What follows belongs to an exercise in optimizing a design on an open flow for small area, a short achievable clock period and few clock cycles; a production flow would make more cautious choices. At most, simulation tests tie the RTL to the original design; equivalence was not proved. Not every run is shown, and edits may drop behaviour that the tests do not exercise. The RTL of runs 2 to 10 was laid out without a check of its function.

### Zoomed window, run 1

Region (116, 116) to (166, 166) um. Cells in gray, sequential cells in the stronger gray; small squares are vias.
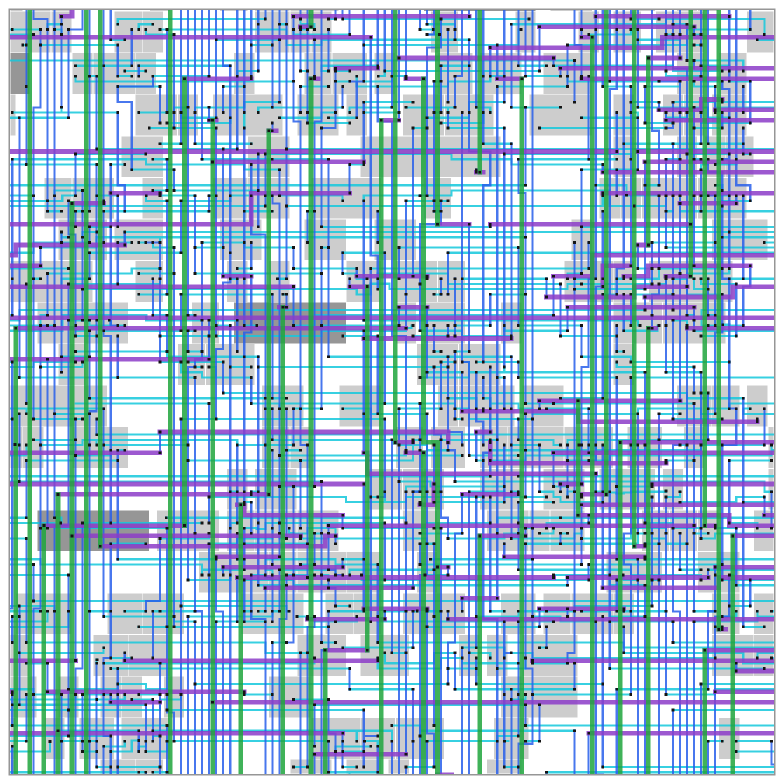
### Ports around the boundary, run 1

Pins as bars across the die edge, other pins in gray.
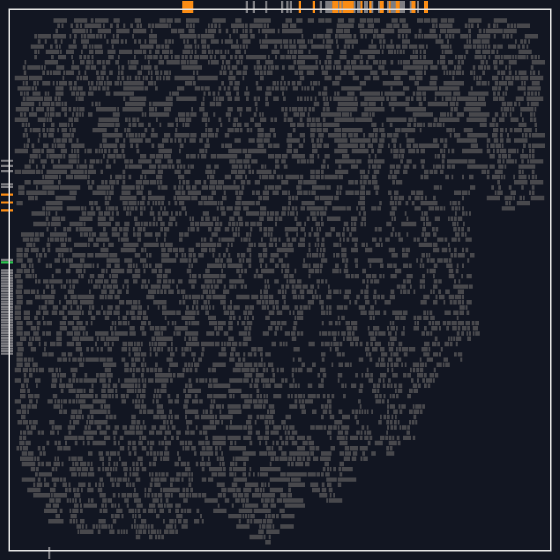
### Routing view, run 1

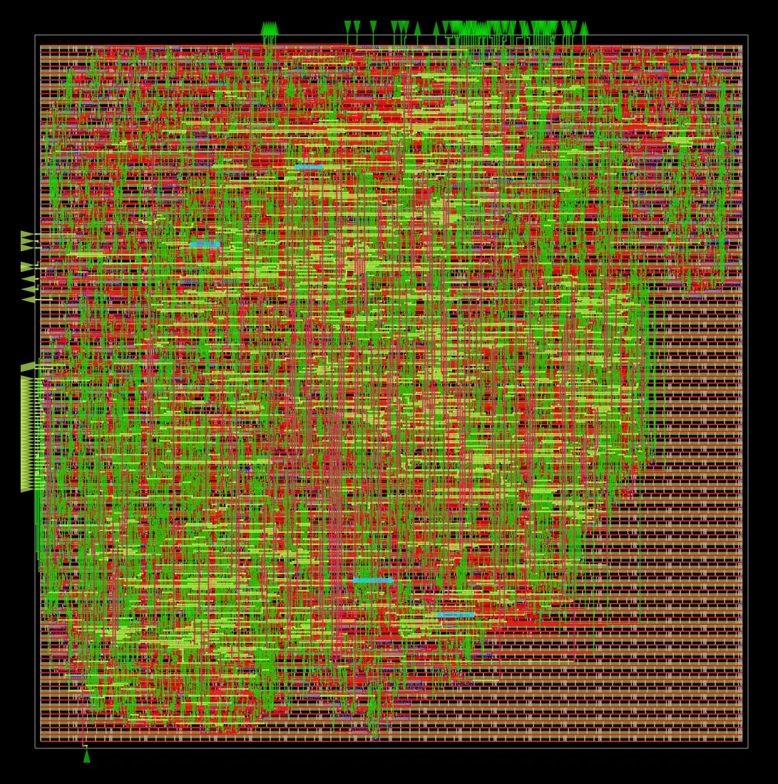
==> flow/design.v <==
module divider (
    input div_clk, reset,
    input div,
    input div_signed,
    input [31:0] x, y,
    input use_mod,
    output [31:0] div_result,
    output div_ok
);
    wire [31:0] s;
    wire [31:0] r;
    wire complete;
    wire div0_err;
    assign div_result = use_mod ? r : s;
    assign div_ok = complete || !div;
    srt_divider my_srt(
        .srt_clk(div_clk),
        .reset(reset),
        .div(div),
        .div_signed(div_signed),
        .dividend(x), .divisor(y), .Q(s), .rem(r),
        .complete(complete),
        .div_zero_err(div0_err)
    );
endmodule
module srt_divider (
    input srt_clk,
    input div,
    input reset,
    input div_signed,
    input [31:0] dividend,
    input [31:0] divisor,
    output reg complete,
    output reg div_zero_err,
    output reg [31:0] Q,
    output reg [31:0] rem
);
    reg [1:0] status;
    localparam WAITING   = 2'b00;
    localparam NORMALIZE = 2'b01;
    localparam DIVIDING  = 2'b10;
    localparam FINISHED  = 2'b11;
    reg [32:0] S; 
    reg [32:0] D, mD;
    wire [32:0] SpD  = S + D;
    wire [32:0] SpmD = S + mD;
    reg [5:0] counter, rounds, shifter;
    wire Q_is_neg, S_is_neg, D_is_neg, R_is_neg;
    assign Q_is_neg = div_signed & (dividend[31] ^ divisor[31]);
    assign S_is_neg = div_signed & dividend[31];
    assign D_is_neg = div_signed & divisor[31];
    assign R_is_neg = S_is_neg;
    reg q_sign, rem_sign;
    wire [5:0] s_zero, s_one, d_zero;
    wire [5:0] delta_zero = d_zero - s_zero;
    leading0_detector div_s0(
        .data(S[31:0]),
        .zero_count(s_zero)
    );
    leading0_detector norm_d(
        .data({D[31] | D[32], D[30:0]}),
        .zero_count(d_zero)
    );
    wire [31:0] ulp = {31'd0, S[32]};
    reg [31:0] posQ, negQ;  
    always @(posedge srt_clk) begin
        if(reset | complete) begin
            complete <= 1'b0;
            status <= WAITING;
            S  <= 33'd0;
            D  <= 33'd0;
            mD <= 33'd0;
            q_sign  <= 1'b0;
            rem_sign<= 1'b0;
            counter <= 6'd0;
            rounds  <= 6'd0;
            div_zero_err <= 1'b0;
            posQ <= 32'd0;
            negQ <= 32'd0;
        end else if(div) begin
            case(status)
                WAITING: begin 
                    status <= NORMALIZE;
                    S <= S_is_neg ? {1'b0, -dividend} : {1'b0, dividend};
                    D <= D_is_neg ? {1'b0, -divisor } : {1'b0,  divisor};
                    q_sign   <= Q_is_neg;
                    rem_sign <= R_is_neg;
                    complete <= 1'b0;
                    posQ <= 32'd0;
                    negQ <= 32'd0;
                    counter <= 6'd0;
                    rounds  <= 6'd0;
                    div_zero_err <= 1'b0;
                end
                NORMALIZE: begin
                    if(d_zero == 6'd32) begin: divide_zero_error
                        div_zero_err <= 1'b1;
                        complete <= 1'b1;
                        status <= WAITING;
                    end else if (delta_zero[5]) begin
                        complete <= 1'b1;
                        status <= WAITING;
                        rem <= dividend;
                        Q <= 32'd0;
                    end begin
                        S  <=  S   << s_zero;
                        D  <=  D   << d_zero;
                        mD <= (-D) << d_zero;
                        posQ    <= 32'd0;
                        negQ    <= 32'd0;
                        shifter <= s_zero;
                        counter <= 6'd0;
                        rounds  <= delta_zero;
                        status  <= DIVIDING;
                    end
                end
                DIVIDING: begin
                    if(counter == rounds) begin
                        case(S[32:31])
                            2'b11: begin
                                posQ <= {posQ[30:0], 1'b0};
                                negQ <= {negQ[30:0], 1'b0};
                            end
                            2'b00: begin
                                posQ <= {posQ[30:0], 1'b0};
                                negQ <= {negQ[30:0], 1'b0};
                            end
                            2'b01: begin: q_1_last
                                S    <= SpmD;
                                posQ <= {posQ[30:0], 1'b1};
                                negQ <= {negQ[30:0], 1'b0};
                            end
                            2'b10: begin: q_m1_last
                                S    <= SpD;
                                posQ <= {posQ[30:0], 1'b0};
                                negQ <= {negQ[30:0], 1'b1};
                            end
                        endcase
                        status <= FINISHED;
                    end else begin
                        counter <= counter + 6'd1;
                        case(S[32:31])
                            2'b11: begin
                                S    <= {S[31:0],    1'b0};
                                posQ <= {posQ[30:0], 1'b0};
                                negQ <= {negQ[30:0], 1'b0};
                            end
                            2'b00: begin
                                S    <= {S[31:0],    1'b0};
                                posQ <= {posQ[30:0], 1'b0};
                                negQ <= {negQ[30:0], 1'b0};
                            end
                            2'b01: begin: q_1
                                S    <= {SpmD[31:0], 1'b0};
                                posQ <= {posQ[30:0], 1'b1};
                                negQ <= {negQ[30:0], 1'b0};
                            end
                            2'b10: begin: q_m1
                                S    <= {SpD[31:0] , 1'b0};
                                posQ <= {posQ[30:0], 1'b0};
                                negQ <= {negQ[30
                                :0], 1'b1};
                            end
                        endcase
                    end
                end
                FINISHED: begin
                    complete <= 1'b1;
                    rem <= rem_sign ? -((S[32] ? (S+D) : S) >> (rounds + shifter)) : ((S[32] ? (S+D) : S) >> (rounds + shifter));
                    Q <= q_sign ? (negQ - posQ + ulp) : (posQ - negQ - ulp);
                    S <= {1'b0, dividend};
                    D <= {1'b0, divisor };
                    mD <= 33'd0;
                    status <= WAITING;
                end
            endcase
        end
    end
endmodule
module leading0_detector(
    input [31:0] data,
    output reg [5:0] zero_count
);
    wire [31:0] x;
    assign x = data;
    always @* begin
    case(x[31:16])
        16'd0: begin  
            case(x[15:8]) 
                8'd0: begin  
                    case(x[7:4])
                        4'd0: begin  
                            case(x[3:2])
                            2'b00: begin  
                                if(x[1] == 1'b1) zero_count = 6'd30;
                                else if(x[0] == 1'b1) zero_count = 6'd31;
                                else zero_count = 6'd32;
                            end
                            default: begin  
                                if(x[3] == 1'b1) zero_count = 6'd28;
                                else zero_count = 6'd29;
                            end
                            endcase
                        end
                        default: begin  
                            case(x[7:6])
                            2'b00: begin  
                                if(x[5] == 1'b1) zero_count = 6'd26;
                                else zero_count = 6'd27;
                            end
                            default:begin  
                                if(x[7] == 1'b1) zero_count = 6'd24;
                                else zero_count = 6'd25;
                            end
                            endcase
                        end
                    endcase
                end
                default: begin  
                    case(x[15:12])
                        4'd0: begin  
                            case(x[11:10])
                            2'b00: begin  
                                if(x[9] == 1'b1) zero_count = 6'd22;
                                else zero_count = 6'd23;
                            end
                            default:begin  
                                if(x[11] == 1'b1) zero_count = 6'd20;
                                else zero_count = 6'd21;
                            end
                            endcase
                        end
                        default: begin 
                            case(x[15:14])
                            2'b00: begin  
                                if(x[13] == 1'b1) zero_count = 6'd18;
                                else zero_count = 6'd19;
                            end
                            default:begin  
                                if(x[15] == 1'b1) zero_count = 6'd16;
                                else zero_count = 6'd17;
                            end
                            endcase
                        end
                    endcase
                end
            endcase
        end
        default: begin  
            case(x[31:24])
                8'd0: begin  
                    case(x[23:20])
                        4'd0: begin  
                            case(x[19:18])
                            2'b00: begin  
                                if(x[17] == 1'b1) zero_count = 6'd14;
                                else zero_count = 6'd15;
                            end
                            default: begin  
                                if(x[19] == 1'b1) zero_count = 6'd12;
                                else zero_count = 6'd13;
                            end
                            endcase
                        end
                        default: begin 
                            case(x[23:22])
                            2'b00: begin  
                                if(x[21] == 1'b1) zero_count = 6'd10;
                                else zero_count = 6'd11;
                            end
                            default:begin  
                                if(x[23] == 1'b1) zero_count = 6'd8;
                                else zero_count = 6'd9;
                            end
                            endcase
                        end
                    endcase
                end
                default: begin  
                    case(x[31:28])
                        4'd0: begin 
                            case(x[27:26])
                            2'b00: begin  
                                if(x[25] == 1'b1) zero_count = 6'd6;
                                else zero_count = 6'd7;
                            end
                            default:begin  
                                if(x[27] == 1'b1) zero_count = 6'd4;
                                else zero_count = 6'd5;
                            end
                            endcase
                        end
                        default: begin 
                            case(x[31:30])
                            2'b00: begin  
                                if(x[29] == 1'b1) zero_count = 6'd2;
                                else zero_count = 6'd3;
                            end
                            default:begin  
                                if(x[31] == 1'b1) zero_count = 6'd0;
                                else zero_count = 6'd1;
                            end
                            endcase
                        end
                    endcase
                end
            endcase
        end
    endcase
    end
endmodule
==> flow/run.sh <==
#!/bin/bash
# synth_recipe.tcl (not shown) runs the flow's synth.tcl, then flattens the netlist and writes it again
# the make line also repeats each setting of config.mk as NAME=value (left out here)
make -C /OpenROAD-flow-scripts/flow DESIGN_CONFIG=/design/flow/config.mk WORK_HOME=/design/flow/orfs CLKGATE_MAP_FILE= SYNTH_SCRIPT=/design/flow/synth_recipe.tcl finish
==> flow/config.mk <==
export PLATFORM = sky130hd
export DESIGN_NAME = divider
export DESIGN_NICKNAME = divider
export VERILOG_FILES = /design/flow/design.v
export SDC_FILE = /design/flow/constraint.sdc
export NUM_CORES = 4
export LEC_CHECK = 0
export CAP_MARGIN = 20
export CORE_MARGIN = 2
export CORE_UTILIZATION = 40
export SLEW_MARGIN = 20
==> flow/constraint.sdc <==
create_clock -name core_clock -period 8.0 [get_ports {div_clk}]
set_input_delay 1.6000 -clock core_clock [delete_from_list [all_inputs] [get_ports {div_clk}]]
set_output_delay 1.6000 -clock core_clock [all_outputs]
set_load 0.01 [all_outputs]
==> metrics list, run 1 <==
- The run finished with no timing, DRC or antenna violations.
* Cell seen most often among critical-path stages: sky130_fd_sc_hd__nor2_1
* Hold Vio Cnt, Final: 0
- Initial core utilization: 40.52%
- The number of antenna violations at the first check in global routing came to 6.
- Number of distinct library cells after synthesis: 95
- Maximum operating frequency: 152.1 MHz
* Wire length of the first global-routing pass: 201600 um
- The top cell type by area accounts for 11.69% of the synthesized area.
* Transition time of the tightest slew-check pin: 1.089 ns
- In this run the worst path has a maximum fanout of 14.
- In the final design database the tool counted 4427 nets.
- Register bit total from synthesis: 250
* Number of search-and-repair iterations in the first detailed-routing pass: 9
- Maximum capacitance violations: 0
- Crit path buffers/inverters: 0
- Placed wire-length estimate: 102700 um
- Measured against its own limit, the worst slew margin works out to 26.89%.
- Worst-Skew Late Latency: 0.59 ns
* Final Core Density: 44.50%
- Gr busiest metal: met2
- Post-detailed-route wirelength per cell: 25.91 um
- Summing all non-filler instances in the final layout gives an area of 0.03385 mm2.
- Setup violations remaining at the end of the flow were counted as 0.
- The count of nets left with antenna violations once routing finished came out at 0.
- Min-Delay Startpoint: my_srt.posQ[12]
- The clock arrives with 0.03868 ns of skew.
- Summing over every cut layer, the via total after detailed routing is 34.29k.
- Cell type of the slowest stage on the worst timing path: sky130_fd_sc_hd__or4b_1
- Of the cells placed in the final design, the portion with a size suffix greater than 1 is 7.076%.
- TritonCTS built the clock tree.
- Gate family responsible for the most delay along the worst path: simple AND/OR/NAND/NOR gates
* Buffer levels on the longest clock path: 3
- CTS HTree Levels: 2
- For this run, the slowest stage of the critical path takes 0.82 ns.
- Count of pins over their slew limit: 0
* Count of flip-flops with a built-in enable after synthesis: 70
- Crit share post-route: 82.17%
- Ranked by total cell area, the synthesized netlist is headed by sky130_fd_sc_hd__dfxtp_1 12%, sky130_fd_sc_hd__ha_1 7.3%, sky130_fd_sc_hd__edfxtp_1 6.8%.
* Final weighted congestion of routability-driven global placement: 1.024
* Cell area after synthesis: 0.03082 mm2
- STA classifies the critical path endpoint as a flip-flop.
- After detailed routing, the number of vias per cell comes to 6.559.
- In this run the critical register-to-register path is captured at my_srt.rem[23].
- Summed over all failing endpoints, the final setup total negative slack is 0 ns.
- The worst hold path terminates at my_srt.posQ[12].
* Final Worst Setup Slack: 1.427 ns
- Instance count after placement with tap cells included: 5163
* Warning count from the yosys run: 2
- Buffers added to address setup during post-CTS repair amount to 0.
- Entering global routing, the biggest net connects 80 pins.
* Post-cts gate resize count: 0
- The routed design could run at a clock period as short as 6.573 ns.
- For the worst flop-to-flop path, the logic depth is 16.
* Routing usage on met2: 50.00%
* Floorplan row count: 101
* Count of hold buffers inserted by post-cts repair: 0
* Die ar.: 0.07930 mm2
- Ys flop type: sky130_fd_sc_hd__dfxtp_1
- In the routed design, unresolved DRC markers number 0.
* Origin of the critical flop-to-flop path: my_srt.S[0]
* Yosys top cell by area: sky130_fd_sc_hd__dfxtp_1
- Synthesized netlist net count: 4519
- For this block, the initial DRC count from the detailed router was 4058.
- Cell count after synthesis: 4263
* Overflow left after global routing: 0
* Kind of path behind the tightest hold check: reg2reg
- Layout fillers: 7860
* Proportion of synthesized chip area in sequential cells: 18.51%
- On the final layout, the worst hold slack is 0.4647 ns.
* Worst path required time: 8.40 ns
- In this run the register-to-register setup slack is 1.43 ns.
- Cell at the root of the clock tree: sky130_fd_sc_hd__clkbuf_16
* Placeable core region: 0.07608 mm2
- Counting flops with an async set or reset pin after synthesis yields a share of 0%.
* Number of buffers created by CTS: 35
* Top Ports: 102
- Sequential cell area in the final layout: 0.005708 mm2
* Non-Filler Instances: 5228
- The worst hold path was traced through 2 stages.
- After clock tree synthesis, the clock-pin slew on the worst setup and hold paths is 0.06 ns.
- The multi-input combinational cells in the finished layout cover a total of 0.02336 mm2.
* Unrepaired setup endpoints after global routing: no
- STA puts the critical path data arrival time at 6.97 ns.
* Critical path type: reg2reg
- Minimum setup slack after placement: 1.570 ns
- Layout overhead on the synthesized area: 9.819%
* Via count of the first global-routing pass: 31.78k
Testbench counts for the RTL of run 1, summed over its fixed seeds: cycles 33,445.
Back to the opening pictures, 'Zoomed window':
[met3] purple
[met2] blue
[met1] cyan
[met4] green
sequential cells in the window: 2
most frequent: nand2_1 (34), nor2_1 (18), o21ai_0 (15)
netlist names of flops here include: my_srt.S (2)
cells with their middle in the window: 181

Back to the opening pictures, 'Ports around the boundary':
[div_result] orange | pins: 32 | direction: output | edge: 29 north, 3 west
[reset] green | pins: 1 | direction: input | edge: west
all pins by edge: 58 north, 43 west, 1 south
Die H: 281.6 um
count of buffers inserted at the top-level ports: 101
width of the die: 281.6 um

Back to the opening pictures, 'Routing view':
Global Route Usage Sum: 33.13%
Met2 Wirelength: 57170 um
routed wire length: 135500 um
M1 wire length: 56030 um
top layer in use: met5

-- run 1: flip-flops by register name, indices dropped and copies added (netlist names) --
name and cells:
my_srt.rounds 6, my_srt.D 33, my_srt.negQ 32, my_srt.counter 6
my_srt.posQ 32, my_srt.complete 1, my_srt.Q 32, my_srt.S 33
my_srt.shifter 6, my_srt.mD 33, my_srt.status 2, my_srt.q_sign 1
my_srt.rem 32, my_srt.rem_sign 1
-- run 1: cell families after synthesis --
| family | after synthesis | synth area share, % |
|---|---|---|
| xor+xnor | 210 | 5.967 |
| mux | 254 | 9.089 |
| fa+ha+maj | 187 | 7.761 |
| simple gates | 1411 | 21.04 |
| flops | 250 | 18.51 |
| compound gates | 1448 | 31.46 |
| buf+inv | 503 | 6.174 |
-- run 1: synthesized netlist by cell type (18+ instances only) --
cell type and number:
sky130_fd_sc_hd__or3_1 32, sky130_fd_sc_hd__mux2_2 67, sky130_fd_sc_hd__o31ai_1 42, sky130_fd_sc_hd__dfxtp_1 180, sky130_fd_sc_hd__nor3_1 110, sky130_fd_sc_hd__clkbuf_1 262
sky130_fd_sc_hd__a21o_1 55, sky130_fd_sc_hd__ha_1 180, sky130_fd_sc_hd__a211o_1 23, sky130_fd_sc_hd__o211ai_1 73, sky130_fd_sc_hd__a2111oi_0 18, sky130_fd_sc_hd__o21a_1 47
sky130_fd_sc_hd__and3_1 21, sky130_fd_sc_hd__a21oi_1 384, sky130_fd_sc_hd__o21ai_0 249, sky130_fd_sc_hd__o221ai_1 30, sky130_fd_sc_hd__mux2i_1 173, sky130_fd_sc_hd__and2_1 27
sky130_fd_sc_hd__nor4_1 30, sky130_fd_sc_hd__nand4_1 45, sky130_fd_sc_hd__nor2_1 419, sky130_fd_sc_hd__o21ai_1 22, sky130_fd_sc_hd__a221oi_1 41, sky130_fd_sc_hd__o22ai_1 18
sky130_fd_sc_hd__xor2_1 83, sky130_fd_sc_hd__edfxtp_1 70, sky130_fd_sc_hd__a211oi_1 92, sky130_fd_sc_hd__nor2b_1 32, sky130_fd_sc_hd__a22oi_1 50, sky130_fd_sc_hd__buf_1 46
sky130_fd_sc_hd__a31oi_1 59, sky130_fd_sc_hd__xnor2_1 127, sky130_fd_sc_hd__nand3_1 163, sky130_fd_sc_hd__nand2_1 424, sky130_fd_sc_hd__o21bai_1 27, sky130_fd_sc_hd__or4_1 23
sky130_fd_sc_hd__nand2b_1 35, sky130_fd_sc_hd__inv_1 174
-- run 1: final cells by class --
cell class,instances,area share [%]
well taps,1030,3.807
multi-input cells,3510,69.00
clock inverters,10,0.3105
clock buffers,53,2.905
inverters,183,2.029
flip-flops and latches,250,16.86
diodes,1,0.007393
repair buffers,191,5.079
-- run 1: how the worst max path moves through the flow --
| stage | from | to | slack (ns) | depth (start not counted) |
|---|---|---|---|---|
| after floorplan | my_srt.S[27] | my_srt.Q[0] | 1.66 | 21 |
| final | my_srt.S[0] | my_srt.rem[23] | 1.43 | 16 |
| after CTS | my_srt.S[0] | my_srt.rem[23] | 1.54 | 16 |
| after global routing | my_srt.S[0] | my_srt.rem[23] | 1.08 | 16 |
| after global placement | my_srt.S[0] | my_srt.rem[23] | 1.65 | 16 |
| after detailed placement | my_srt.S[0] | my_srt.rem[23] | 1.57 | 16 |
-- run 1: layout by cell type, fill, tap and decap left out, types with 88 or more instances in the layout --
master / n
sky130_fd_sc_hd__nor3_1: 107
sky130_fd_sc_hd__a21oi_1: 384
sky130_fd_sc_hd__buf_4: 88
sky130_fd_sc_hd__nor2_1: 418
sky130_fd_sc_hd__xnor2_1: 124
sky130_fd_sc_hd__clkdlybuf4s50_1: 101
sky130_fd_sc_hd__mux2i_1: 173
sky130_fd_sc_hd__nand2_1: 423
sky130_fd_sc_hd__nand3_1: 162
sky130_fd_sc_hd__o21ai_0: 247
sky130_fd_sc_hd__ha_1: 176
sky130_fd_sc_hd__dfxtp_1: 178
sky130_fd_sc_hd__inv_1: 173
sky130_fd_sc_hd__a211oi_1: 92
==> run 2: changes to the inputs <==
==> flow/design.v (replaced) <==
module divider (
    input div_clk, reset,
    input div,
    input div_signed,
    input [31:0] x, y,
    input use_mod,
    output [31:0] div_result,
    output div_ok
);
    localparam IDLE = 2'd0, NORM = 2'd1, ITER = 2'd2, DONE = 2'd3;
    reg  [1:0]  state;
    reg         done;
    reg  [32:0] V;       
    reg  [32:0] D;       
    reg  [31:0] A, B;    
    reg  [4:0]  cnt;
    reg         xneg, yneg, qneg, mod, sub;
    assign div_ok     = done;
    assign div_result = mod ? V[31:0] : A;
    wire [31:0] xa = V[31:0] ^ {32{xneg}};    
    wire [31:0] ya = D[31:0] ^ {32{yneg}};    
    wire [5:0]  xz, yz;
    wire        xall0, yall0;
    lzc32 lzx (.a(xa), .z(xz), .all0(xall0));
    lzc32 lzy (.a(ya), .z(yz), .all0(yall0));
    wire xp = xneg & ~|(~V[31:1] & V[30:0]);
    wire yp = yneg & ~|(~D[31:1] & D[30:0]);
    wire [5:0]  cx = xz - {5'd0, xp};         
    wire [5:0]  cy = yz - {5'd0, yp};         
    wire [6:0]  dd = {1'b0, cy} - {1'b0, cx};
    wire        trivial = dd[6] | (cy == 6'd32);    
    wire [32:0] Dsh = D << dd[4:0];
    wire [32:0] T = V + D + {32'd0, sub};
    wire [32:0] zs = (V ^ D) ^ {(V[31:0] | D[31:0]), 1'b0};
    wire        Z  = sub ? (V == ~D) : ~|zs;
    wire        acc = xneg ? (T[32] | Z) : ~T[32];
    wire [31:0] M = qneg ? B : A;
    always @(posedge div_clk) begin
        if (reset) begin
            state <= IDLE;
            done  <= 1'b0;
        end else begin
            case (state)
                IDLE: if (div) state <= NORM;
                NORM: if (trivial) begin
                          state <= DONE;
                          done  <= 1'b1;
                      end else
                          state <= ITER;
                ITER: if (cnt == 5'd0) begin
                          state <= DONE;
                          done  <= 1'b1;
                      end
                DONE: begin
                          state <= IDLE;
                          done  <= 1'b0;
                      end
            endcase
        end
    end
    always @(posedge div_clk) begin
        case (state)
            IDLE: begin
                V    <= {div_signed & x[31], x};
                D    <= {div_signed & y[31], y};
                xneg <= div_signed & x[31];
                yneg <= div_signed & y[31];
                qneg <= div_signed & (x[31] ^ y[31]);
                sub  <= ~(div_signed & (x[31] ^ y[31]));
                mod  <= use_mod;
                A    <= 32'd0;
                B    <= 32'hffffffff;
            end
            NORM: begin
                D   <= Dsh ^ {33{sub}};
                cnt <= dd[4:0];
            end
            ITER: begin
                if (acc) V <= T;
                D <= {D[32], D[32:1]};
                A <= acc ? {M[30:0], 1'b1} : {A[30:0], 1'b0};
                B <= acc ? {M[30:0], 1'b0} : {B[30:0], 1'b1};
                cnt <= cnt - 5'd1;
            end
            default: ;
        endcase
    end
endmodule
module lzc32 (
    input  [31:0] a,
    output [5:0]  z,
    output        all0
);
    wire [15:0] v1; wire [15:0] c1;           
    wire [7:0]  v2; wire [15:0] c2;           
    wire [3:0]  v3; wire [11:0] c3;           
    wire [1:0]  v4; wire [7:0]  c4;           
    genvar i;
    generate
        for (i = 0; i < 16; i = i + 1) begin : g1
            assign v1[i] = a[2*i+1] | a[2*i];
            assign c1[i] = ~a[2*i+1];
        end
        for (i = 0; i < 8; i = i + 1) begin : g2
            assign v2[i] = v1[2*i+1] | v1[2*i];
            assign c2[2*i+1:2*i] = v1[2*i+1] ? {1'b0, c1[2*i+1]} : {1'b1, c1[2*i]};
        end
        for (i = 0; i < 4; i = i + 1) begin : g3
            assign v3[i] = v2[2*i+1] | v2[2*i];
            assign c3[3*i+2:3*i] = v2[2*i+1] ? {1'b0, c2[4*i+3:4*i+2]} : {1'b1, c2[4*i+1:4*i]};
        end
        for (i = 0; i < 2; i = i + 1) begin : g4
            assign v4[i] = v3[2*i+1] | v3[2*i];
            assign c4[4*i+3:4*i] = v3[2*i+1] ? {1'b0, c3[6*i+5:6*i+3]} : {1'b1, c3[6*i+2:6*i]};
        end
    endgenerate
    assign all0 = ~(v4[1] | v4[0]);
    assign z = all0 ? 6'd32 : (v4[1] ? {2'b00, c4[7:4]} : {2'b01, c4[3:0]});
endmodule
--- a/flow/config.mk
+++ b/flow/config.mk
@@ -7,2 +7,3 @@
 export LEC_CHECK = 0
+export ABC_CLOCK_PERIOD_IN_PS = 2500
 export CAP_MARGIN = 20
@@ -10,2 +11,3 @@
 export CORE_UTILIZATION = 40
+export SETUP_SLACK_MARGIN = 5
 export SLEW_MARGIN = 20
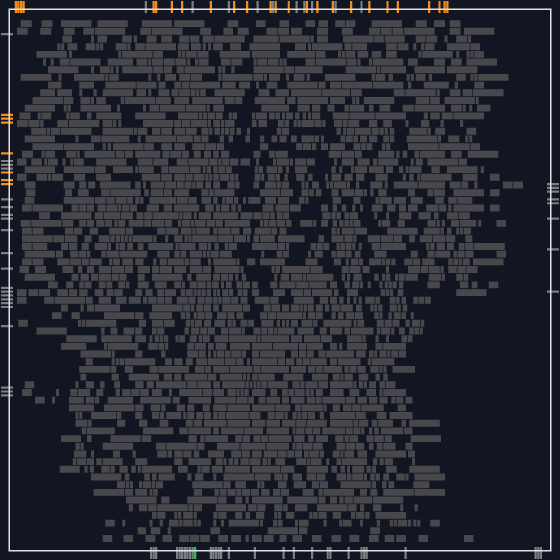
*Ports around the boundary, run 2*
Pins as bars across the die edge, other pins in gray.
[div_result] orange | pins: 32 | direction: output | edge: 25 north, 7 west
[reset] green | pins: 1 | direction: input | edge: south
Die H: 191.1 um
width of the die: 191.1 um

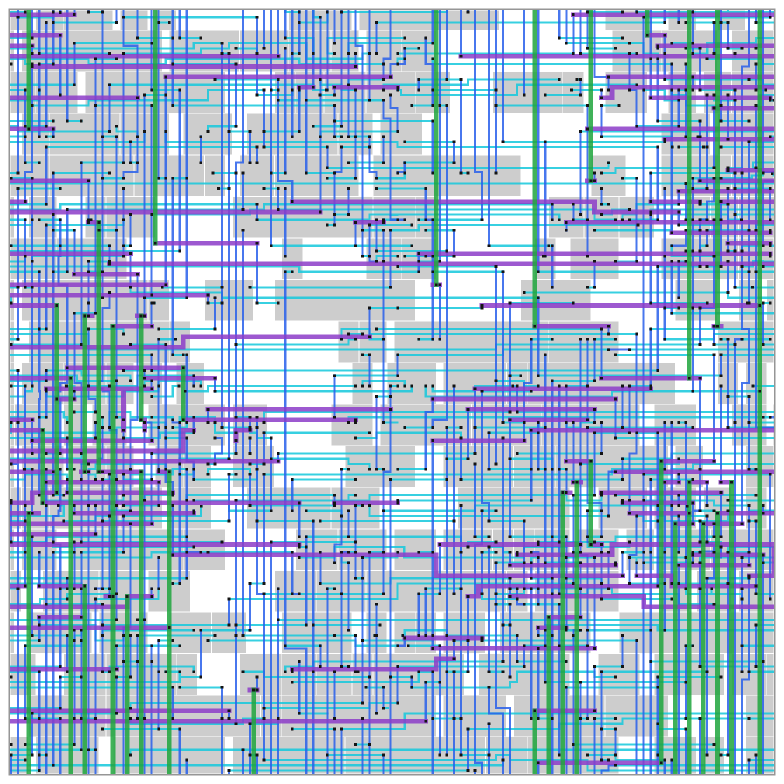
*Zoomed window, run 2*
Region (71, 71) to (121, 121) um. Cells in gray, sequential cells in the stronger gray; small squares are vias.
[met4] green
[met3] purple
[met1] cyan
[met2] blue
sequential cells in the window: 0
most frequent: buf_4 (22), inv_1 (15)
cells with their middle in the window: 197

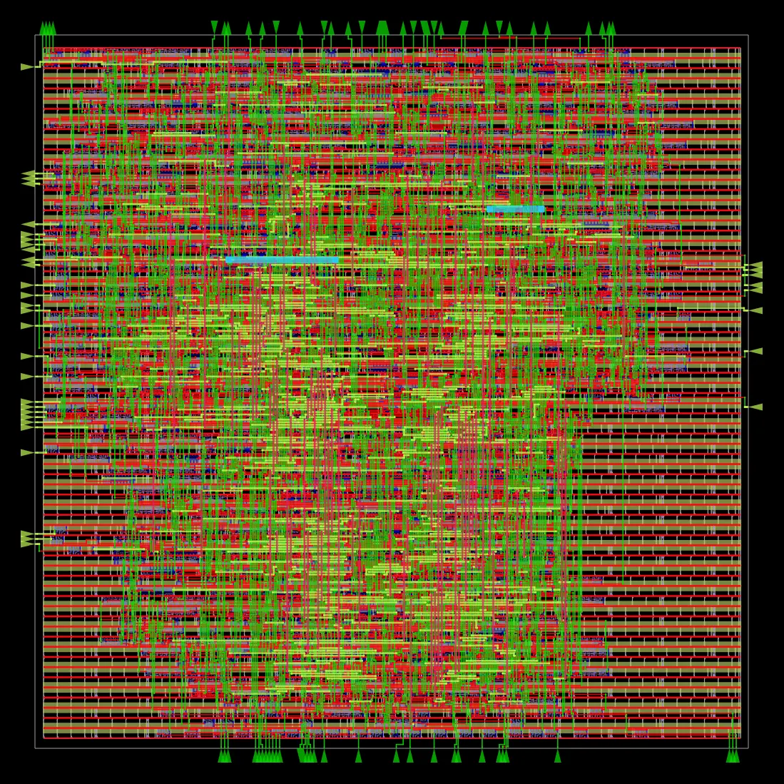
*Routing view, run 2*
routed wire length: 56380 um
Global Route Usage Sum: 29.60%
sum of met3 wire segment lengths after detailed routing: 5489 um

==> metrics list, run 2 <==
- The run finished with no timing, DRC or antenna violations.
- Entering global routing, the biggest net connects 106 pins.
- Synthesis instantiated 91 different standard cells from the library.
* Cell at the root of the clock tree: sky130_fd_sc_hd__clkbuf_16
- 102 I/O pins were placed.
- Cell area after synthesis: 0.01401 mm2
- Die ar.: 0.03654 mm2
* Sequential cell area in the final layout: 0.004234 mm2
- Routed Antenna Nets: 0
- Origin of the critical flop-to-flop path: V[1]
- In this run the worst path has a maximum fanout of 11.
- Among all cell types in the netlist, the one instantiated most often is sky130_fd_sc_hd__nand2_1.
* Kind of path behind the tightest hold check: reg2reg
- Counting tap cells, the placed design contains a total of 2012 instances.
- Final weighted congestion of routability-driven global placement: 0.9267
* Number of search-and-repair iterations in the first detailed-routing pass: 7
- Number of buffers created by CTS: 17
* Number of antenna violations at the first check in global routing: 1
- Arr. time, crit path: 5.55 ns
- Worst-Skew Late Latency: 0.46 ns
- TritonCTS built the clock tree.
- The library cells used most frequently in the layout, excluding fill and tap cells, are 183 x sky130_fd_sc_hd__buf_4, 182 x sky130_fd_sc_hd__nand2_1, 139 x sky130_fd_sc_hd__edfxtp_1.
* Register bit total from synthesis: 142
- Most common cell after layout, fill and taps aside: sky130_fd_sc_hd__buf_4
* Overflow left after global routing: 0
* Cell count after synthesis: 1559
- Wire length of the first global-routing pass: 81540 um
* CP endpoint kind: flip-flop
- Hold Path Sink: done
- After clock tree synthesis, the flow added hold-fix buffers numbering 0.
- Setup violations remaining at the end of the flow were counted as 0.
- Maximum capacitance violations: 0
- Crit share post-route: 67.28%
- Ranked by instance count, the synthesized netlist is headed by 191 x sky130_fd_sc_hd__nand2_1, 139 x sky130_fd_sc_hd__edfxtp_1, 120 x sky130_fd_sc_hd__inv_1.
* Proportion of layout cells with a drive suffix above 1: 34.69%
- The final-report max-slew violation count was 0.
- Using the TritonRoute via totals, the vias-per-cell ratio works out to 6.206.
- Placeable core region: 0.03454 mm2
- Clock transition at the registers of the reported paths: 0.06 ns
- Critical path type: reg2reg
- Sequential elements use 30.22% of the synthesized area.
* Initial DRC count: 1645
* Register-to-Register Path Depth: 26
- Post-synthesis area per instance: 8.986 um2
* Via count of the first global-routing pass: 13.53k
- For this design, the sink count on the clock tree is 142.
* Share of synthesized registers carrying an async set or reset: 0%
* Final layout net count: 2005
- Initial core utilization: 40.56%
* Post-detailed-route wirelength per cell: 24.30 um
- The worst hold path passes through 2 cells.
* Floorplan row count: 68
- Placed wire-length estimate: 32670 um
- In the routed design, unresolved DRC markers number 0.
- The largest registers in the layout are D (33), V (33), A (32).
- Layout fillers: 2938
* Buffer levels on the longest clock path: 2
- Transition time of the tightest slew-check pin: 1.022 ns
- R2r endpoint: D[31]
- Synthesized netlist net count: 1711
- Compared with the post-synthesis result, the final layout area differs by 41.55%.
- Summing all multi-input logic gate instances after layout gives 0.01018 mm2.
- Ys flop type: sky130_fd_sc_hd__edfxtp_1
* Top cell type's share of synthesized area: 29.79%
* Final sum of negative setup slack: 0 ns
- Setup slack on the worst reg-to-reg path comes out at 2.62 ns.
- Count of buffers inserted at the top-level ports: 101
- Largest cells by area after synthesis: sky130_fd_sc_hd__edfxtp_1 30%, sky130_fd_sc_hd__mux2i_1 7.8%, sky130_fd_sc_hd__ha_1 7.1%
* Minimum clock period after layout: 5.383 ns
- In this run the number of H-tree levels came out at 4.
* Count of flip-flops with a built-in enable after synthesis: 139
* Yosys top cell by area: sky130_fd_sc_hd__edfxtp_1
- STA classifies the critical path startpoint as a flip-flop.
- Based on the critical path, the design can be clocked at up to 185.8 MHz.
- Headroom to the max-slew limit: 31.85%
- Hold Vio Cnt, Final: 0
- At the worst endpoint, the required time is 8.17 ns.
- Number of antenna diodes: 0
- Setup repair after global routing could not meet its margin everywhere.
- Warning count from the yosys run: 1
- Routed via count: 14.40k
- In this run the most critical hold path is launched from done.
- Skew final: 0.01384 ns
- The count of cells in the finished layout, fillers not included, comes to 2320.
[run 2: layout make-up]
class,instances,area share (%)
sequential,142,21.35
multi-input combinational,1186,51.36
inverter,123,2.442
clock buffer,17,2.145
clock inverter,14,0.4858
tap,455,2.871
timing repair buffer,383,19.35
[run 2: repair_timing]
action,CTS,global route
pin swaps,68,79
setup buffers,210,51
gates resized for setup,382,120
hold endpoints to repair,0,0
endpoints found under the setup margin,191,192
cloned,14,2
[run 2: cells by family (layout without fill, tap and decap cells)]
kind of cell	count (synthesis)	in the layout	synth area share (%)
AND/OR/NAND/NOR	452	455	15.35
AO/OA/AOI/OAI	359	359	17.83
buffers and inverters	238	537	6.743
multiplexers	189	192	15.91
flip-flops	142	142	30.22
XOR/XNOR	96	97	6.377
adder cells (fa/ha/maj)	83	83	7.573
[run 2: worst max-delay path by stage]
stage	from	to	slack [ns]	depth (start not counted)
3_5_place_dp	xneg	D[31]	1.62	25
6_report	V[1]	D[31]	2.62	26
4_1_cts	D[17]	D[31]	2.81	17
5_1_grt	V[1]	D[22]	2.49	26
2_1_floorplan	D[1]	D[17]	3.19	21
3_3_place_gp	xneg	D[31]	1.62	25
[run 2: per-stage QoR]
| step | util [%] | cell area (um2) | setup slack [ns] | hold WS [ns] |
|---|---|---|---|---|
| 2_1_floorplan | - | 14400 | 3.192 | 0.5228 |
| 5_1_grt | 57.41 | 19830 | 2.486 | 0.5774 |
| 6_report | 57.41 | 19830 | 2.617 | 0.5179 |
| 3_5_place_dp | 44.60 | 15410 | 1.618 | 0.5224 |
| 4_1_cts | 54.57 | 18850 | 2.809 | 0.5413 |
| 3_3_place_gp | 44.60 | 15410 | 1.618 | 0.5147 |
[run 2: worst max-delay path: stages, from the launching register on]
cell,delay (ns)
sky130_fd_sc_hd__edfxtp_1,0.48
sky130_fd_sc_hd__buf_6,0.17
sky130_fd_sc_hd__nand2b_4,0.06
sky130_fd_sc_hd__a21oi_4,0.06
sky130_fd_sc_hd__o221ai_2,0.20
sky130_fd_sc_hd__a21oi_2,0.09
sky130_fd_sc_hd__nor3_2,0.14
sky130_fd_sc_hd__a21oi_2,0.06
sky130_fd_sc_hd__a21oi_1,0.14
sky130_fd_sc_hd__o21ai_1,0.08
sky130_fd_sc_hd__a211oi_1,0.22
sky130_fd_sc_hd__a21oi_1,0.08
sky130_fd_sc_hd__nor2_1,0.11
sky130_fd_sc_hd__o21ai_1,0.09
sky130_fd_sc_hd__ha_2,0.34
sky130_fd_sc_hd__inv_2,0.05
sky130_fd_sc_hd__ha_4,0.16
sky130_fd_sc_hd__fa_4,0.86
sky130_fd_sc_hd__buf_12,0.13
sky130_fd_sc_hd__buf_4,0.12
sky130_fd_sc_hd__buf_12,0.14
sky130_fd_sc_hd__mux4_2,0.33
sky130_fd_sc_hd__a211oi_1,0.31
sky130_fd_sc_hd__a21oi_2,0.11
sky130_fd_sc_hd__mux2i_1,0.27
sky130_fd_sc_hd__xnor2_1,0.16
sky130_fd_sc_hd__o221ai_1,0.12
[run 2: routing by layer]
layer | vias up | wire, um | global-route usage [%]
met5 | - | 42 | 0
met3 | 217 | 5489 | 5.710
met1 | 6922 | 22930 | 40.07
met4 | 4 | 2972 | 13.17
met2 | 939 | 24940 | 45.86
li1 | 6316 | - | -
==> run 3: changes to the inputs <==
--- a/flow/design.v
+++ b/flow/design.v
@@ -19,16 +19,17 @@
     assign div_result = mod ? V[31:0] : A;
-    wire [31:0] xa = V[31:0] ^ {32{xneg}};    
-    wire [31:0] ya = D[31:0] ^ {32{yneg}};    
-    wire [5:0]  xz, yz;
+    wire        sx = div_signed & x[31];
+    wire        sy = div_signed & y[31];
+    wire [5:0]  xz_in, yz_in;
     wire        xall0, yall0;
-    lzc32 lzx (.a(xa), .z(xz), .all0(xall0));
-    lzc32 lzy (.a(ya), .z(yz), .all0(yall0));
-    wire xp = xneg & ~|(~V[31:1] & V[30:0]);
-    wire yp = yneg & ~|(~D[31:1] & D[30:0]);
-    wire [5:0]  cx = xz - {5'd0, xp};         
-    wire [5:0]  cy = yz - {5'd0, yp};         
-    wire [6:0]  dd = {1'b0, cy} - {1'b0, cx};
-    wire        trivial = dd[6] | (cy == 6'd32);    
+    lzc32 lzx (.a(x ^ {32{sx}}), .z(xz_in), .all0(xall0));
+    lzc32 lzy (.a(y ^ {32{sy}}), .z(yz_in), .all0(yall0));
+    wire        xp_in = sx & ~|(~x[31:1] & x[30:0]);
+    wire        yp_in = sy & ~|(~y[31:1] & y[30:0]);
+    reg  [5:0]  xz, yz;
+    reg         xp, yp;
+    wire [6:0]  dd = {1'b0, yz} + {1'b1, ~xz} + {6'd0, xp} + {6'd0, ~yp};
+    wire        trivial = dd[6] | (yz[5] & ~yp);    
     wire [32:0] Dsh = D << dd[4:0];
-    wire [32:0] T = V + D + {32'd0, sub};
+    wire [33:0] Tc = {V, 1'b1} + {D, sub};
+    wire [32:0] T = Tc[33:1];
     wire [32:0] zs = (V ^ D) ^ {(V[31:0] | D[31:0]), 1'b0};
@@ -70,2 +71,6 @@
                 mod  <= use_mod;
+                xz   <= xz_in;
+                yz   <= yz_in;
+                xp   <= xp_in;
+                yp   <= yp_in;
                 A    <= 32'd0;
--- a/flow/config.mk
+++ b/flow/config.mk
@@ -7,3 +7,2 @@
 export LEC_CHECK = 0
-export ABC_CLOCK_PERIOD_IN_PS = 2500
 export CAP_MARGIN = 20
@@ -11,3 +10,3 @@
 export CORE_UTILIZATION = 40
-export SETUP_SLACK_MARGIN = 5
+export SETUP_SLACK_MARGIN = 4
 export SLEW_MARGIN = 20
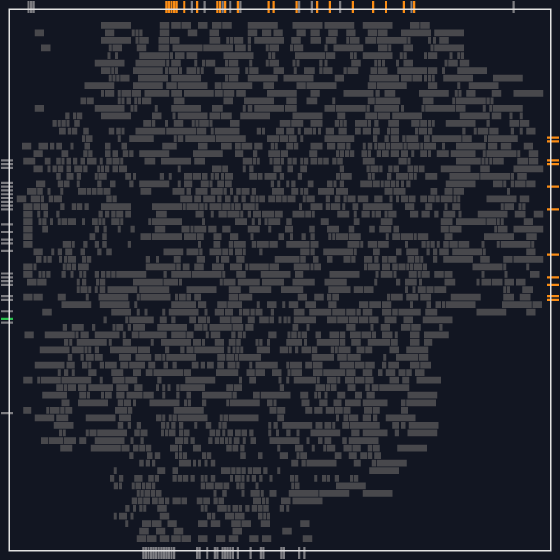
*Ports around the boundary, run 3*
Pins as bars across the die edge, other pins in gray.
[div_result] orange | pins: 32 | direction: output | edge: 21 north, 11 east
[reset] green | pins: 1 | direction: input | edge: west
all pins by edge: 34 north, 31 south, 26 west, 11 east
Die H: 194.6 um
width of the die: 194.6 um

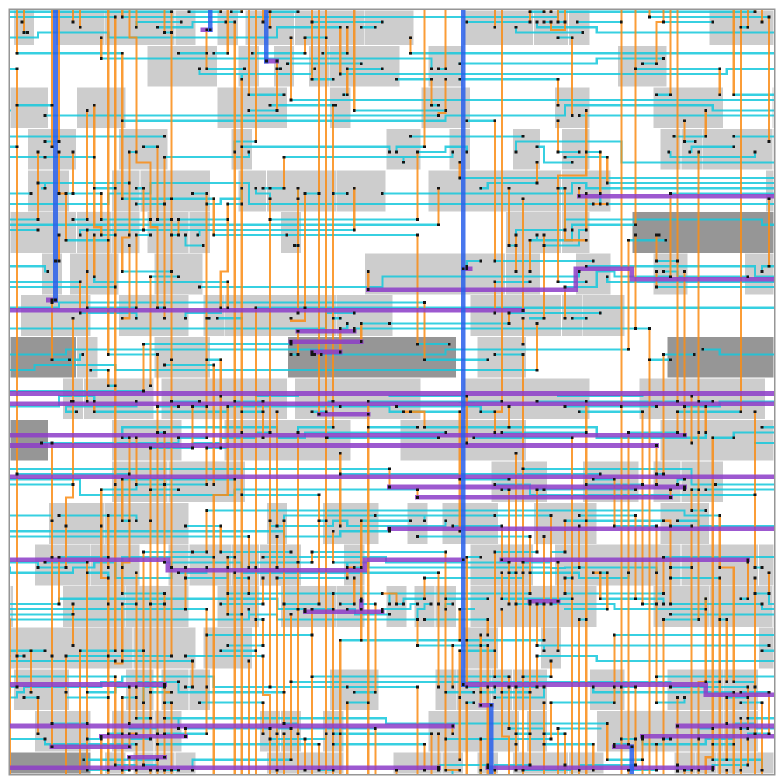
*Zoomed window, run 3*
Region (72, 72) to (122, 122) um. Cells in gray, sequential cells in the stronger gray; small squares are vias.
[met4] blue
[met3] purple
[met2] orange
[met1] cyan
sequential cells in the window: 3
most frequent: inv_1 (16), mux2i_1 (15), nand2_1 (15)
netlist names of flops here include: V (2), D (1)
cells with their middle in the window: 159

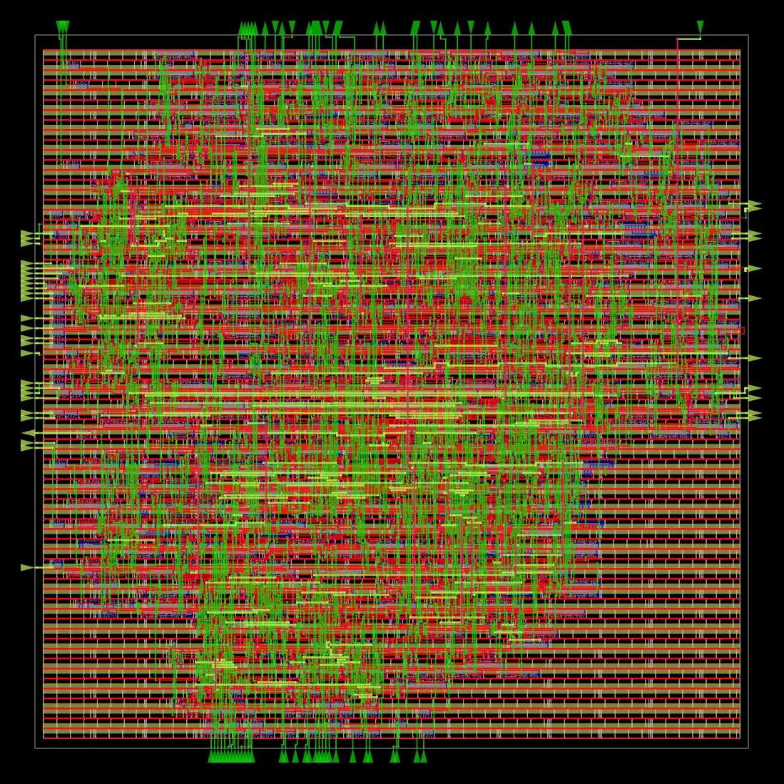
*Routing view, run 3*
routed wire length: 43620 um
Global Route Usage Sum: 23.11%
M1 wire length: 19900 um
routed via count: 12.23k
top layer in use: met4

==> metrics list, run 3 <==
* Overflow left after global routing: 0
- For this configuration, the core starts out at a cell density of 40.74%.
- Leaving out fill and tap cells, the most frequent cells in the layout are 177 x sky130_fd_sc_hd__nor2_1, 165 x sky130_fd_sc_hd__nand2_1, 152 x sky130_fd_sc_hd__edfxtp_1.
- The final layout contains 1807 nets.
* Count of buffers inserted at the top-level ports: 101
* Number of search-and-repair iterations in the first detailed-routing pass: 5
- Number of antenna violations at the first check in global routing: 0
* # setup viols final: 0
* Initial DRC count: 1163
* CP endpoint kind: flip-flop
- Register bit total from synthesis: 155
- Layout overhead on the synthesized area: 13.28%
- Number of antenna diodes: 0
- Maximum capacitance violations: 0
- The flow ran to the end and the layout has no timing, DRC or antenna violations.
* Count of pins over their slew limit: 0
* Cell count after synthesis: 1623
* Most instantiated cells after synthesis: 177 x sky130_fd_sc_hd__nor2_1, 169 x sky130_fd_sc_hd__nand2_1, 152 x sky130_fd_sc_hd__edfxtp_1
- Cell area after synthesis: 0.01453 mm2
- Top cell type's share of synthesized area: 31.42%
- Peak fanout along the critical path: 9
* Post-synthesis area per instance: 8.950 um2
- The floorplan step defined a die boundary enclosing 0.03786 mm2.
* Critical path type: in2reg
- Buffer levels on the longest clock path: 2
- Of the synthesized area, sequential elements account for 31.83%.
* Startpoint types: input port
* Transition time of the tightest slew-check pin: 0.8749 ns
* Post-detailed-route wirelength per cell: 20.51 um
- CTS placed an instance of sky130_fd_sc_hd__clkbuf_16 at the clock tree root.
- Placed wire-length estimate: 32450 um
- For this run, the number of Yosys warnings is 1.
- Worst-Skew Late Latency: 0.46 ns
* Xor/xnor share of the synthesized area: 6.305%
* Synthesized netlist net count: 1777
- Cell with the most instances after synthesis: sky130_fd_sc_hd__nor2_1
- Number of buffers created by CTS: 17
* # clock sinks: 155
- Biggest regs: D (33), V (33), A (32)
## run 3: cell count changes after synthesis, sizes merged, moves of 21 or more
cell | before | now
buf | 22 | 55
nand3 | 55 | 32
a21oi | 96 | 117
o221ai | 29 | 4
nand2 | 191 | 170
nor2 | 80 | 178
clkbuf | 93 | 51
a22oi | 5 | 35
## run 3: final timing paths
path              start     to  cells past startpoint  slack [ns]
hold / removal     done   done                      2        0.53
setup / recovery  x[23]  xz[1]                      7        4.07
setup reg to reg  yz[0]  D[24]                     12        4.10
hold reg to reg    done   done                      2        0.53
## run 3: final cells by class
class / count / area [um2]
fill: 3436 / 19200
multi-input combinational: 1240 / 9045
sequential: 155 / 4624
timing repair buffer: 122 / 1204
tap: 461 / 576.8
inverter: 117 / 440.4
clock buffer: 17 / 425.4
clock inverter: 15 / 140.1
## run 3: metal layers
metal  global-route usage [%]  share of wire (%)  vias up
met3                    5.518                6.8       51
met2                    36.67                 46      385
met1                    31.49                 46     5893
met4                    6.325                1.7        0
li1                         -                  -     5897
met5                        0                  0        -
## run 3: what timing repair did
| item | 4_1_cts | 5_1_grt |
|---|---|---|
| pin swaps | 1 | 15 |
| buffers inserted | 2 | 3 |
| endpoints found under the hold margin | 0 | 0 |
| setup endpoints to repair | 69 | 54 |
| resized for setup | 10 | 29 |
| gates cloned | 0 | 1 |
## run 3: kinds of logic (layout without fill, tap and decap cells)
kind of cell	after synthesis	count (layout)
flip-flops	155	155
AND/OR/NAND/NOR	510	510
AO/OA/AOI/OAI	339	339
buffers and inverters	229	271
XOR/XNOR	102	103
multiplexers	203	203
adder cells (fa/ha/maj)	85	85
## run 3: per-stage QoR
step | hold WS [ns] | setup slack, ns | cell area [um2] | cells
CTS | 0.5412 | 3.993 | 16310 | 2123
finish | 0.5322 | 4.071 | 16460 | 2127
global route | 0.5613 | 3.985 | 16460 | 2127
global placement | 0.5215 | 3.019 | 15680 | 2089
floorplan | 0.5149 | 4.335 | 14530 | 1623
detailed placement | 0.5254 | 2.842 | 15690 | 2089
## run 3: critical path, stage by stage
cell                              delay [ns]
sky130_fd_sc_hd__clkdlybuf4s50_1        0.68
sky130_fd_sc_hd__or3_1                  0.52
sky130_fd_sc_hd__o22ai_1                0.24
sky130_fd_sc_hd__nand2_1                0.16
sky130_fd_sc_hd__or3_1                  0.44
sky130_fd_sc_hd__nor3_1                 0.37
sky130_fd_sc_hd__nor3_1                 0.11
==> run 4: changes to the inputs <==
--- a/flow/config.mk
+++ b/flow/config.mk
@@ -10,3 +10,3 @@
 export CORE_UTILIZATION = 40
-export SETUP_SLACK_MARGIN = 4
+export SETUP_SLACK_MARGIN = 0
 export SLEW_MARGIN = 20
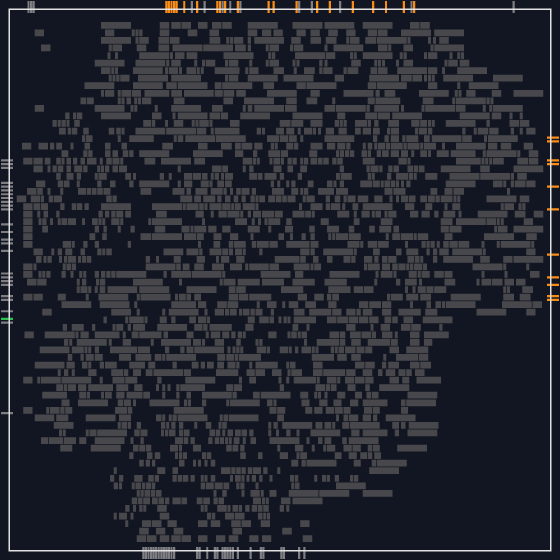
*Ports around the boundary, run 4*
Pins as bars across the die edge, other pins in gray.
[reset] green | pins: 1 | direction: input | edge: west
[div_result] orange | pins: 32 | direction: output | edge: 21 north, 11 east
all pins by edge: 34 north, 31 south, 26 west, 11 east

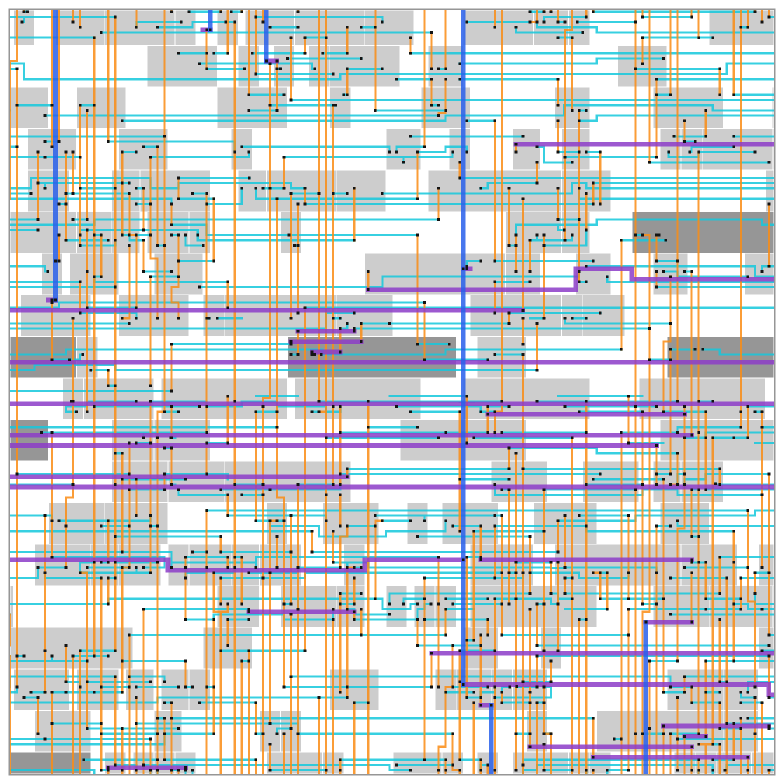
*Zoomed window, run 4*
Region (72, 72) to (122, 122) um. Cells in gray, sequential cells in the stronger gray; small squares are vias.
[met1] cyan
[met3] purple
[met2] orange
[met4] blue
most frequent: mux2i_1 (18), nand2_1 (17), inv_1 (16)
sequential cells in the window: 3
netlist names of flops here include: V (2), D (1)
cells with their middle in the window: 156

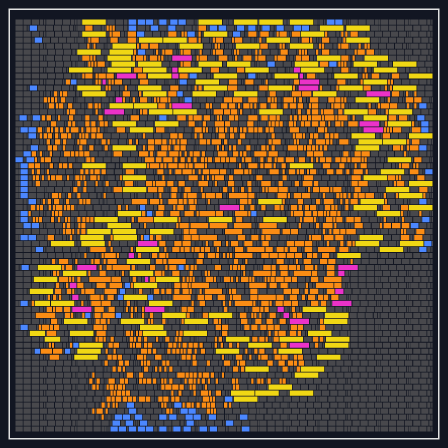
*Cell classes on the final placement, run 4*
Fill, decap, tap and diode cells in gray.
[flip-flops] yellow | cells: 155
[clock drivers and dummy loads] magenta | cells: 32
[other buffers and delay cells] blue | cells: 117
[all other logic] orange | cells: 1356
floorplan row count: 69
sequential share of cell area: 28.44%
Final Core Density: 45.60%

==> metrics list, run 4 <==
* Cell at the root of the clock tree: sky130_fd_sc_hd__clkbuf_16
- The synthesized netlist devotes 6.305% of its cell area to XOR and XNOR gates.
* Buffer levels on the longest clock path: 2
- The synthesized netlist devotes 15.15% of its cell area to compound gates.
- After synthesis, the largest family of logic cells by area is multiplexers.
- 102 I/O pins were placed.
- Biggest regs: D (33), V (33), A (32)
- Gates resized during post-CTS repair numbered 0.
- Adder and majority gate portion of the synthesized area: 7.476%
- Setup violations remaining at the end of the flow were counted as 0.
* Non-Filler Instances: 2121
- Top cell type's share of synthesized area: 31.42%
* Setup bufs post-CTS: 0
- Summed over all failing endpoints, the final setup total negative slack is 0 ns.
- Global Route Usage Sum: 22.96%
- Cell area after synthesis: 0.01453 mm2
* Proportion of synthesized chip area in sequential cells: 31.83%
* Skew final: 0.01331 ns
- Commonest cells after routing, fill and taps aside: 177 x sky130_fd_sc_hd__nor2_1, 169 x sky130_fd_sc_hd__nand2_1, 152 x sky130_fd_sc_hd__edfxtp_1
* Instance count after placement with tap cells included: 2089
- The first global-routing pass estimated 67540 um of wire.
- Worst path required time: 8.19 ns
- The finished cells cover 0.01626 mm2.
* Crit share post-route: 59.09%
- Buffers placed on the I/O ports in this run total 101.
* Number of distinct library cells after synthesis: 84
* Via count of the first global-routing pass: 11.75k
- The later pin in the worst-skew pair is clocked with a latency of 0.46 ns.
- In the synthesized netlist, mux cells make up 16.31% of the area.
- Of all cell types, the one taking the most synthesized area is sky130_fd_sc_hd__edfxtp_1.
- Placed wire-length estimate: 32450 um
* Number of antenna violations at the first check in global routing: 0
- The flow ran to the end and the layout has no timing, DRC or antenna violations.
* Placement-stage cell area: 0.01569 mm2
- Entering global routing, the biggest net connects 78 pins.
- Top layer in use: met4
- Post-synthesis area per instance: 8.950 um2
- Headroom to the max-slew limit: 33.75%
- In the synthesized netlist the dominant register cell turns out to be sky130_fd_sc_hd__edfxtp_1.
-- run 4: cell counts after synthesis --
No cell type changed its count.
-- run 4: layout make-up --
cell class | count | area, um2
Fill cell | 3447 | 19400
Clock inverter | 15 | 140.1
Tap cell | 461 | 576.8
Sequential cell | 155 | 4624
Inverter | 117 | 439.2
Clock buffer | 17 | 425.4
Multi-Input combinational cell | 1239 | 8922
Timing Repair Buffer | 117 | 1131
-- run 4: layer usage --
metal / vias to the layer above / track usage [%]
met4: 0 / 6.268
met1: 5785 / 31.23
met3: 51 / 5.501
met5: - / 0
met2: 367 / 36.47
li1: 5879 / -
-- run 4: final timing paths --
path / from / end / slack [ns] / depth (start not counted)
worst max-delay path: div_signed / xz[1] / 3.27 / 10
worst min-delay path: done / done / 0.53 / 2
worst max register to register: yz[0] / D[24] / 3.70 / 11
worst min register to register: done / done / 0.53 / 2
-- run 4: worst max-delay path: stages --
cell and delay [ns]:
sky130_fd_sc_hd__clkdlybuf4s50_1 0.68, sky130_fd_sc_hd__nand2_1 0.56, sky130_fd_sc_hd__clkinv_1 0.59, sky130_fd_sc_hd__o22ai_1 0.43
sky130_fd_sc_hd__nor2b_1 0.35, sky130_fd_sc_hd__a211oi_1 0.14, sky130_fd_sc_hd__o221ai_1 0.24, sky130_fd_sc_hd__a221oi_1 0.13
sky130_fd_sc_hd__a21oi_1 0.14, sky130_fd_sc_hd__nor3_1 0.06
-- run 4: cell families after synthesis --
family | after synthesis
mux | 203
xor+xnor | 102
fa+ha+maj | 85
compound gates | 339
buf+inv | 229
flops | 155
simple gates | 510
==> run 5: changes to the inputs <==
--- a/flow/design.v
+++ b/flow/design.v
@@ -14,5 +14,5 @@
     reg  [32:0] D;       
-    reg  [31:0] A, B;    
+    reg  [31:0] A;       
     reg  [4:0]  cnt;
-    reg         xneg, yneg, qneg, mod, sub;
+    reg         xneg, qneg, mod, sub;
     assign div_ok     = done;
@@ -37,3 +37,2 @@
     wire        acc = xneg ? (T[32] | Z) : ~T[32];
-    wire [31:0] M = qneg ? B : A;
     always @(posedge div_clk) begin
@@ -67,3 +66,2 @@
                 xneg <= div_signed & x[31];
-                yneg <= div_signed & y[31];
                 qneg <= div_signed & (x[31] ^ y[31]);
@@ -75,6 +73,7 @@
                 yp   <= yp_in;
-                A    <= 32'd0;
-                B    <= 32'hffffffff;
             end
             NORM: begin
+                if (qneg & acc) V <= T;
+                qneg <= qneg & acc;
+                A    <= {32{qneg & acc}};
                 D   <= Dsh ^ {33{sub}};
@@ -85,4 +84,3 @@
                 D <= {D[32], D[32:1]};
-                A <= acc ? {M[30:0], 1'b1} : {A[30:0], 1'b0};
-                B <= acc ? {M[30:0], 1'b0} : {B[30:0], 1'b1};
+                A <= {A[30:0], acc ^ qneg};
                 cnt <= cnt - 5'd1;
--- a/flow/config.mk
+++ b/flow/config.mk
@@ -10,3 +10,3 @@
 export CORE_UTILIZATION = 40
-export SETUP_SLACK_MARGIN = 0
+export SETUP_SLACK_MARGIN = 5
 export SLEW_MARGIN = 20
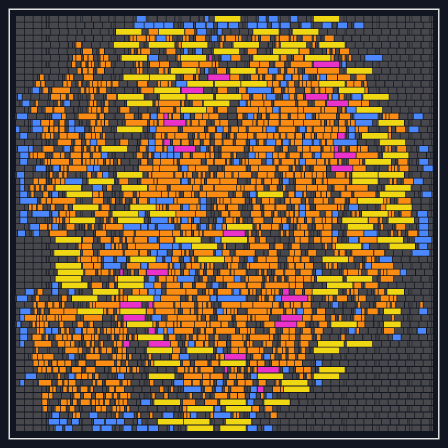
*Cell classes on the final placement, run 5*
Fill, decap, tap and diode cells in gray.
[flip-flops] yellow | cells: 124
[clock drivers and dummy loads] magenta | cells: 31
[all other logic] orange | cells: 1224
[other buffers and delay cells] blue | cells: 271
placeable core region: 0.03043 mm2
floorplan row count: 64
sequential share of cell area: 21.42%
final instance area: 0.01725 mm2
Final Core Density: 56.68%

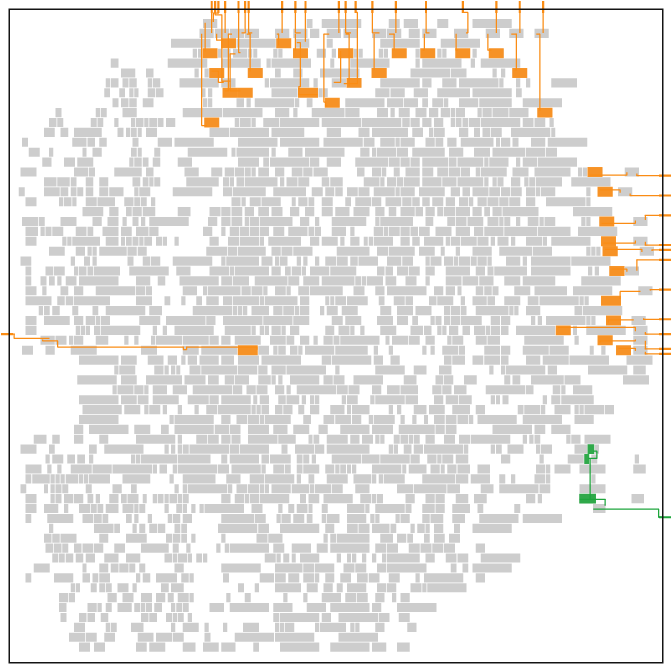
*Wires at chosen ports, followed through buffers, run 5*
[div_result] orange | bits: 32 | direction: output | edge: 20 north, 11 east, 1 west | end cells: 32 | wire: 643 um
[reset] green | bits: 1 | direction: input | edge: east | end cells: 3 | wire: 45.9 um
Top Ports: 102

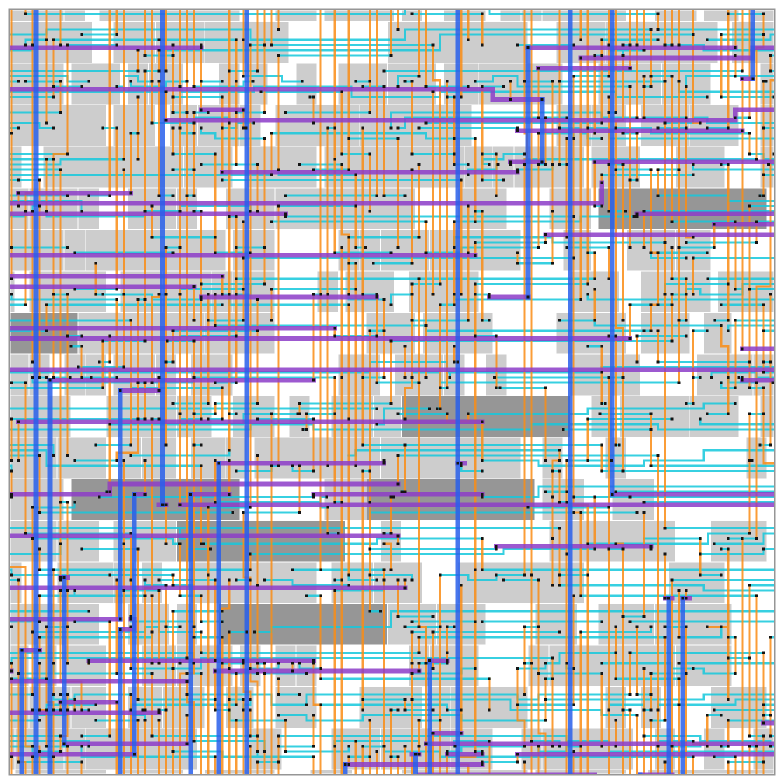
*Zoomed window, run 5*
Region (65, 65) to (115, 115) um. Cells in gray, sequential cells in the stronger gray; small squares are vias.
[met3] purple
[met1] cyan
[met2] orange
[met4] blue
netlist names of flops here include: D (2), V (2)
most frequent: buf_4 (20), xnor2_1 (17), nand2_1 (17)
cells with their middle in the window: 182
sequential cells in the window: 6

==> metrics list, run 5 <==
* Width of the die: 179.2 um
- After filler insertion, the fill cell instance count of the layout stands at 2720.
* Post-synthesis area per instance: 8.540 um2
* Outcome: no timing/DRC/antenna violations
- Cell with the most instances after synthesis: sky130_fd_sc_hd__nand2_1
* Final sum of negative setup slack: 0 ns
* Register bit total from synthesis: 124
- Worst-Skew Late Latency: 0.45 ns
- Routed wire length: 48150 um
* Transition time of the tightest slew-check pin: 1.179 ns
* Biggest regs: D (33), V (33), A (32)
- From synthesis to final layout, the design area changed by 40.54%.
- Summing every instance area after synthesis gives 0.01227 mm2.
* Vias per cell: 6.105
- Buffer levels on the longest clock path: 2
* # DRC: 0
- The detailed router finished its first iteration with 1455 violations.
- CP endpoint kind: flip-flop
* Startpoint types: flip-flop
- The number of nets in the synthesized netlist is 1592.
- # setup viols final: 0
- Global Route Usage Sum: 28.02%
- Warning count from the yosys run: 1
- Leaving out fill and tap cells, the most frequent cell in the layout is sky130_fd_sc_hd__nand2_1.
* Hold Vio Cnt, Final: 0
- In this run, post-CTS hold repair placed 0 buffers.
- Maximum capacitance violations: 0
- TritonCTS built the clock tree.
- In this design, the stage delay of the slowest critical-path cell is 0.85 ns.
* # clock sinks: 124
- For this configuration, the core starts out at a cell density of 40.33%.
* Die H: 179.2 um
- Routed Antenna Nets: 0
- The routed layout has 12.49k vias.
- Setup repair after global routing could not meet its margin everywhere.
- Clock transition at the registers of the reported paths: 0.07 ns
* Worst path required time: 8.19 ns
- Summed over its instances, the top area cell type makes up 29.61% of the synthesized netlist area.
- Number of search-and-repair iterations in the first detailed-routing pass: 6
* Count of flip-flops with a built-in enable after synthesis: 121
* Placed wire-length estimate: 29570 um
* Cell at the root of the clock tree: sky130_fd_sc_hd__clkbuf_16
* Arr. time, crit path: 4.04 ns
- The first global-routing pass estimated 67030 um of wire.
- The post-route netlist has 35.33% of its cells at a drive strength greater than 1.
- Subtracting the final worst setup slack from the clock period gives 3.855 ns.
* Skew final: 0.01734 ns
- The worst path uses 48.19% of the clock period.
- During placement, the flow inserted port buffers numbering 101.
- Across all hold checks on the routed design, the worst slack comes to 0.5444 ns.
- Commonest cells after routing, fill and taps aside: 153 x sky130_fd_sc_hd__nand2_1, 130 x sky130_fd_sc_hd__buf_4, 121 x sky130_fd_sc_hd__edfxtp_1
* Number of distinct library cells after synthesis: 68
## run 5: area by class of cell
type                       count  area share, %
sequential                   124          21.42
inverter                     118          2.655
tap                          396          2.873
clock buffer                  19          2.510
clock inverter                12         0.7255
multi-input combinational   1105          54.53
timing repair buffer         271          15.24
timing repair inverter         1        0.04353
## run 5: metal layers
| metal | vias up | part of all wire [%] | global-route usage [%] |
|---|---|---|---|
| met5 | - | 0 | 0 |
| li1 | 5641 | - | - |
| met3 | 136 | 9.7 | 5.344 |
| met1 | 6028 | 41 | 38.56 |
| met4 | 0 | 5.0 | 12.74 |
| met2 | 686 | 45 | 42.53 |
## run 5: what timing repair did
item,4_1_cts,5_1_grt
setup endpoints to repair,162,158
pin swaps,56,79
buffers inserted,65,88
gates resized for setup,371,257
cloned,9,6
hold endpoints to repair,0,0
## run 5: final timing paths
check | start | to | slack, ns | cells past startpoint
hold / removal | A[22] | A[23] | 0.54 | 2
setup reg to reg | xp | D[19] | 4.14 | 15
hold reg to reg | A[22] | A[23] | 0.54 | 2
setup / recovery | xp | D[19] | 4.14 | 15
## run 5: through the flow
step                      setup slack [ns]  cell area (um2)  std cells
after floorplan                      4.643            12670       1437
final                                4.145            17250       2046
after global routing                 3.997            17250       2046
after global placement               3.286            13740       1847
after CTS                            4.158            15620       1952
after detailed placement             3.190            13740       1847
## run 5: logic make-up after synthesis
family	count (synthesis)	share of synthesized area [%]
flip-flops	124	30.10
multiplexers	113	11.51
AND/OR/NAND/NOR	455	16.97
AO/OA/AOI/OAI	338	18.29
XOR/XNOR	103	7.351
adder cells (fa/ha/maj)	86	8.952
buffers and inverters	218	6.831
## run 5: worst register-to-register path: stages (launching register included)
cell and delay [ns]:
sky130_fd_sc_hd__edfxtp_1 0.39, sky130_fd_sc_hd__inv_2 0.06, sky130_fd_sc_hd__fa_1 0.50, sky130_fd_sc_hd__inv_1 0.05, sky130_fd_sc_hd__ha_2 0.18, sky130_fd_sc_hd__fa_4 0.85
sky130_fd_sc_hd__buf_12 0.17, sky130_fd_sc_hd__mux4_2 0.33, sky130_fd_sc_hd__nand2_1 0.13, sky130_fd_sc_hd__nand2_1 0.06, sky130_fd_sc_hd__nor2_1 0.08, sky130_fd_sc_hd__a211oi_1 0.06
sky130_fd_sc_hd__a31oi_1 0.30, sky130_fd_sc_hd__xnor2_1 0.12, sky130_fd_sc_hd__a221oi_2 0.25, sky130_fd_sc_hd__nor2_1 0.07
==> run 6: changes to the inputs <==
--- a/flow/config.mk
+++ b/flow/config.mk
@@ -10,3 +10,3 @@
 export CORE_UTILIZATION = 40
-export SETUP_SLACK_MARGIN = 5
+export SETUP_SLACK_MARGIN = 4.5
 export SLEW_MARGIN = 20
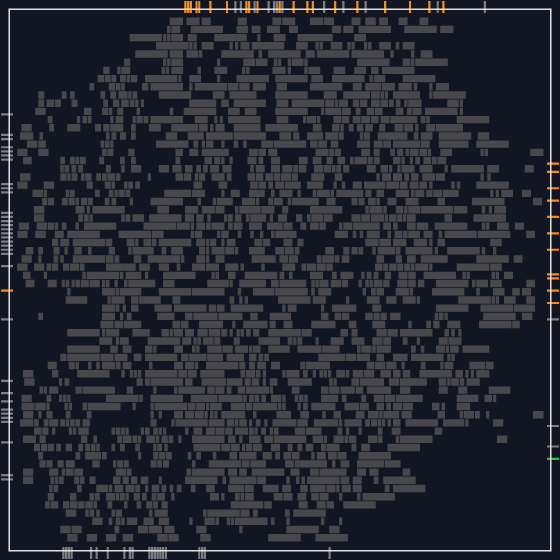
*Ports around the boundary, run 6*
Pins as bars across the die edge, other pins in gray.
[div_result] orange | pins: 32 | direction: output | edge: 20 north, 11 east, 1 west
[reset] green | pins: 1 | direction: input | edge: east
all pins by edge: 34 west, 32 north, 21 south, 15 east
Die H: 179.2 um
width of the die: 179.2 um

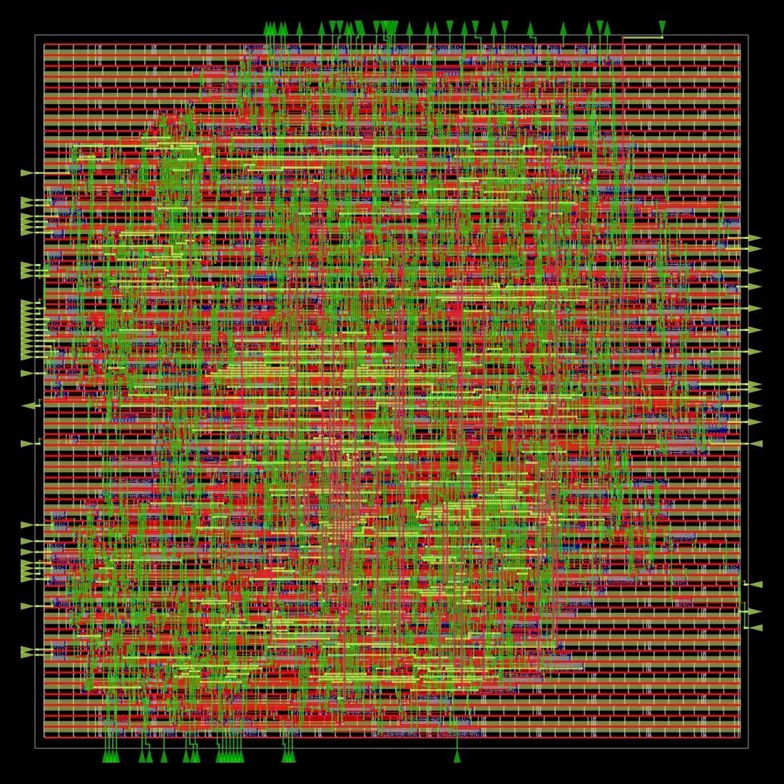
*Routing view, run 6*
M1 wire length: 19100 um
Met2 Wirelength: 19690 um
post-detailed-route wirelength per cell: 22.61 um
Global Route Usage Sum: 27.28%

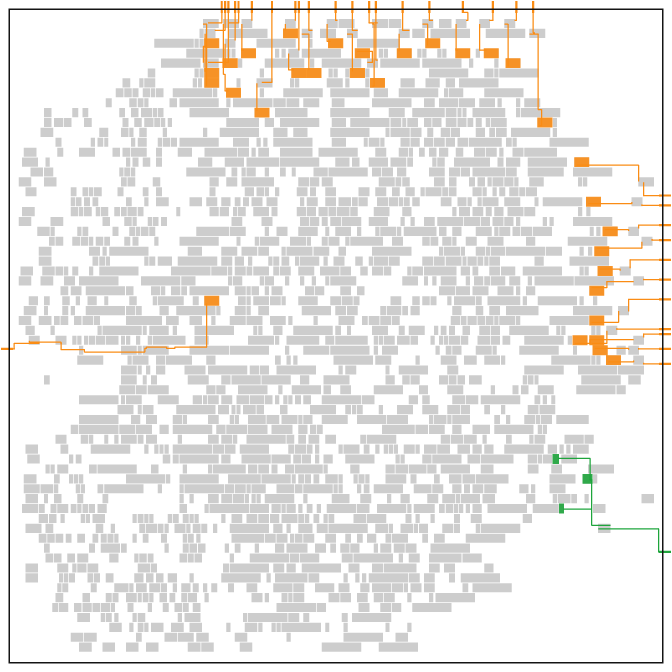
*Wires at chosen ports, followed through buffers, run 6*
[reset] green | bits: 1 | direction: input | edge: east | end cells: 3 | wire: 64.6 um
[div_result] orange | bits: 32 | direction: output | edge: 20 north, 11 east, 1 west | end cells: 32 | wire: 640 um

==> metrics list, run 6 <==
* Biggest regs: D (33), V (33), A (32)
- Die ar.: 0.03210 mm2
- Overflow left after global routing: 0
- The tool flagged a number of max-cap violations equal to 0.
- Including well taps, the total number of placed cells is 1849.
- The synthesized design contains 121 enable-type register cells.
* Most common cell after layout, fill and taps aside: sky130_fd_sc_hd__nand2_1
- In this run the worst path has a maximum fanout of 4.
* Worst-Skew Late Latency: 0.44 ns
- The detailed router finished its first iteration with 1298 violations.
- The initialized floorplan defines 64 standard-cell rows.
- Final weighted congestion of routability-driven global placement: 0.9110
* Critical path type: reg2reg
- Non-Filler Instances: 1949
* Transition time of the tightest slew-check pin: 0.8764 ns
- Startpoint types: flip-flop
- Setup violations remaining at the end of the flow were counted as 0.
- Timing would allow up to 258.5 MHz.
- # DRC: 0
- The top cell type by area accounts for 29.61% of the synthesized area.
- Cells fill 50.58% of the core in the end.
* Outcome: no timing/DRC/antenna violations
- Routed Antenna Nets: 0
* Cell area after synthesis: 0.01227 mm2
* Proportion of layout cells with a drive suffix above 1: 19.19%
- Buffer levels on the longest clock path: 2
* Post-synthesis area per instance: 8.540 um2
- Proportion of synthesized area in mux cells: 11.51%
- Headroom to the max-slew limit came out at 41.57%.
- The top cell types in the final layout, fill and taps aside, are 156 x sky130_fd_sc_hd__nand2_1, 121 x sky130_fd_sc_hd__edfxtp_1, 119 x sky130_fd_sc_hd__nor2_1.
- The worst path needs 3.869 ns of the cycle, external delays included.
- TritonCTS built the clock tree.
- The filler cells instantiated in the layout total 2943.
- Compared with the post-synthesis result, the final layout area differs by 25.41%.
* Synthesized netlist net count: 1592
- Data arrives at the worst endpoint at 4.04 ns.
- The first global-routing pass estimated 64940 um of wire.
* Worst hold margin: 0.5066 ns
* Most instantiated cells after synthesis: 165 x sky130_fd_sc_hd__nand2_1, 122 x sky130_fd_sc_hd__nor2_1, 121 x sky130_fd_sc_hd__edfxtp_1
- Of the available clock period, the critical path in the final layout requires 48.36%.
- Number of antenna violations at the first check in global routing: 1
- Largest family of logic cells by synthesized area: compound AO/OA/AOI/OAI gates
- Final layout net count: 1695
* Kind of path behind the tightest hold check: reg2reg
* Warning count from the yosys run: 1
* Final instance area: 0.01539 mm2
- After Yosys synthesis, full adders, half adders and majority gates account for 8.952% of the synthesized area.
- Routed via count: 11.72k
- After detailed placement, the total cell area comes to 0.01355 mm2.
- CP endpoint kind: flip-flop
* Clock transition at the registers of the reported paths: 0.06 ns
- The synthesized netlist devotes 18.29% of its cell area to compound gates.
- Sequential cells were found to cover 30.10% of the synthesized design area.
- # clock sinks: 124
- Routed wire length: 44070 um
- After legalization and detailed placement, the total HPWL measured 29350 um.
- The count of buffers added on input and output ports is 101.
- The synthesized netlist contains 68 unique library cells.
* Hold Vio Cnt, Final: 0
- For this design, the CTS-stage hold fixing added 0 buffers.
- Initial core utilization: 40.33%
- Maximum number of pins on one net before global-route repair: 75
* Cell with the most instances after synthesis: sky130_fd_sc_hd__nand2_1
* Cell at the root of the clock tree: sky130_fd_sc_hd__clkbuf_16
- For the worst setup path, the data required time is 8.17 ns.
- Vias per cell: 6.015
- The first detailed-routing pass took 5 iterations.
- Largest cells by area after synthesis: sky130_fd_sc_hd__edfxtp_1 30%, sky130_fd_sc_hd__ha_1 8.5%, sky130_fd_sc_hd__xnor2_1 5.9%
- Setup repair after global routing could not meet its margin everywhere.
* CTS HTree Levels: 4
- After technology mapping, the gate count stands at 1437.
* Final Worst Setup Slack: 4.131 ns
* Placeable core region: 0.03043 mm2
* Share of synthesized registers carrying an async set or reset: 0%
- Register bit total from synthesis: 124
- Count of pins over their slew limit: 0
- Of the total synthesized cell area, the portion taken by AND, OR, NAND and NOR gates is 16.97%.
- The number of clock buffers added by TritonCTS is 17.
- Top Ports: 102
- The clock arrives with 0.01401 ns of skew.
- sky130_fd_sc_hd__edfxtp_1 takes more of the synthesized area than any other cell.
- Of the total synthesized cell area, the portion taken by XOR and XNOR cells is 7.351%.
- Minimum setup slack after placement: 2.736 ns
- Ys flop type: sky130_fd_sc_hd__edfxtp_1
- Final sum of negative setup slack: 0 ns
- The number of antenna diodes in the final layout is 0.
==> run 6: cell counts after synthesis <==
No cell type changed its count.
==> run 6: cells by family (layout without fill, tap and decap cells) <==
group,after synthesis,after routing
flops,124,124
compound gates,338,340
simple gates,455,456
buf+inv,218,331
xor+xnor,103,103
fa+ha+maj,86,86
mux,113,113
==> run 6: path summary, 6_finish.rpt <==
kind / from / slack, ns / to / cells past startpoint
max: yz[0] / 4.13 / D[29] / 15
min: done / 0.51 / done / 2
max reg2reg: yz[0] / 4.13 / D[29] / 15
min reg2reg: done / 0.51 / done / 2
==> run 6: cell type report <==
cell class	instances	area [um2]	share of cell area (%)
clock buffer	17	425.4	2.764
clock inverter	15	125.1	0.8130
inverter	118	446.7	2.902
multi-input combinational	1098	8403	54.60
sequential	124	3694	24.00
tap	396	495.5	3.220
timing repair buffer	180	1795	11.67
timing repair inverter	1	5.005	0.03252
==> run 6: repair_timing <==
item	in CTS	in global routing
gates resized for setup	106	94
setup buffers	45	14
pin swaps	24	27
setup endpoints to repair	145	135
cloned	7	2
==> run 6: layer usage <==
layer | share of wire, % | wire length (um) | up-vias | track usage [%]
li1 | - | - | 5439 | -
met3 | 7.6 | 3344 | 96 | 4.644
met2 | 45 | 19690 | 530 | 42.04
met5 | 0 | 0 | - | 0
met4 | 4.4 | 1942 | 0 | 11.73
met1 | 43 | 19100 | 5658 | 37.64
==> run 6: worst max-delay path, stage by stage (launching register included) <==
cell                       delay, ns
sky130_fd_sc_hd__edfxtp_1       0.36
sky130_fd_sc_hd__inv_2          0.05
sky130_fd_sc_hd__fa_1           0.55
sky130_fd_sc_hd__inv_2          0.05
sky130_fd_sc_hd__ha_4           0.16
sky130_fd_sc_hd__fa_4           0.81
sky130_fd_sc_hd__buf_12         0.13
sky130_fd_sc_hd__buf_6          0.10
sky130_fd_sc_hd__mux4_2         0.32
sky130_fd_sc_hd__mux2_4         0.31
sky130_fd_sc_hd__nor2_1         0.09
sky130_fd_sc_hd__a21oi_1        0.07
sky130_fd_sc_hd__mux2i_1        0.19
sky130_fd_sc_hd__xnor2_1        0.09
sky130_fd_sc_hd__a221oi_1       0.26
sky130_fd_sc_hd__nor2_1         0.08
==> run 7: changes to the inputs <==
--- a/flow/design.v
+++ b/flow/design.v
@@ -27,7 +27,13 @@
     wire        yp_in = sy & ~|(~y[31:1] & y[30:0]);
-    reg  [5:0]  xz, yz;
-    reg         xp, yp;
-    wire [6:0]  dd = {1'b0, yz} + {1'b1, ~xz} + {6'd0, xp} + {6'd0, ~yp};
-    wire        trivial = dd[6] | (yz[5] & ~yp);    
-    wire [32:0] Dsh = D << dd[4:0];
+    reg  [5:0]  ncx, cy;                      
+    wire [6:0]  dd = {1'b0, cy} + {1'b1, ncx} + 7'd1;   
+    wire        trivial = dd[6] | cy[5];      
+    wire [32:0] s1  = dd[0] ? {D[31:0],   sub}        : D;
+    wire [32:0] s2  = dd[1] ? {s1[30:0],  {2{sub}}}   : s1;
+    wire [32:0] s3  = dd[2] ? {s2[28:0],  {4{sub}}}   : s2;
+    wire [32:0] s4  = dd[3] ? {s3[24:0],  {8{sub}}}   : s3;
+    wire [32:0] Dsh = dd[4] ? {s4[16:0],  {16{sub}}}  : s4;
+    wire        msb_lt;
+    msb_less lt (.a(x ^ {32{sx}}), .b(y ^ {32{sy}}), .lt(msb_lt));
+    wire        fast = msb_lt & ~xp_in;
     wire [33:0] Tc = {V, 1'b1} + {D, sub};
@@ -43,3 +49,9 @@
             case (state)
-                IDLE: if (div) state <= NORM;
+                IDLE: if (div) begin
+                          if (fast) begin
+                              state <= DONE;
+                              done  <= 1'b1;
+                          end else
+                              state <= NORM;
+                      end
                 NORM: if (trivial) begin
@@ -64,3 +76,3 @@
                 V    <= {div_signed & x[31], x};
-                D    <= {div_signed & y[31], y};
+                D    <= {div_signed & y[31], y} ^ {33{~(div_signed & (x[31] ^ y[31]))}};
                 xneg <= div_signed & x[31];
@@ -69,6 +81,5 @@
                 mod  <= use_mod;
-                xz   <= xz_in;
-                yz   <= yz_in;
-                xp   <= xp_in;
-                yp   <= yp_in;
+                ncx  <= ~(xz_in - {5'd0, xp_in});
+                cy   <= yz_in - {5'd0, yp_in};
+                A    <= 32'd0;
             end
@@ -78,3 +89,3 @@
                 A    <= {32{qneg & acc}};
-                D   <= Dsh ^ {33{sub}};
+                D   <= Dsh;
                 cnt <= dd[4:0];
@@ -122 +133,34 @@
 endmodule
+module msb_less (
+    input  [31:0] a, b,
+    output        lt
+);
+    wire [15:0] a1, b1, l1;
+    wire [7:0]  a2, b2, l2;
+    wire [3:0]  a3, b3, l3;
+    wire [1:0]  a4, b4, l4;
+    genvar i;
+    generate
+        for (i = 0; i < 16; i = i + 1) begin : g1
+            assign a1[i] = a[2*i+1] | a[2*i];
+            assign b1[i] = b[2*i+1] | b[2*i];
+            assign l1[i] = (a[2*i+1] | b[2*i+1]) ? ~a[2*i+1] : (b[2*i] & ~a[2*i]);
+        end
+        for (i = 0; i < 8; i = i + 1) begin : g2
+            assign a2[i] = a1[2*i+1] | a1[2*i];
+            assign b2[i] = b1[2*i+1] | b1[2*i];
+            assign l2[i] = (a1[2*i+1] | b1[2*i+1]) ? l1[2*i+1] : l1[2*i];
+        end
+        for (i = 0; i < 4; i = i + 1) begin : g3
+            assign a3[i] = a2[2*i+1] | a2[2*i];
+            assign b3[i] = b2[2*i+1] | b2[2*i];
+            assign l3[i] = (a2[2*i+1] | b2[2*i+1]) ? l2[2*i+1] : l2[2*i];
+        end
+        for (i = 0; i < 2; i = i + 1) begin : g4
+            assign a4[i] = a3[2*i+1] | a3[2*i];
+            assign b4[i] = b3[2*i+1] | b3[2*i];
+            assign l4[i] = (a3[2*i+1] | b3[2*i+1]) ? l3[2*i+1] : l3[2*i];
+        end
+    endgenerate
+    assign lt = (a4[1] | b4[1]) ? l4[1] : l4[0];
+endmodule
--- a/flow/config.mk
+++ b/flow/config.mk
@@ -7,2 +7,3 @@
 export LEC_CHECK = 0
+export ABC_AREA = 1
 export CAP_MARGIN = 20
@@ -10,3 +11,3 @@
 export CORE_UTILIZATION = 40
-export SETUP_SLACK_MARGIN = 4.5
+export SETUP_SLACK_MARGIN = 5
 export SLEW_MARGIN = 20
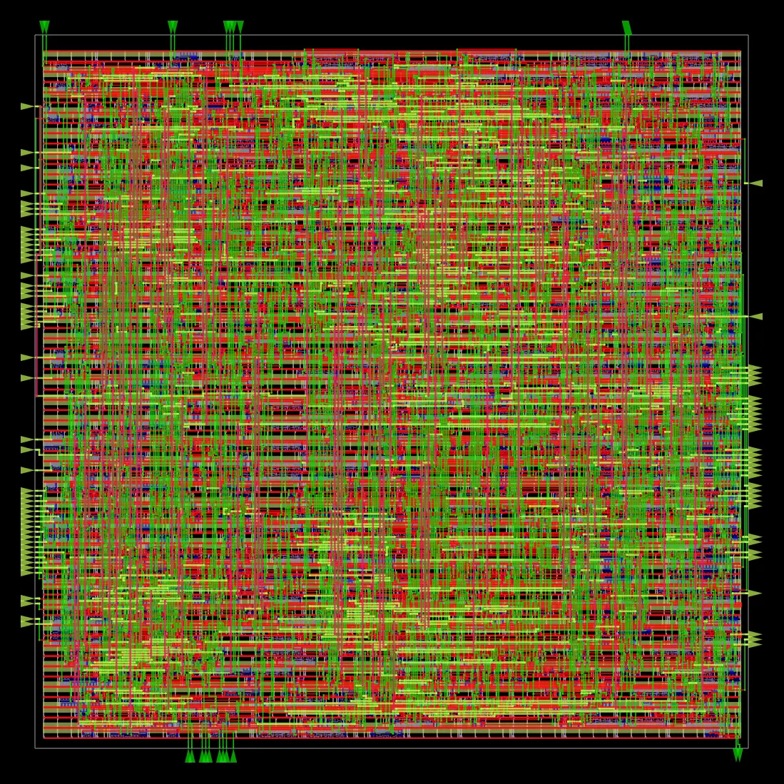
*Routing view, run 7*
routed via count: 16.63k
Global Route Usage Sum: 38.86%
M1 wire length: 26910 um
routed wire length: 72510 um

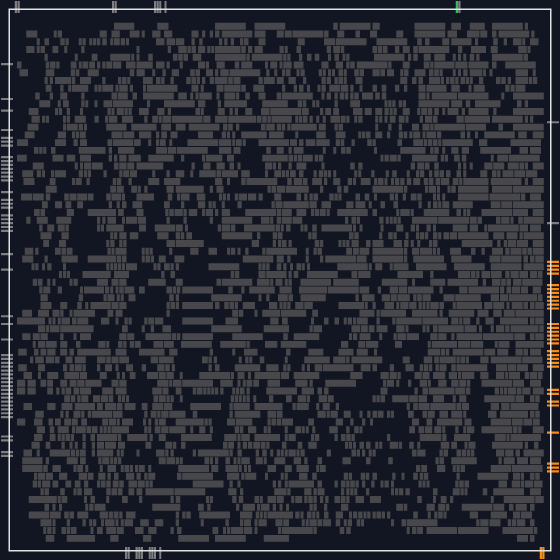
*Ports around the boundary, run 7*
Pins as bars across the die edge, other pins in gray.
[div_result] orange | pins: 32 | direction: output | edge: 30 east, 2 south
[reset] green | pins: 1 | direction: input | edge: north
Die H: 189.3 um
width of the die: 189.3 um

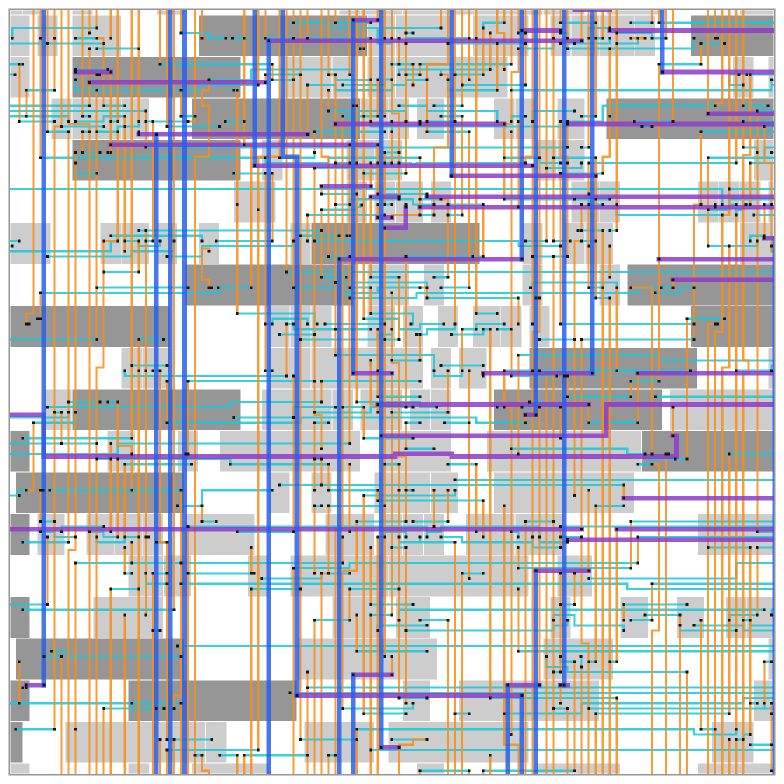
*Zoomed window, run 7*
Region (70, 70) to (120, 120) um. Cells in gray, sequential cells in the stronger gray; small squares are vias.
[met3] purple
[met2] orange
[met4] blue
[met1] cyan
cells with their middle in the window: 140
netlist names of flops here include: D (9), V (6)
sequential cells in the window: 16
most frequent: nand2_1 (31), o21ai_0 (18), edfxtp_1 (16)

==> metrics list, run 7 <==
- The count of cells in the finished layout, fillers not included, comes to 2830.
- CTS placed an instance of sky130_fd_sc_hd__clkbuf_16 at the clock tree root.
- After layout, the worst setup slack is 4.517 ns.
- Using the TritonRoute via totals, the vias-per-cell ratio works out to 5.876.
- Top cell type's share of synthesized area: 26.02%
- In the final timing run, aggregate negative setup slack is 0 ns.
* Gr busiest metal: met2
* # setup viols final: 0
- For this run, the register share of the synthesized area comes to 26.46%.
- Counting flops with a built-in enable in the synthesized netlist gives 119.
* Ys flop type: sky130_fd_sc_hd__edfxtp_1
- Initial core utilization: 40.75%
* Maximum operating frequency: 287.1 MHz
- Cell with the most instances after synthesis: sky130_fd_sc_hd__nand2_1
* Routed Antenna Nets: 0
* Startpoint types: input port
- Hold Vio Cnt, Final: 0
- The die covers 0.03583 mm2.
- Worst-Skew Late Latency: 0.45 ns
* Minimum clock period after layout: 3.483 ns
- The layout has 3167 filler cells.
- The repair_antennas step left the layout with diodes totalling 0.
- Post-synthesis area per instance: 6.606 um2
- Headroom to the max-slew limit: 39.67%
- Number of antenna violations at the first check in global routing: 0
- Routing usage on met2: 63.79%
* Placed wire-length estimate: 49630 um
- In the post-synthesis netlist, the biggest area contributors are sky130_fd_sc_hd__edfxtp_1 26%, sky130_fd_sc_hd__nand2_1 17%, sky130_fd_sc_hd__ha_1 7.5%.
- Commonest cells after routing, fill and taps aside: 541 x sky130_fd_sc_hd__nand2_1, 172 x sky130_fd_sc_hd__inv_1, 163 x sky130_fd_sc_hd__buf_4
- The final-report max-slew violation count came to 0.
* Top Ports: 102
- Number of distinct library cells after synthesis: 54
* Layout overhead on the synthesized area: 46.16%
- For this run, asynchronously set or reset flops after synthesis account for 0%.
* Post-detailed-route wirelength per cell: 25.62 um
- The congestion estimate from routability-driven global placement came to 1.033.
- Clock transition at the registers of the reported paths: 0.07 ns
- Most instantiated cells after synthesis: 616 x sky130_fd_sc_hd__nand2_1, 243 x sky130_fd_sc_hd__inv_1, 181 x sky130_fd_sc_hd__a21oi_1
- Counting every net in the synthesized netlist gives 2232.
- The worst path uses 43.54% of the clock period.
- The tool flagged a number of max-cap violations equal to 0.
* Count of buffers inserted at the top-level ports: 101
* CTS HTree Levels: 4
- Setup repair after global routing could not meet its margin everywhere.
- The net count of the finished layout is 2522.
* Minimum setup slack after placement: 2.549 ns
- The critical path is of the in2reg type.
- TritonCTS built the clock tree.
- The worst setup path is captured at a flip-flop.
- The via count of the first global-routing pass is 15.63k.
* Peak fanout along the critical path: 12
- The number of placed instances, taps included, is 2548.
* Cell count after synthesis: 2079
- Placeable core region: 0.03370 mm2
- Buffers inserted to repair hold after CTS numbered 0.
- The mapped netlist covers 0.01373 mm2.
* Arr. time, crit path: 3.68 ns
- Combined area of the multi-input logic cells: 0.01085 mm2
* Outcome: no timing/DRC/antenna violations
- For met1 alone, demand over resource in global routing was 46.47%.
- # DRC: 0
- Biggest regs: D (33), V (33), A (32)
- Hold timing on the final database bottoms out at a slack of 0.5205 ns.
- Worst path required time: 8.20 ns
- Initial DRC count: 1839
* Number of buffers created by CTS: 17
* Final instance area: 0.02007 mm2
- Sequential cell area in the final layout: 0.003633 mm2
- Kind of path behind the tightest hold check: reg2reg
- # clock sinks: 122
- Before antenna repair, the detailed router went through 5 iterations.
* Most common cell after layout, fill and taps aside: sky130_fd_sc_hd__nand2_1
* Wire length of the first global-routing pass: 101300 um
- The floorplan has 67 rows.
- Global routing used 7.099% of the available met3 tracks.
- Placement-stage cell area: 0.01508 mm2
- The clock arrives with 0.01193 ns of skew.
- After global routing the overflow that remains totals 0.
- Buffer levels on the longest clock path: 2
* Register bit total from synthesis: 122
- At the pin with the least slew margin, the transition time is 0.8984 ns.
- Warning count from the yosys run: 1
- Proportion of layout cells with a drive suffix above 1: 32.20%
- Entering global routing, the biggest net connects 70 pins.
- Yosys top cell by area: sky130_fd_sc_hd__edfxtp_1
run 7: changes by cell type after synthesis, sizes merged, moves of 27 or more:
cell / delta
a21oi: +80
o21ai: +128
inv: +128
mux2: -55
nand2: +465
a211oi: -31
xor2: +27
xnor2: -61
nand3: +102
a221oi: -27
run 7: final timing paths:
check	cells after the start	startpoint	slack [ns]	end
setup reg to reg	17	V[28]	4.78	V[7]
hold reg to reg	2	done	0.52	done
hold / removal	2	done	0.52	done
setup / recovery	16	div_signed	4.52	cy[4]
run 7: routing by layer:
layer	up-vias	routed length (um)
met5	-	0
met4	0	5816
met3	269	6380
met2	1002	33400
met1	7805	26910
li1	7553	-
run 7: cells by family (layout without fill, tap and decap cells):
kind of cell | after synthesis | count (layout) | synth area share, %
muxes | 23 | 23 | 1.676
xor gates and xnor gates | 69 | 69 | 4.619
and+or+nand+nor | 969 | 984 | 29.87
DFF | 122 | 122 | 26.46
adders and majority gates | 84 | 84 | 7.762
AOI/OAI and AO/OA | 469 | 469 | 19.33
buffers and inverters | 343 | 631 | 10.28
run 7: critical path: stages:
cell and delay (ns):
sky130_fd_sc_hd__buf_12 0.11, sky130_fd_sc_hd__bufbuf_16 0.32, sky130_fd_sc_hd__nand3_2 0.09, sky130_fd_sc_hd__nand2_2 0.14, sky130_fd_sc_hd__inv_1 0.08, sky130_fd_sc_hd__nand2_2 0.08, sky130_fd_sc_hd__clkinv_1 0.09, sky130_fd_sc_hd__nand2_1 0.12
sky130_fd_sc_hd__nor2_4 0.06, sky130_fd_sc_hd__nand2_4 0.11, sky130_fd_sc_hd__nor2_4 0.06, sky130_fd_sc_hd__a32oi_2 0.26, sky130_fd_sc_hd__ha_4 0.20, sky130_fd_sc_hd__ha_4 0.14, sky130_fd_sc_hd__nand3_2 0.08, sky130_fd_sc_hd__xnor2_1 0.14
run 7: stage by stage:
stage | utilization (%)
floorplan | -
global placement | 44.74
detailed placement | 44.74
CTS | 55.57
global route | 59.56
finish | 59.56
run 7: what timing repair did:
item | 4_1_cts | 5_1_grt
pin swaps | 100 | 79
resized for setup | 664 | 173
setup buffers | 142 | 69
endpoints found under the setup margin | 163 | 152
gates cloned | 30 | 9
run 7: final cells by class:
type	instances	area share, %
multi-input cells	1629	54.03
clock inverters	13	0.6483
inverters	250	4.962
well taps	448	2.792
repair inverters	7	0.2680
clock buffers	19	2.207
flip-flops and latches	122	18.10
repair buffers	342	16.99
==> run 8: changes to the inputs <==
--- a/flow/config.mk
+++ b/flow/config.mk
@@ -11,3 +11,3 @@
 export CORE_UTILIZATION = 40
-export SETUP_SLACK_MARGIN = 5
+export SETUP_SLACK_MARGIN = 4.5
 export SLEW_MARGIN = 20
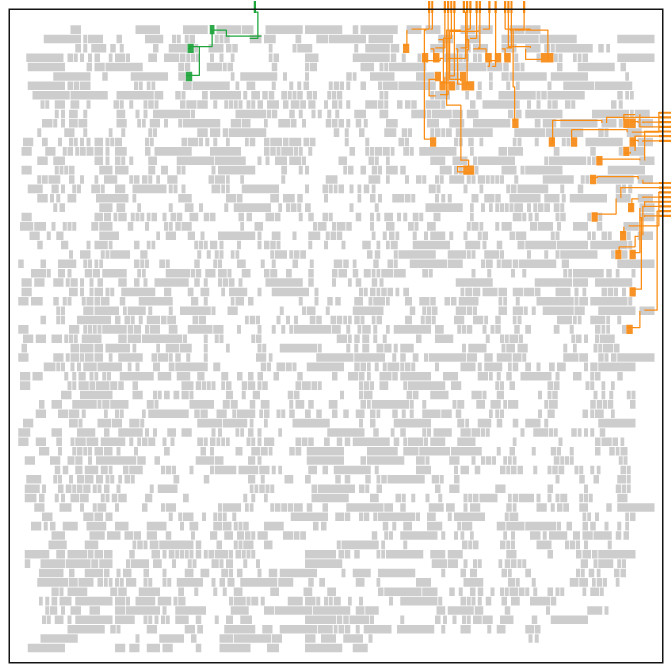
*Wires at chosen ports, followed through buffers, run 8*
[reset] green | bits: 1 | direction: input | edge: north | end cells: 3 | wire: 51.8 um
[div_result] orange | bits: 32 | direction: output | edge: 17 north, 15 east | end cells: 32 | wire: 818 um

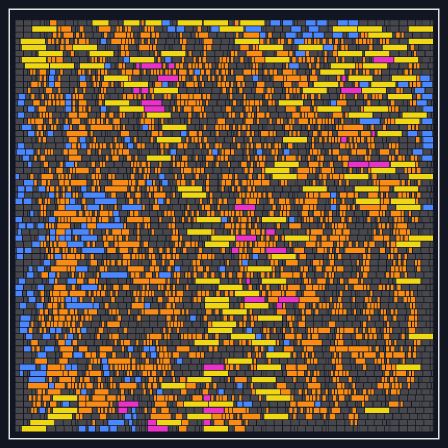
*Cell classes on the final placement, run 8*
Fill, decap, tap and diode cells in gray.
[flip-flops] yellow | cells: 122
[clock drivers and dummy loads] magenta | cells: 32
[all other logic] orange | cells: 1877
[other buffers and delay cells] blue | cells: 217
final instance area: 0.01762 mm2
floorplan row count: 67
placeable core region: 0.03370 mm2
Final Core Density: 52.30%

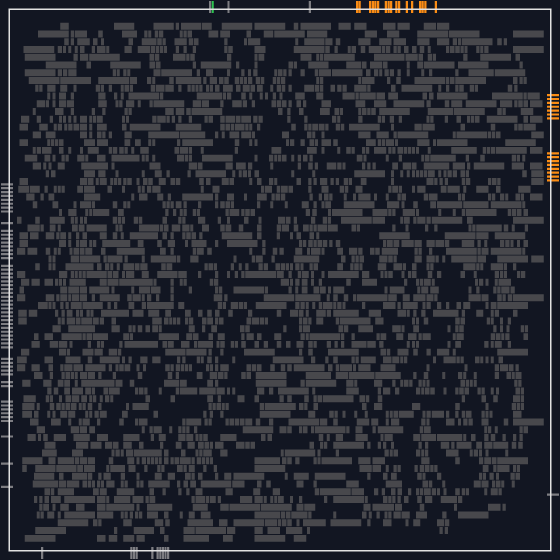
*Ports around the boundary, run 8*
Pins as bars across the die edge, other pins in gray.
[div_result] orange | pins: 32 | direction: output | edge: 17 north, 15 east
[reset] green | pins: 1 | direction: input | edge: north

==> metrics list, run 8 <==
* Headroom to the max-slew limit: 36.95%
- During I/O placement, the number of pins put on the boundary was 102.
- Proportion of layout cells with a drive suffix above 1: 17.30%
- Overflow left after global routing: 0
- By area the synthesized netlist is led by sky130_fd_sc_hd__edfxtp_1 26%, sky130_fd_sc_hd__nand2_1 17%, sky130_fd_sc_hd__ha_1 7.5%.
- The final-report max-slew violation count is 0.
* Via count of the first global-routing pass: 14.31k
- Register bit total from synthesis: 122
* Unrepaired setup endpoints after global routing: yes
* Count of buffers inserted at the top-level ports: 101
- The worst setup path is of the in2reg kind.
* Count of hold buffers inserted by post-cts repair: 0
- In the final routed layout, each cell accounts on average for 24.46 um.
* Slack of the worst reg-to-reg path: 4.58 ns
- Top cell type's share of synthesized area: 26.02%
* Die H: 189.3 um
- Arr. time, crit path: 3.77 ns
* CTS tree: yes
* Peak fanout along the critical path: 3
* Placed wire-length estimate: 48690 um
- Crit path buffers/inverters: 2
* Series of cell instances along the critical path: clkdlybuf4s50_1 -> inv_2 -> nand2_1 -> o2111ai_1 -> a2111oi_2 -> and3_1 -> ha_2 -> ha_4 -> nand3_2 -> xnor2_1
* Yosys top cell by area: sky130_fd_sc_hd__edfxtp_1
* Cell area after synthesis: 0.01373 mm2
- The worst register-to-register path has a depth of 17.
- Worst hold margin: 0.4797 ns
- Clock transition at the registers of the reported paths: 0.06 ns
* Setup crit start: x[23]
- In the synthesized netlist the dominant register cell turns out to be sky130_fd_sc_hd__edfxtp_1.
- In this run the number of cells on the critical path is 10.
- Post-synthesis area per instance: 6.606 um2
- Routed Antenna Nets: 0
- Most common cell after layout, fill and taps aside: sky130_fd_sc_hd__nand2_1
* Wire length of the first global-routing pass: 92560 um
- The worst hold path was traced through 2 stages.
- Biggest regs: D (33), V (33), A (32)
* Maximum operating frequency: 280.2 MHz
* Share of synthesized registers carrying an async set or reset: 0%
* Critical path destination: ncx[4]
- The worst setup path is captured at a flip-flop.
* Most instantiated cells after synthesis: 616 x sky130_fd_sc_hd__nand2_1, 243 x sky130_fd_sc_hd__inv_1, 181 x sky130_fd_sc_hd__a21oi_1
* Outcome: no timing/DRC/antenna violations
- Transition time of the tightest slew-check pin: 0.9458 ns
- Cell type of the slowest stage on the worst timing path: sky130_fd_sc_hd__clkdlybuf4s50_1
* CTS HTree Levels: 4
- Final sum of negative setup slack: 0 ns
- The final layout contains 2388 nets.
- The later pin in the worst-skew pair is clocked with a latency of 0.45 ns.
* Gate family responsible for the most delay along the worst path: buffers and inverters
* Vias per cell: 5.868
* Worst path required time: 8.20 ns
- For this run, the total global-route usage over all layers was measured as 35.44%.
- STA classifies the critical path startpoint as an input port.
* Minimum clock period after layout: 3.569 ns
- Number of distinct library cells after synthesis: 54
- After layout, the worst path uses 44.62% of the clock period.
- The library cells used most frequently in the layout, excluding fill and tap cells, are 578 x sky130_fd_sc_hd__nand2_1, 208 x sky130_fd_sc_hd__inv_1, 171 x sky130_fd_sc_hd__a21oi_1.
- The synthesized design contains 119 enable-type register cells.
- Number of search-and-repair iterations in the first detailed-routing pass: 6
- Cell at the root of the clock tree: sky130_fd_sc_hd__clkbuf_16
* Largest incremental delay on the critical path: 0.50 ns
* # clock sinks: 122
- Across the run, the number of max-cap violations was 0.
- Summed over all layers, the routed wires come to 65960 um.
- For this run, the number of Yosys warnings is 1.
* Buffer levels on the longest clock path: 2
* Width of the die: 189.3 um
- # DRC: 0
- Compared with the post-synthesis result, the final layout area differs by 28.33%.
- Number of antenna violations at the first check in global routing: 3
* Minimum setup slack after placement: 3.024 ns
- The number of clock buffers added by TritonCTS is 17.
- Final Worst Setup Slack: 4.431 ns
- Final weighted congestion of routability-driven global placement: 1.016
- Synthesized netlist net count: 2232
- The die covers 0.03583 mm2.
- # setup viols final: 0
* Cell with the most instances after synthesis: sky130_fd_sc_hd__nand2_1
- Maximum number of pins on one net before global-route repair: 74
- The endpoint identified for the worst register-to-register timing path is V[26].
- Proportion of synthesized chip area in sequential cells: 26.46%
* Routed via count: 15.83k
* Skew final: 0.01207 ns
- Hold Vio Cnt, Final: 0
* Origin of the critical flop-to-flop path: D[15]
* Initial core utilization: 40.75%
- After technology mapping, the gate count stands at 2079.
* Kind of path behind the tightest hold check: reg2reg
- After filler insertion, the fill cell instance count of the layout stands at 3445.
- After the first detailed-routing iteration, the DRC count stood at 2086.
-- run 8: how the worst min path moves through the flow --
stage	from	to	slack [ns]
floorplan	state[1]	state[1]	0.49
CTS	done	done	0.48
global placement	done	done	0.47
global route	done	done	0.51
detailed placement	done	done	0.47
finish	done	done	0.48
-- run 8: metal layers --
metal | GRT usage (%) | up-vias | wire [um]
li1 | - | 7270 | -
met1 | 47.02 | 7445 | 26990
met2 | 54.86 | 957 | 29390
met3 | 5.542 | 155 | 5732
met4 | 20.27 | 0 | 3852
met5 | 0 | - | 0
-- run 8: tightest hold or removal path: stages, from the launching register on --
cell and delay, ns:
sky130_fd_sc_hd__dfxtp_1 0.33, sky130_fd_sc_hd__a21oi_1 0.04, sky130_fd_sc_hd__nor2_1 0.08
-- run 8: through the flow --
stage	instances	area, um2
6_report	2697	17620
5_1_grt	2696	17620
4_1_cts	2647	16720
3_5_place_dp	2550	15040
3_3_place_gp	2550	15040
2_1_floorplan	2079	13810
-- run 8: cell families (layout without fill, tap and decap cells) --
logic type	Yosys count	in the layout	synth area share (%)
buffers and inverters	343	503	10.28
multiplexers	23	23	1.676
XOR/XNOR	69	69	4.619
other	0	1	0
AO/OA/AOI/OAI	469	469	19.33
AND/OR/NAND/NOR	969	978	29.87
flip-flops	122	122	26.46
adder cells (fa/ha/maj)	84	84	7.762
-- run 8: cell type report --
cell class | count | area [um2] | area share [%]
multi-input cells | 1623 | 9642 | 54.71
flip-flops and latches | 122 | 3633 | 20.62
repair buffers | 217 | 2213 | 12.56
inverters | 250 | 984.7 | 5.587
well taps | 448 | 560.5 | 3.180
clock buffers | 17 | 425.4 | 2.414
clock inverters | 15 | 118.9 | 0.6744
repair inverters | 4 | 43.79 | 0.2485
diodes | 1 | 2.502 | 0.01420
-- run 8: what timing repair did --
action                                 CTS  global route
resized for setup                      219           155
buffers inserted                        49            43
endpoints found under the hold margin    0             0
cloned                                  16             6
pin swaps                               26            42
setup endpoints to repair              140           110
==> run 9: changes to the inputs <==
--- a/flow/config.mk
+++ b/flow/config.mk
@@ -7,3 +7,2 @@
 export LEC_CHECK = 0
-export ABC_AREA = 1
 export CAP_MARGIN = 20
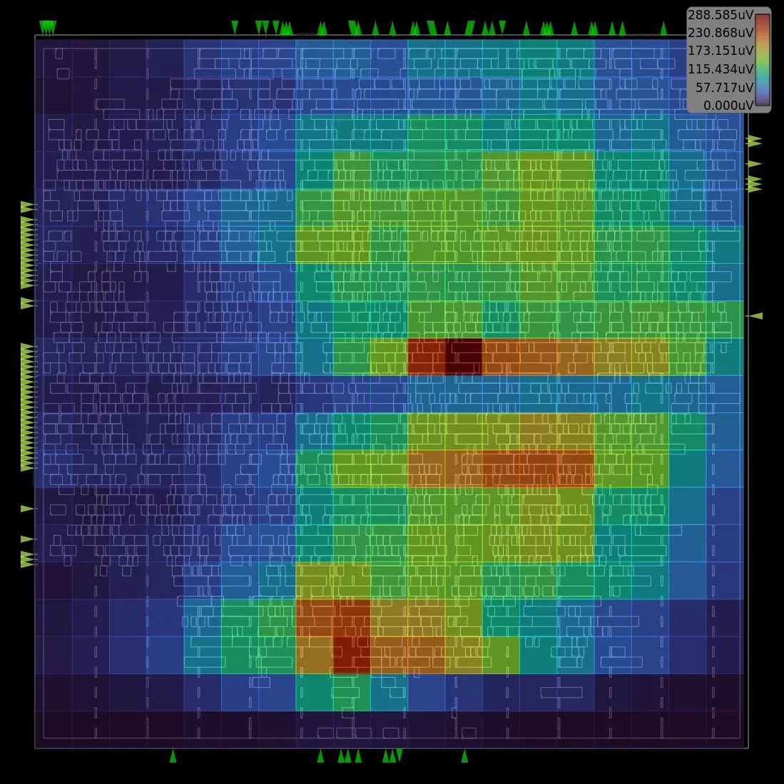
*IR drop over the die, run 9*

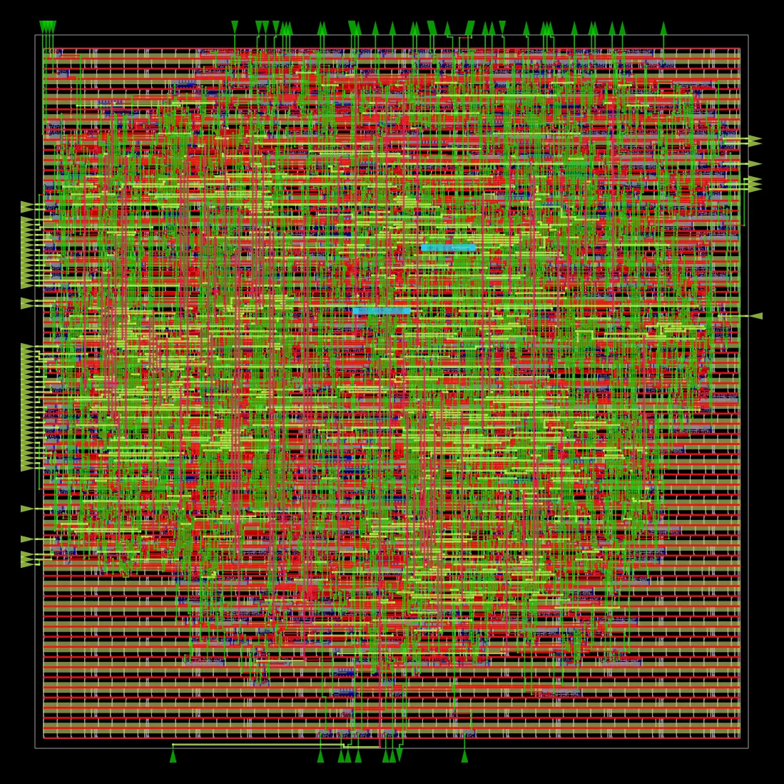
*Routing view, run 9*
Met2 Wirelength: 25840 um
post-detailed-route wirelength per cell: 25.14 um
Global Route Usage Sum: 29.97%
routed wire length: 57560 um

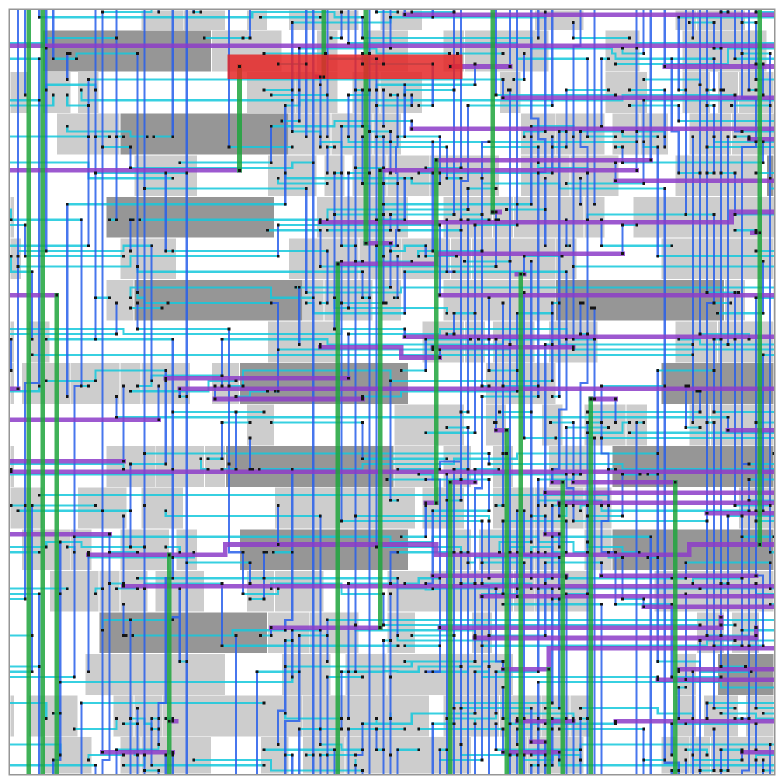
*Zoomed window, run 9*
Region (71, 71) to (121, 121) um. Cells in gray, sequential cells in the stronger gray; small squares are vias.
[met5] red
[met2] blue
[met3] purple
[met4] green
[met1] cyan
netlist names of flops here include: D (6), V (5)
most frequent: buf_4 (14)
cells with their middle in the window: 161
sequential cells in the window: 12

==> metrics list, run 9 <==
* # clock sinks: 122
- Routing usage on met2: 46.28%
- Dividing the detail-routed via count by the number of cells gives 6.389.
- By area, the combinational part of the netlist is dominated by compound AO/OA/AOI/OAI gates.
* Critical path type: in2reg
- Compound-Gate Fraction of Synth Area: 25.85%
- Placement-stage cell area: 0.01525 mm2
- Unrepaired setup endpoints after global routing: yes
- In the synthesized netlist, the number of instances is 1723.
- Of the post-synthesis cell area, the part taken by muxes is 9.469%.
- Startpoint types: input port
- Summing the areas of all xor and xnor instances in the mapped netlist gives 7.543% of the synthesized area.
* Warning count from the yosys run: 1
- Cell at the root of the clock tree: sky130_fd_sc_hd__clkbuf_16
- By area the synthesized netlist is led by sky130_fd_sc_hd__edfxtp_1 25%, sky130_fd_sc_hd__ha_1 7.3%, sky130_fd_sc_hd__a21oi_1 5.6%.
* Final Core Density: 51.41%
- Post-synthesis area per instance: 8.145 um2
- Via count of the first global-routing pass: 13.42k
* Share of synthesized registers carrying an async set or reset: 0%
* Worst hold margin: 0.5979 ns
- Buffer levels on the longest clock path: 2
* Proportion of layout cells with a drive suffix above 1: 23.22%
* Worst path required time: 8.18 ns
- Of all nets on the critical path, the largest fanout is 6.
- Count of hold buffers inserted by post-cts repair: 0
* Worst-Skew Late Latency: 0.44 ns
* Count of pins over their slew limit: 0
- For the pin with the worst max-slew slack, the measured transition is 1.049 ns.
* Top cell type's share of synthesized area: 25.46%
- The number of failing hold endpoints at the final stage came to 0.
- Number of distinct library cells after synthesis: 91
- Leaving out fill and tap cells, the most frequent cell in the layout is sky130_fd_sc_hd__nand2_1.
- Global-route met3 utilization: 4.865%
- Yosys top cell by area: sky130_fd_sc_hd__edfxtp_1
- Once the floorplan was initialized, standard cells occupied 40.63% of the core.
- The first global-routing pass estimated 82500 um of wire.
- Initial DRC count: 1993
- Ys flop type: sky130_fd_sc_hd__edfxtp_1
- The routed design could run at a clock period as short as 3.905 ns.
- The number of antenna violations at the first check in global routing was 3.
- CP endpoint kind: flip-flop
* Maximum operating frequency: 256.1 MHz
- After routing the design area is 0.01776 mm2.
- The first TritonRoute pass finished after 7 iterations.
- Skew final: 0.01489 ns
- Summed over all layers, the global routing overflow is 0.
* Outcome: no timing/DRC/antenna violations
- The region available for standard cell placement spans 0.03454 mm2.
- Synthesized netlist net count: 1876
- After the last flow step, the layout net total stands at 1975.
* Final sum of negative setup slack: 0 ns
- Setup violations remaining at the end of the flow were counted as 0.
- The floorplan step set the die width to 191.3 um.
- The synthesized netlist devotes 15.63% of its cell area to simple gates.
- The number of antenna diodes in the final layout is 0.
- The synthesized netlist devotes 7.596% of its cell area to adder and majority cells.
- Die H: 191.3 um
- The count of buffers added on input and output ports is 101.
- Routed Antenna Nets: 0
* # DRC: 0
- Die ar.: 0.03660 mm2
- Global routing used 39.73% of the available met1 tracks.
- Routed via count: 14.63k
* Floorplan row count: 68
- In this run the count of I/O pins placed on the die edge is 102.
* Headroom to the max-slew limit: 30.05%
- Biggest regs: D (33), V (33), A (32)
- met2 is the most crowded layer.
- Proportion of synthesized chip area in sequential cells: 25.89%
- Count of flip-flops with a built-in enable after synthesis: 119
- Maximum number of pins on one net before global-route repair: 76
* CTS HTree Levels: 4
- Max-cap violations in this run came to 0.
- Compared with the post-synthesis result, the final layout area differs by 26.53%.
* Final weighted congestion of routability-driven global placement: 0.9680
- Number of buffers created by CTS: 17
- Cell with the most instances after synthesis: sky130_fd_sc_hd__nand2_1
- In this run, synthesis produced a sequential element count of 122.
* CTS tree: yes
- The path class of the tightest hold or removal check is reg2reg.
- Arr. time, crit path: 4.08 ns
- Crit share post-route: 48.81%
- Cell area after synthesis: 0.01403 mm2
- Clock transition at the registers of the reported paths: 0.06 ns
* Commonest cells after routing, fill and taps aside: 178 x sky130_fd_sc_hd__nand2_1, 122 x sky130_fd_sc_hd__a21oi_1, 119 x sky130_fd_sc_hd__edfxtp_1
- Placed wire-length estimate: 38320 um
- Counting instances in the post-synthesis netlist gives the leading cell types as 186 x sky130_fd_sc_hd__nand2_1, 157 x sky130_fd_sc_hd__a21oi_1, 127 x sky130_fd_sc_hd__inv_1.
==> run 9: logic make-up (layout without fill, tap and decap cells) <==
group,after synthesis,after routing
fa+ha+maj,84,84
buf+inv,277,383
flops,122,122
compound gates,545,549
xor+xnor,120,120
mux,110,110
simple gates,465,467
==> run 9: path summary, 6_finish.rpt <==
path,start,end,slack [ns],cells past startpoint
max,x[12],ncx[4],4.09,9
min,state[1],state[1],0.60,2
max reg2reg,D[2],V[21],4.30,13
min reg2reg,state[1],state[1],0.60,2
==> run 9: stage by stage <==
stage | worst slack, ns | cells
floorplan | 3.907 | 1723
global placement | 2.286 | 2149
detailed placement | 2.168 | 2149
CTS | 4.245 | 2247
global route | 4.123 | 2290
finish | 4.095 | 2290
==> run 9: metal layers <==
layer	vias to the layer above	wire, um
li1	6528	-
met1	7040	23020
met2	880	25840
met3	179	5364
met4	4	3313
met5	-	26
==> run 9: area by class of cell <==
class | count | area [um2]
Clock inverter | 15 | 173.9
Clock buffer | 17 | 425.4
Fill cell | 3290 | 16790
Multi-Input combinational cell | 1330 | 10120
Sequential cell | 122 | 3633
Tap cell | 455 | 569.3
Inverter | 129 | 510.5
Timing Repair Buffer | 221 | 2311
Timing Repair inverter | 1 | 8.758
==> run 9: repair_timing <==
item,4_1_cts,5_1_grt
gates resized for setup,261,134
cloned,13,7
endpoints found under the setup margin,134,122
setup buffers,53,36
pin swaps,27,18
==> run 9: worst max-delay path: stages <==
cell,delay (ns)
sky130_fd_sc_hd__dlygate4sd2_1,0.45
sky130_fd_sc_hd__inv_1,0.26
sky130_fd_sc_hd__a222oi_1,0.49
sky130_fd_sc_hd__nand3_1,0.17
sky130_fd_sc_hd__nor4_2,0.33
sky130_fd_sc_hd__ha_2,0.29
sky130_fd_sc_hd__ha_4,0.14
sky130_fd_sc_hd__nand2_2,0.05
sky130_fd_sc_hd__mux2_4,0.30
==> run 10: changes to the inputs <==
--- a/flow/config.mk
+++ b/flow/config.mk
@@ -7,2 +7,3 @@
 export LEC_CHECK = 0
+export ABC_AREA = 1
 export CAP_MARGIN = 20
@@ -10,3 +11,3 @@
 export CORE_UTILIZATION = 40
-export SETUP_SLACK_MARGIN = 4.5
+export SETUP_SLACK_MARGIN = 4
 export SLEW_MARGIN = 20
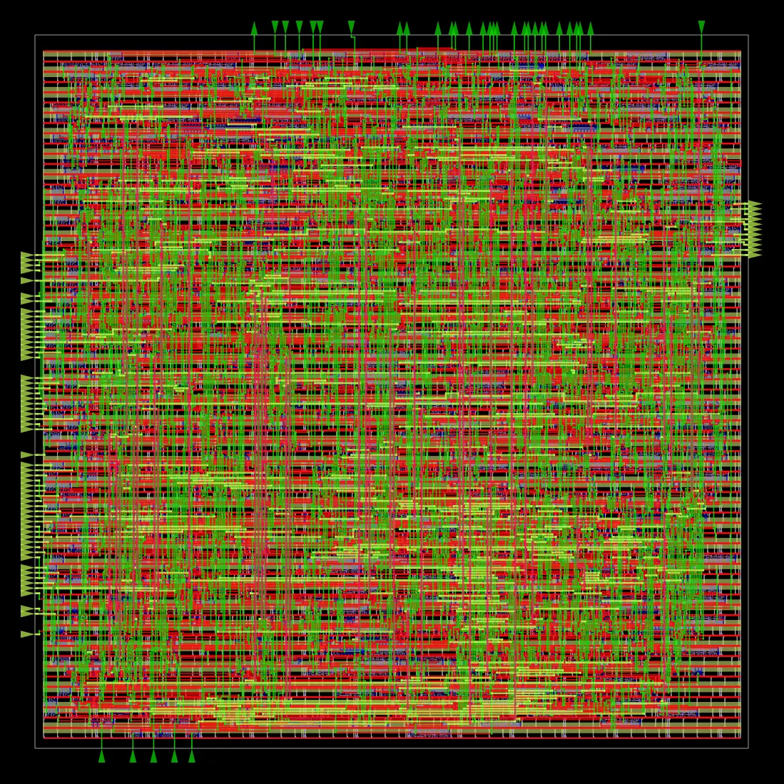
*Routing view, run 10*
sum of met3 wire segment lengths after detailed routing: 5611 um
post-detailed-route wirelength per cell: 24.21 um
M1 wire length: 26420 um
routed via count: 14.99k
Met2 Wirelength: 27490 um

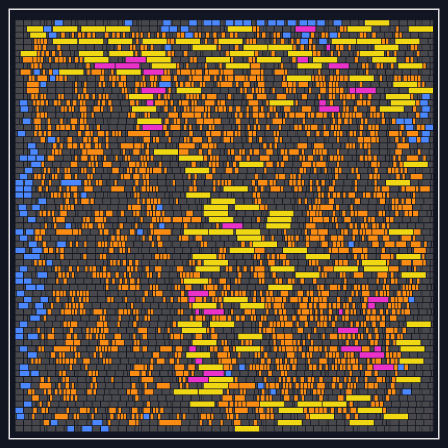
*Cell classes on the final placement, run 10*
Fill, decap, tap and diode cells in gray.
[flip-flops] yellow | cells: 122
[other buffers and delay cells] blue | cells: 125
[clock drivers and dummy loads] magenta | cells: 32
[all other logic] orange | cells: 1868
final instance area: 0.01591 mm2
Final Core Density: 47.21%

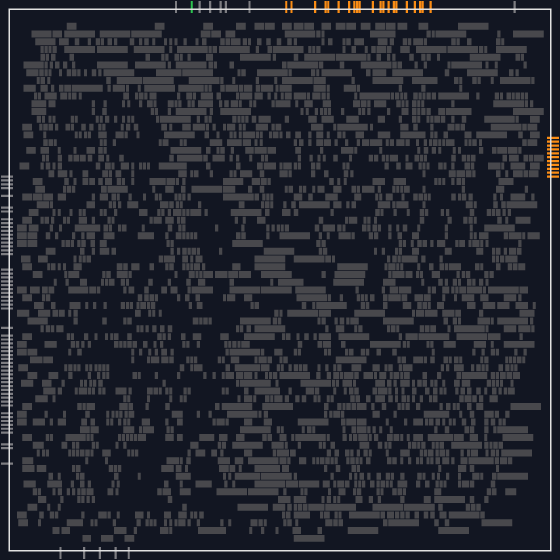
*Ports around the boundary, run 10*
Pins as bars across the die edge, other pins in gray.
[reset] green | pins: 1 | direction: input | edge: north
[div_result] orange | pins: 32 | direction: output | edge: 21 north, 11 east
all pins by edge: 57 west, 29 north, 11 east, 5 south

==> metrics list, run 10 <==
* Number of buffers created by CTS: 17
* Skew final: 0.01360 ns
* Register-to-Register Path Depth: 19
* Via count of the first global-routing pass: 14.05k
* Outcome: no timing/DRC/antenna violations
* R2r endpoint: V[27]
- Cell at the root of the clock tree: sky130_fd_sc_hd__clkbuf_16
- Crit share post-route: 49.70%
- Final Worst Setup Slack: 4.024 ns
- Vias per cell: 5.776
- The die is 189.3 um wide.
- Min-Delay Startpoint: done
- Hold Path Sink: done
* Final weighted congestion of routability-driven global placement: 1.044
- Count of hold buffers inserted by post-cts repair: 0
- In the synthesized netlist the async set-or-reset flop fraction comes to 0%.
- In the layout the commonest cells are 615 x sky130_fd_sc_hd__nand2_1, 227 x sky130_fd_sc_hd__inv_1, 180 x sky130_fd_sc_hd__a21oi_1.
- The initial utilization of the core area, before any placement, comes to 40.75%.
- Overflow left after global routing: 0
- In this run the worst path has a maximum fanout of 4.
- Clock transition at the registers of the reported paths: 0.06 ns
* Cell count after synthesis: 2079
* Cell area after synthesis: 0.01373 mm2
* Routed wire length: 62820 um
* Die ar.: 0.03583 mm2
* Biggest regs: D (33), V (33), A (32)
* Number of distinct library cells after synthesis: 54
- Top cell type's share of synthesized area: 26.02%
* Routed Antenna Nets: 0
- Hold depth: 2
- The H-tree generated during clock tree synthesis spans 4 levels.
- Headroom to the max-slew limit: 36.65%
* Layout overhead on the synthesized area: 15.84%
* Critical path type: in2reg
- Maximum capacitance violations: 0
- The number of nets handed over by synthesis was 2232.
- Worst path required time: 8.20 ns
- Slack of the worst reg-to-reg path: 4.20 ns
* CTS tree: yes
- Startpoint types: input port
- Among all flip-flop cells after synthesis, the most frequent one is sky130_fd_sc_hd__edfxtp_1.
- Proportion of synthesized chip area in sequential cells: 26.46%
- Number of antenna diodes: 0
- The synthesized design contains 119 enable-type register cells.
* Proportion of layout cells with a drive suffix above 1: 7.313%
- The floorplan has 67 rows.
* Minimum setup slack after placement: 2.631 ns
- In the global route stage, overall resource usage came out at 34.69%.
- Maximum number of pins on one net before global-route repair: 100
* # clock sinks: 122
- Detailed placement ended at an HPWL of 49990 um.
* Number of antenna violations at the first check in global routing: 2
* CP endpoint kind: flip-flop
- Count of buffers inserted at the top-level ports: 101
- Each instance of the synthesized netlist takes up on average 6.606 um2.
- Die H: 189.3 um
- The final-report max-slew violation count came to 0.
- Maximum operating frequency: 251.5 MHz
- Kind of path behind the tightest hold check: reg2reg
* Largest cells by area after synthesis: sky130_fd_sc_hd__edfxtp_1 26%, sky130_fd_sc_hd__nand2_1 17%, sky130_fd_sc_hd__ha_1 7.5%
- Worst-Skew Late Latency: 0.46 ns
- Warning count from the yosys run: 1
- Origin of the critical flop-to-flop path: D[1]
- # DRC: 0
==> run 10: changes by cell type after synthesis, moves of 18 or more <==
cell | previous run | this run
sky130_fd_sc_hd__xnor2_1 | 60 | 21
sky130_fd_sc_hd__inv_1 | 127 | 243
sky130_fd_sc_hd__nor2_1 | 86 | 133
sky130_fd_sc_hd__a21o_1 | 26 | 3
sky130_fd_sc_hd__nand3_1 | 41 | 128
sky130_fd_sc_hd__mux2i_1 | 48 | 23
sky130_fd_sc_hd__clkbuf_1 | 91 | 61
sky130_fd_sc_hd__a21oi_1 | 157 | 181
sky130_fd_sc_hd__and3_1 | 19 | 1
sky130_fd_sc_hd__o21ai_0 | 110 | 174
sky130_fd_sc_hd__o31ai_1 | 24 | 0
sky130_fd_sc_hd__mux2_2 | 47 | 0
sky130_fd_sc_hd__buf_2 | 36 | 9
sky130_fd_sc_hd__nand2_1 | 186 | 616
==> run 10: kinds of logic (layout without fill, tap and decap cells) <==
| kind of cell | after synthesis | after routing | synth area share (%) |
|---|---|---|---|
| XOR/XNOR | 69 | 69 | 4.619 |
| AO/OA/AOI/OAI | 469 | 469 | 19.33 |
| adder cells (fa/ha/maj) | 84 | 84 | 7.762 |
| flip-flops | 122 | 122 | 26.46 |
| buffers and inverters | 343 | 407 | 10.28 |
| AND/OR/NAND/NOR | 969 | 973 | 29.87 |
| multiplexers | 23 | 23 | 1.676 |
==> run 10: worst max path at each step <==
stage / start / endpoint / slack [ns] / depth (start not counted)
after detailed placement: y[31] / cy[4] / 2.63 / 16
after global placement: y[31] / cy[4] / 2.75 / 16
after CTS: y[23] / cy[4] / 3.99 / 15
after floorplan: div_signed / cy[4] / 4.27 / 16
after global routing: D[10] / V[27] / 4.00 / 18
final: y[24] / cy[4] / 4.02 / 11
==> run 10: repair_timing <==
| item | 4_1_cts | 5_1_grt |
|---|---|---|
| setup endpoints to repair | 77 | 80 |
| setup buffers | 2 | 5 |
| gates resized for setup | 29 | 54 |
| cloned | 3 | 2 |
| pin swaps | 3 | 3 |
==> run 10: through the flow <==
step	hold slack [ns]	area, um2	cells
2_1_floorplan	0.4878	13730	2079
3_3_place_gp	0.4933	14980	2551
3_5_place_dp	0.4876	14980	2551
4_1_cts	0.5020	15700	2588
5_1_grt	0.5108	15910	2595
6_report	0.4971	15910	2595
==> run 10: layer usage <==
metal	wire length, um	vias to the layer above	part of all wire (%)	track usage [%]
li1	-	7043	-	-
met1	26420	7037	42	46.48
met2	27490	799	44	53.07
met3	5611	109	8.9	6.710
met4	3299	0	5.3	17.92
met5	0	-	0	0
==> run 10: area by class of cell <==
class / instances / area [um2]
fillers: 3591 / 17790
multi-input cells: 1618 / 8876
flip-flops and latches: 122 / 3633
repair buffers: 125 / 1269
inverters: 250 / 958.4
well taps: 448 / 560.5
clock buffers: 18 / 439.2
clock inverters: 14 / 172.7
==> run 10: worst max-delay path, stage by stage <==
cell                              delay, ns
sky130_fd_sc_hd__clkdlybuf4s50_1       0.69
sky130_fd_sc_hd__inv_2                 0.18
sky130_fd_sc_hd__nand2_1               0.09
sky130_fd_sc_hd__o211ai_1              0.22
sky130_fd_sc_hd__a2111oi_0             0.36
sky130_fd_sc_hd__nand2_1               0.13
sky130_fd_sc_hd__nor3_2                0.20
sky130_fd_sc_hd__ha_2                  0.26
sky130_fd_sc_hd__ha_1                  0.20
sky130_fd_sc_hd__nand3_2               0.09
sky130_fd_sc_hd__xnor2_1               0.14

==> what the ideal ports hide <==
No port has a modelled driver above. Below, the same layouts with a new extraction and two added sets of constraints.
Step 1 (the two cells are an assumption about what drives the block):
set clk [get_ports {div_clk}]
set_driving_cell -lib_cell sky130_fd_sc_hd__clkbuf_16 $clk
set_driving_cell -lib_cell sky130_fd_sc_hd__buf_2 [delete_from_list [all_inputs] $clk]
Step 2 moves the port delays by t, midway between the first and last clock arrival at a register: inputs arrive t later, outputs are due t later. That takes back most of the time a late clock gives input paths.
a / b / c = ideal ports / drivers / drivers and shift; a / b = the first two.
| run | shift t [ns] | setup slack, ns | worst setup path after step 2 | worst data-port slew with drivers (ns) |
|---|---|---|---|---|
| run 1 | 0.649 | 1.427 / 1.427 / 1.427 | register to register | 0.07 |
| run 2 | 0.511 | 2.617 / 2.617 / 2.617 | register to register | 0.06 |
| run 3 | 0.508 | 4.071 / 4.098 / 3.594 | input to register | 0.06 |
| run 4 | 0.510 | 3.273 / 3.307 / 2.797 | input to register | 0.06 |
| run 5 | 0.484 | 4.145 / 4.145 / 4.145 | register to register | 0.06 |
| run 6 | 0.486 | 4.131 / 4.131 / 4.131 | register to register | 0.04 |
| run 7 | 0.495 | 4.517 / 4.510 / 4.015 | input to register | 0.06 |
| run 8 | 0.496 | 4.431 / 4.458 / 3.962 | input to register | 0.06 |
| run 9 | 0.480 | 4.095 / 4.129 / 3.648 | input to register | 0.16 |
| run 10 | 0.504 | 4.024 / 4.033 / 3.529 | input to register | 0.08 |
After both steps every run listed still meets setup and hold. For run 7, which loses most, drivers alone change the setup slack by -0.007 ns; drivers and shift together by -0.502 ns.
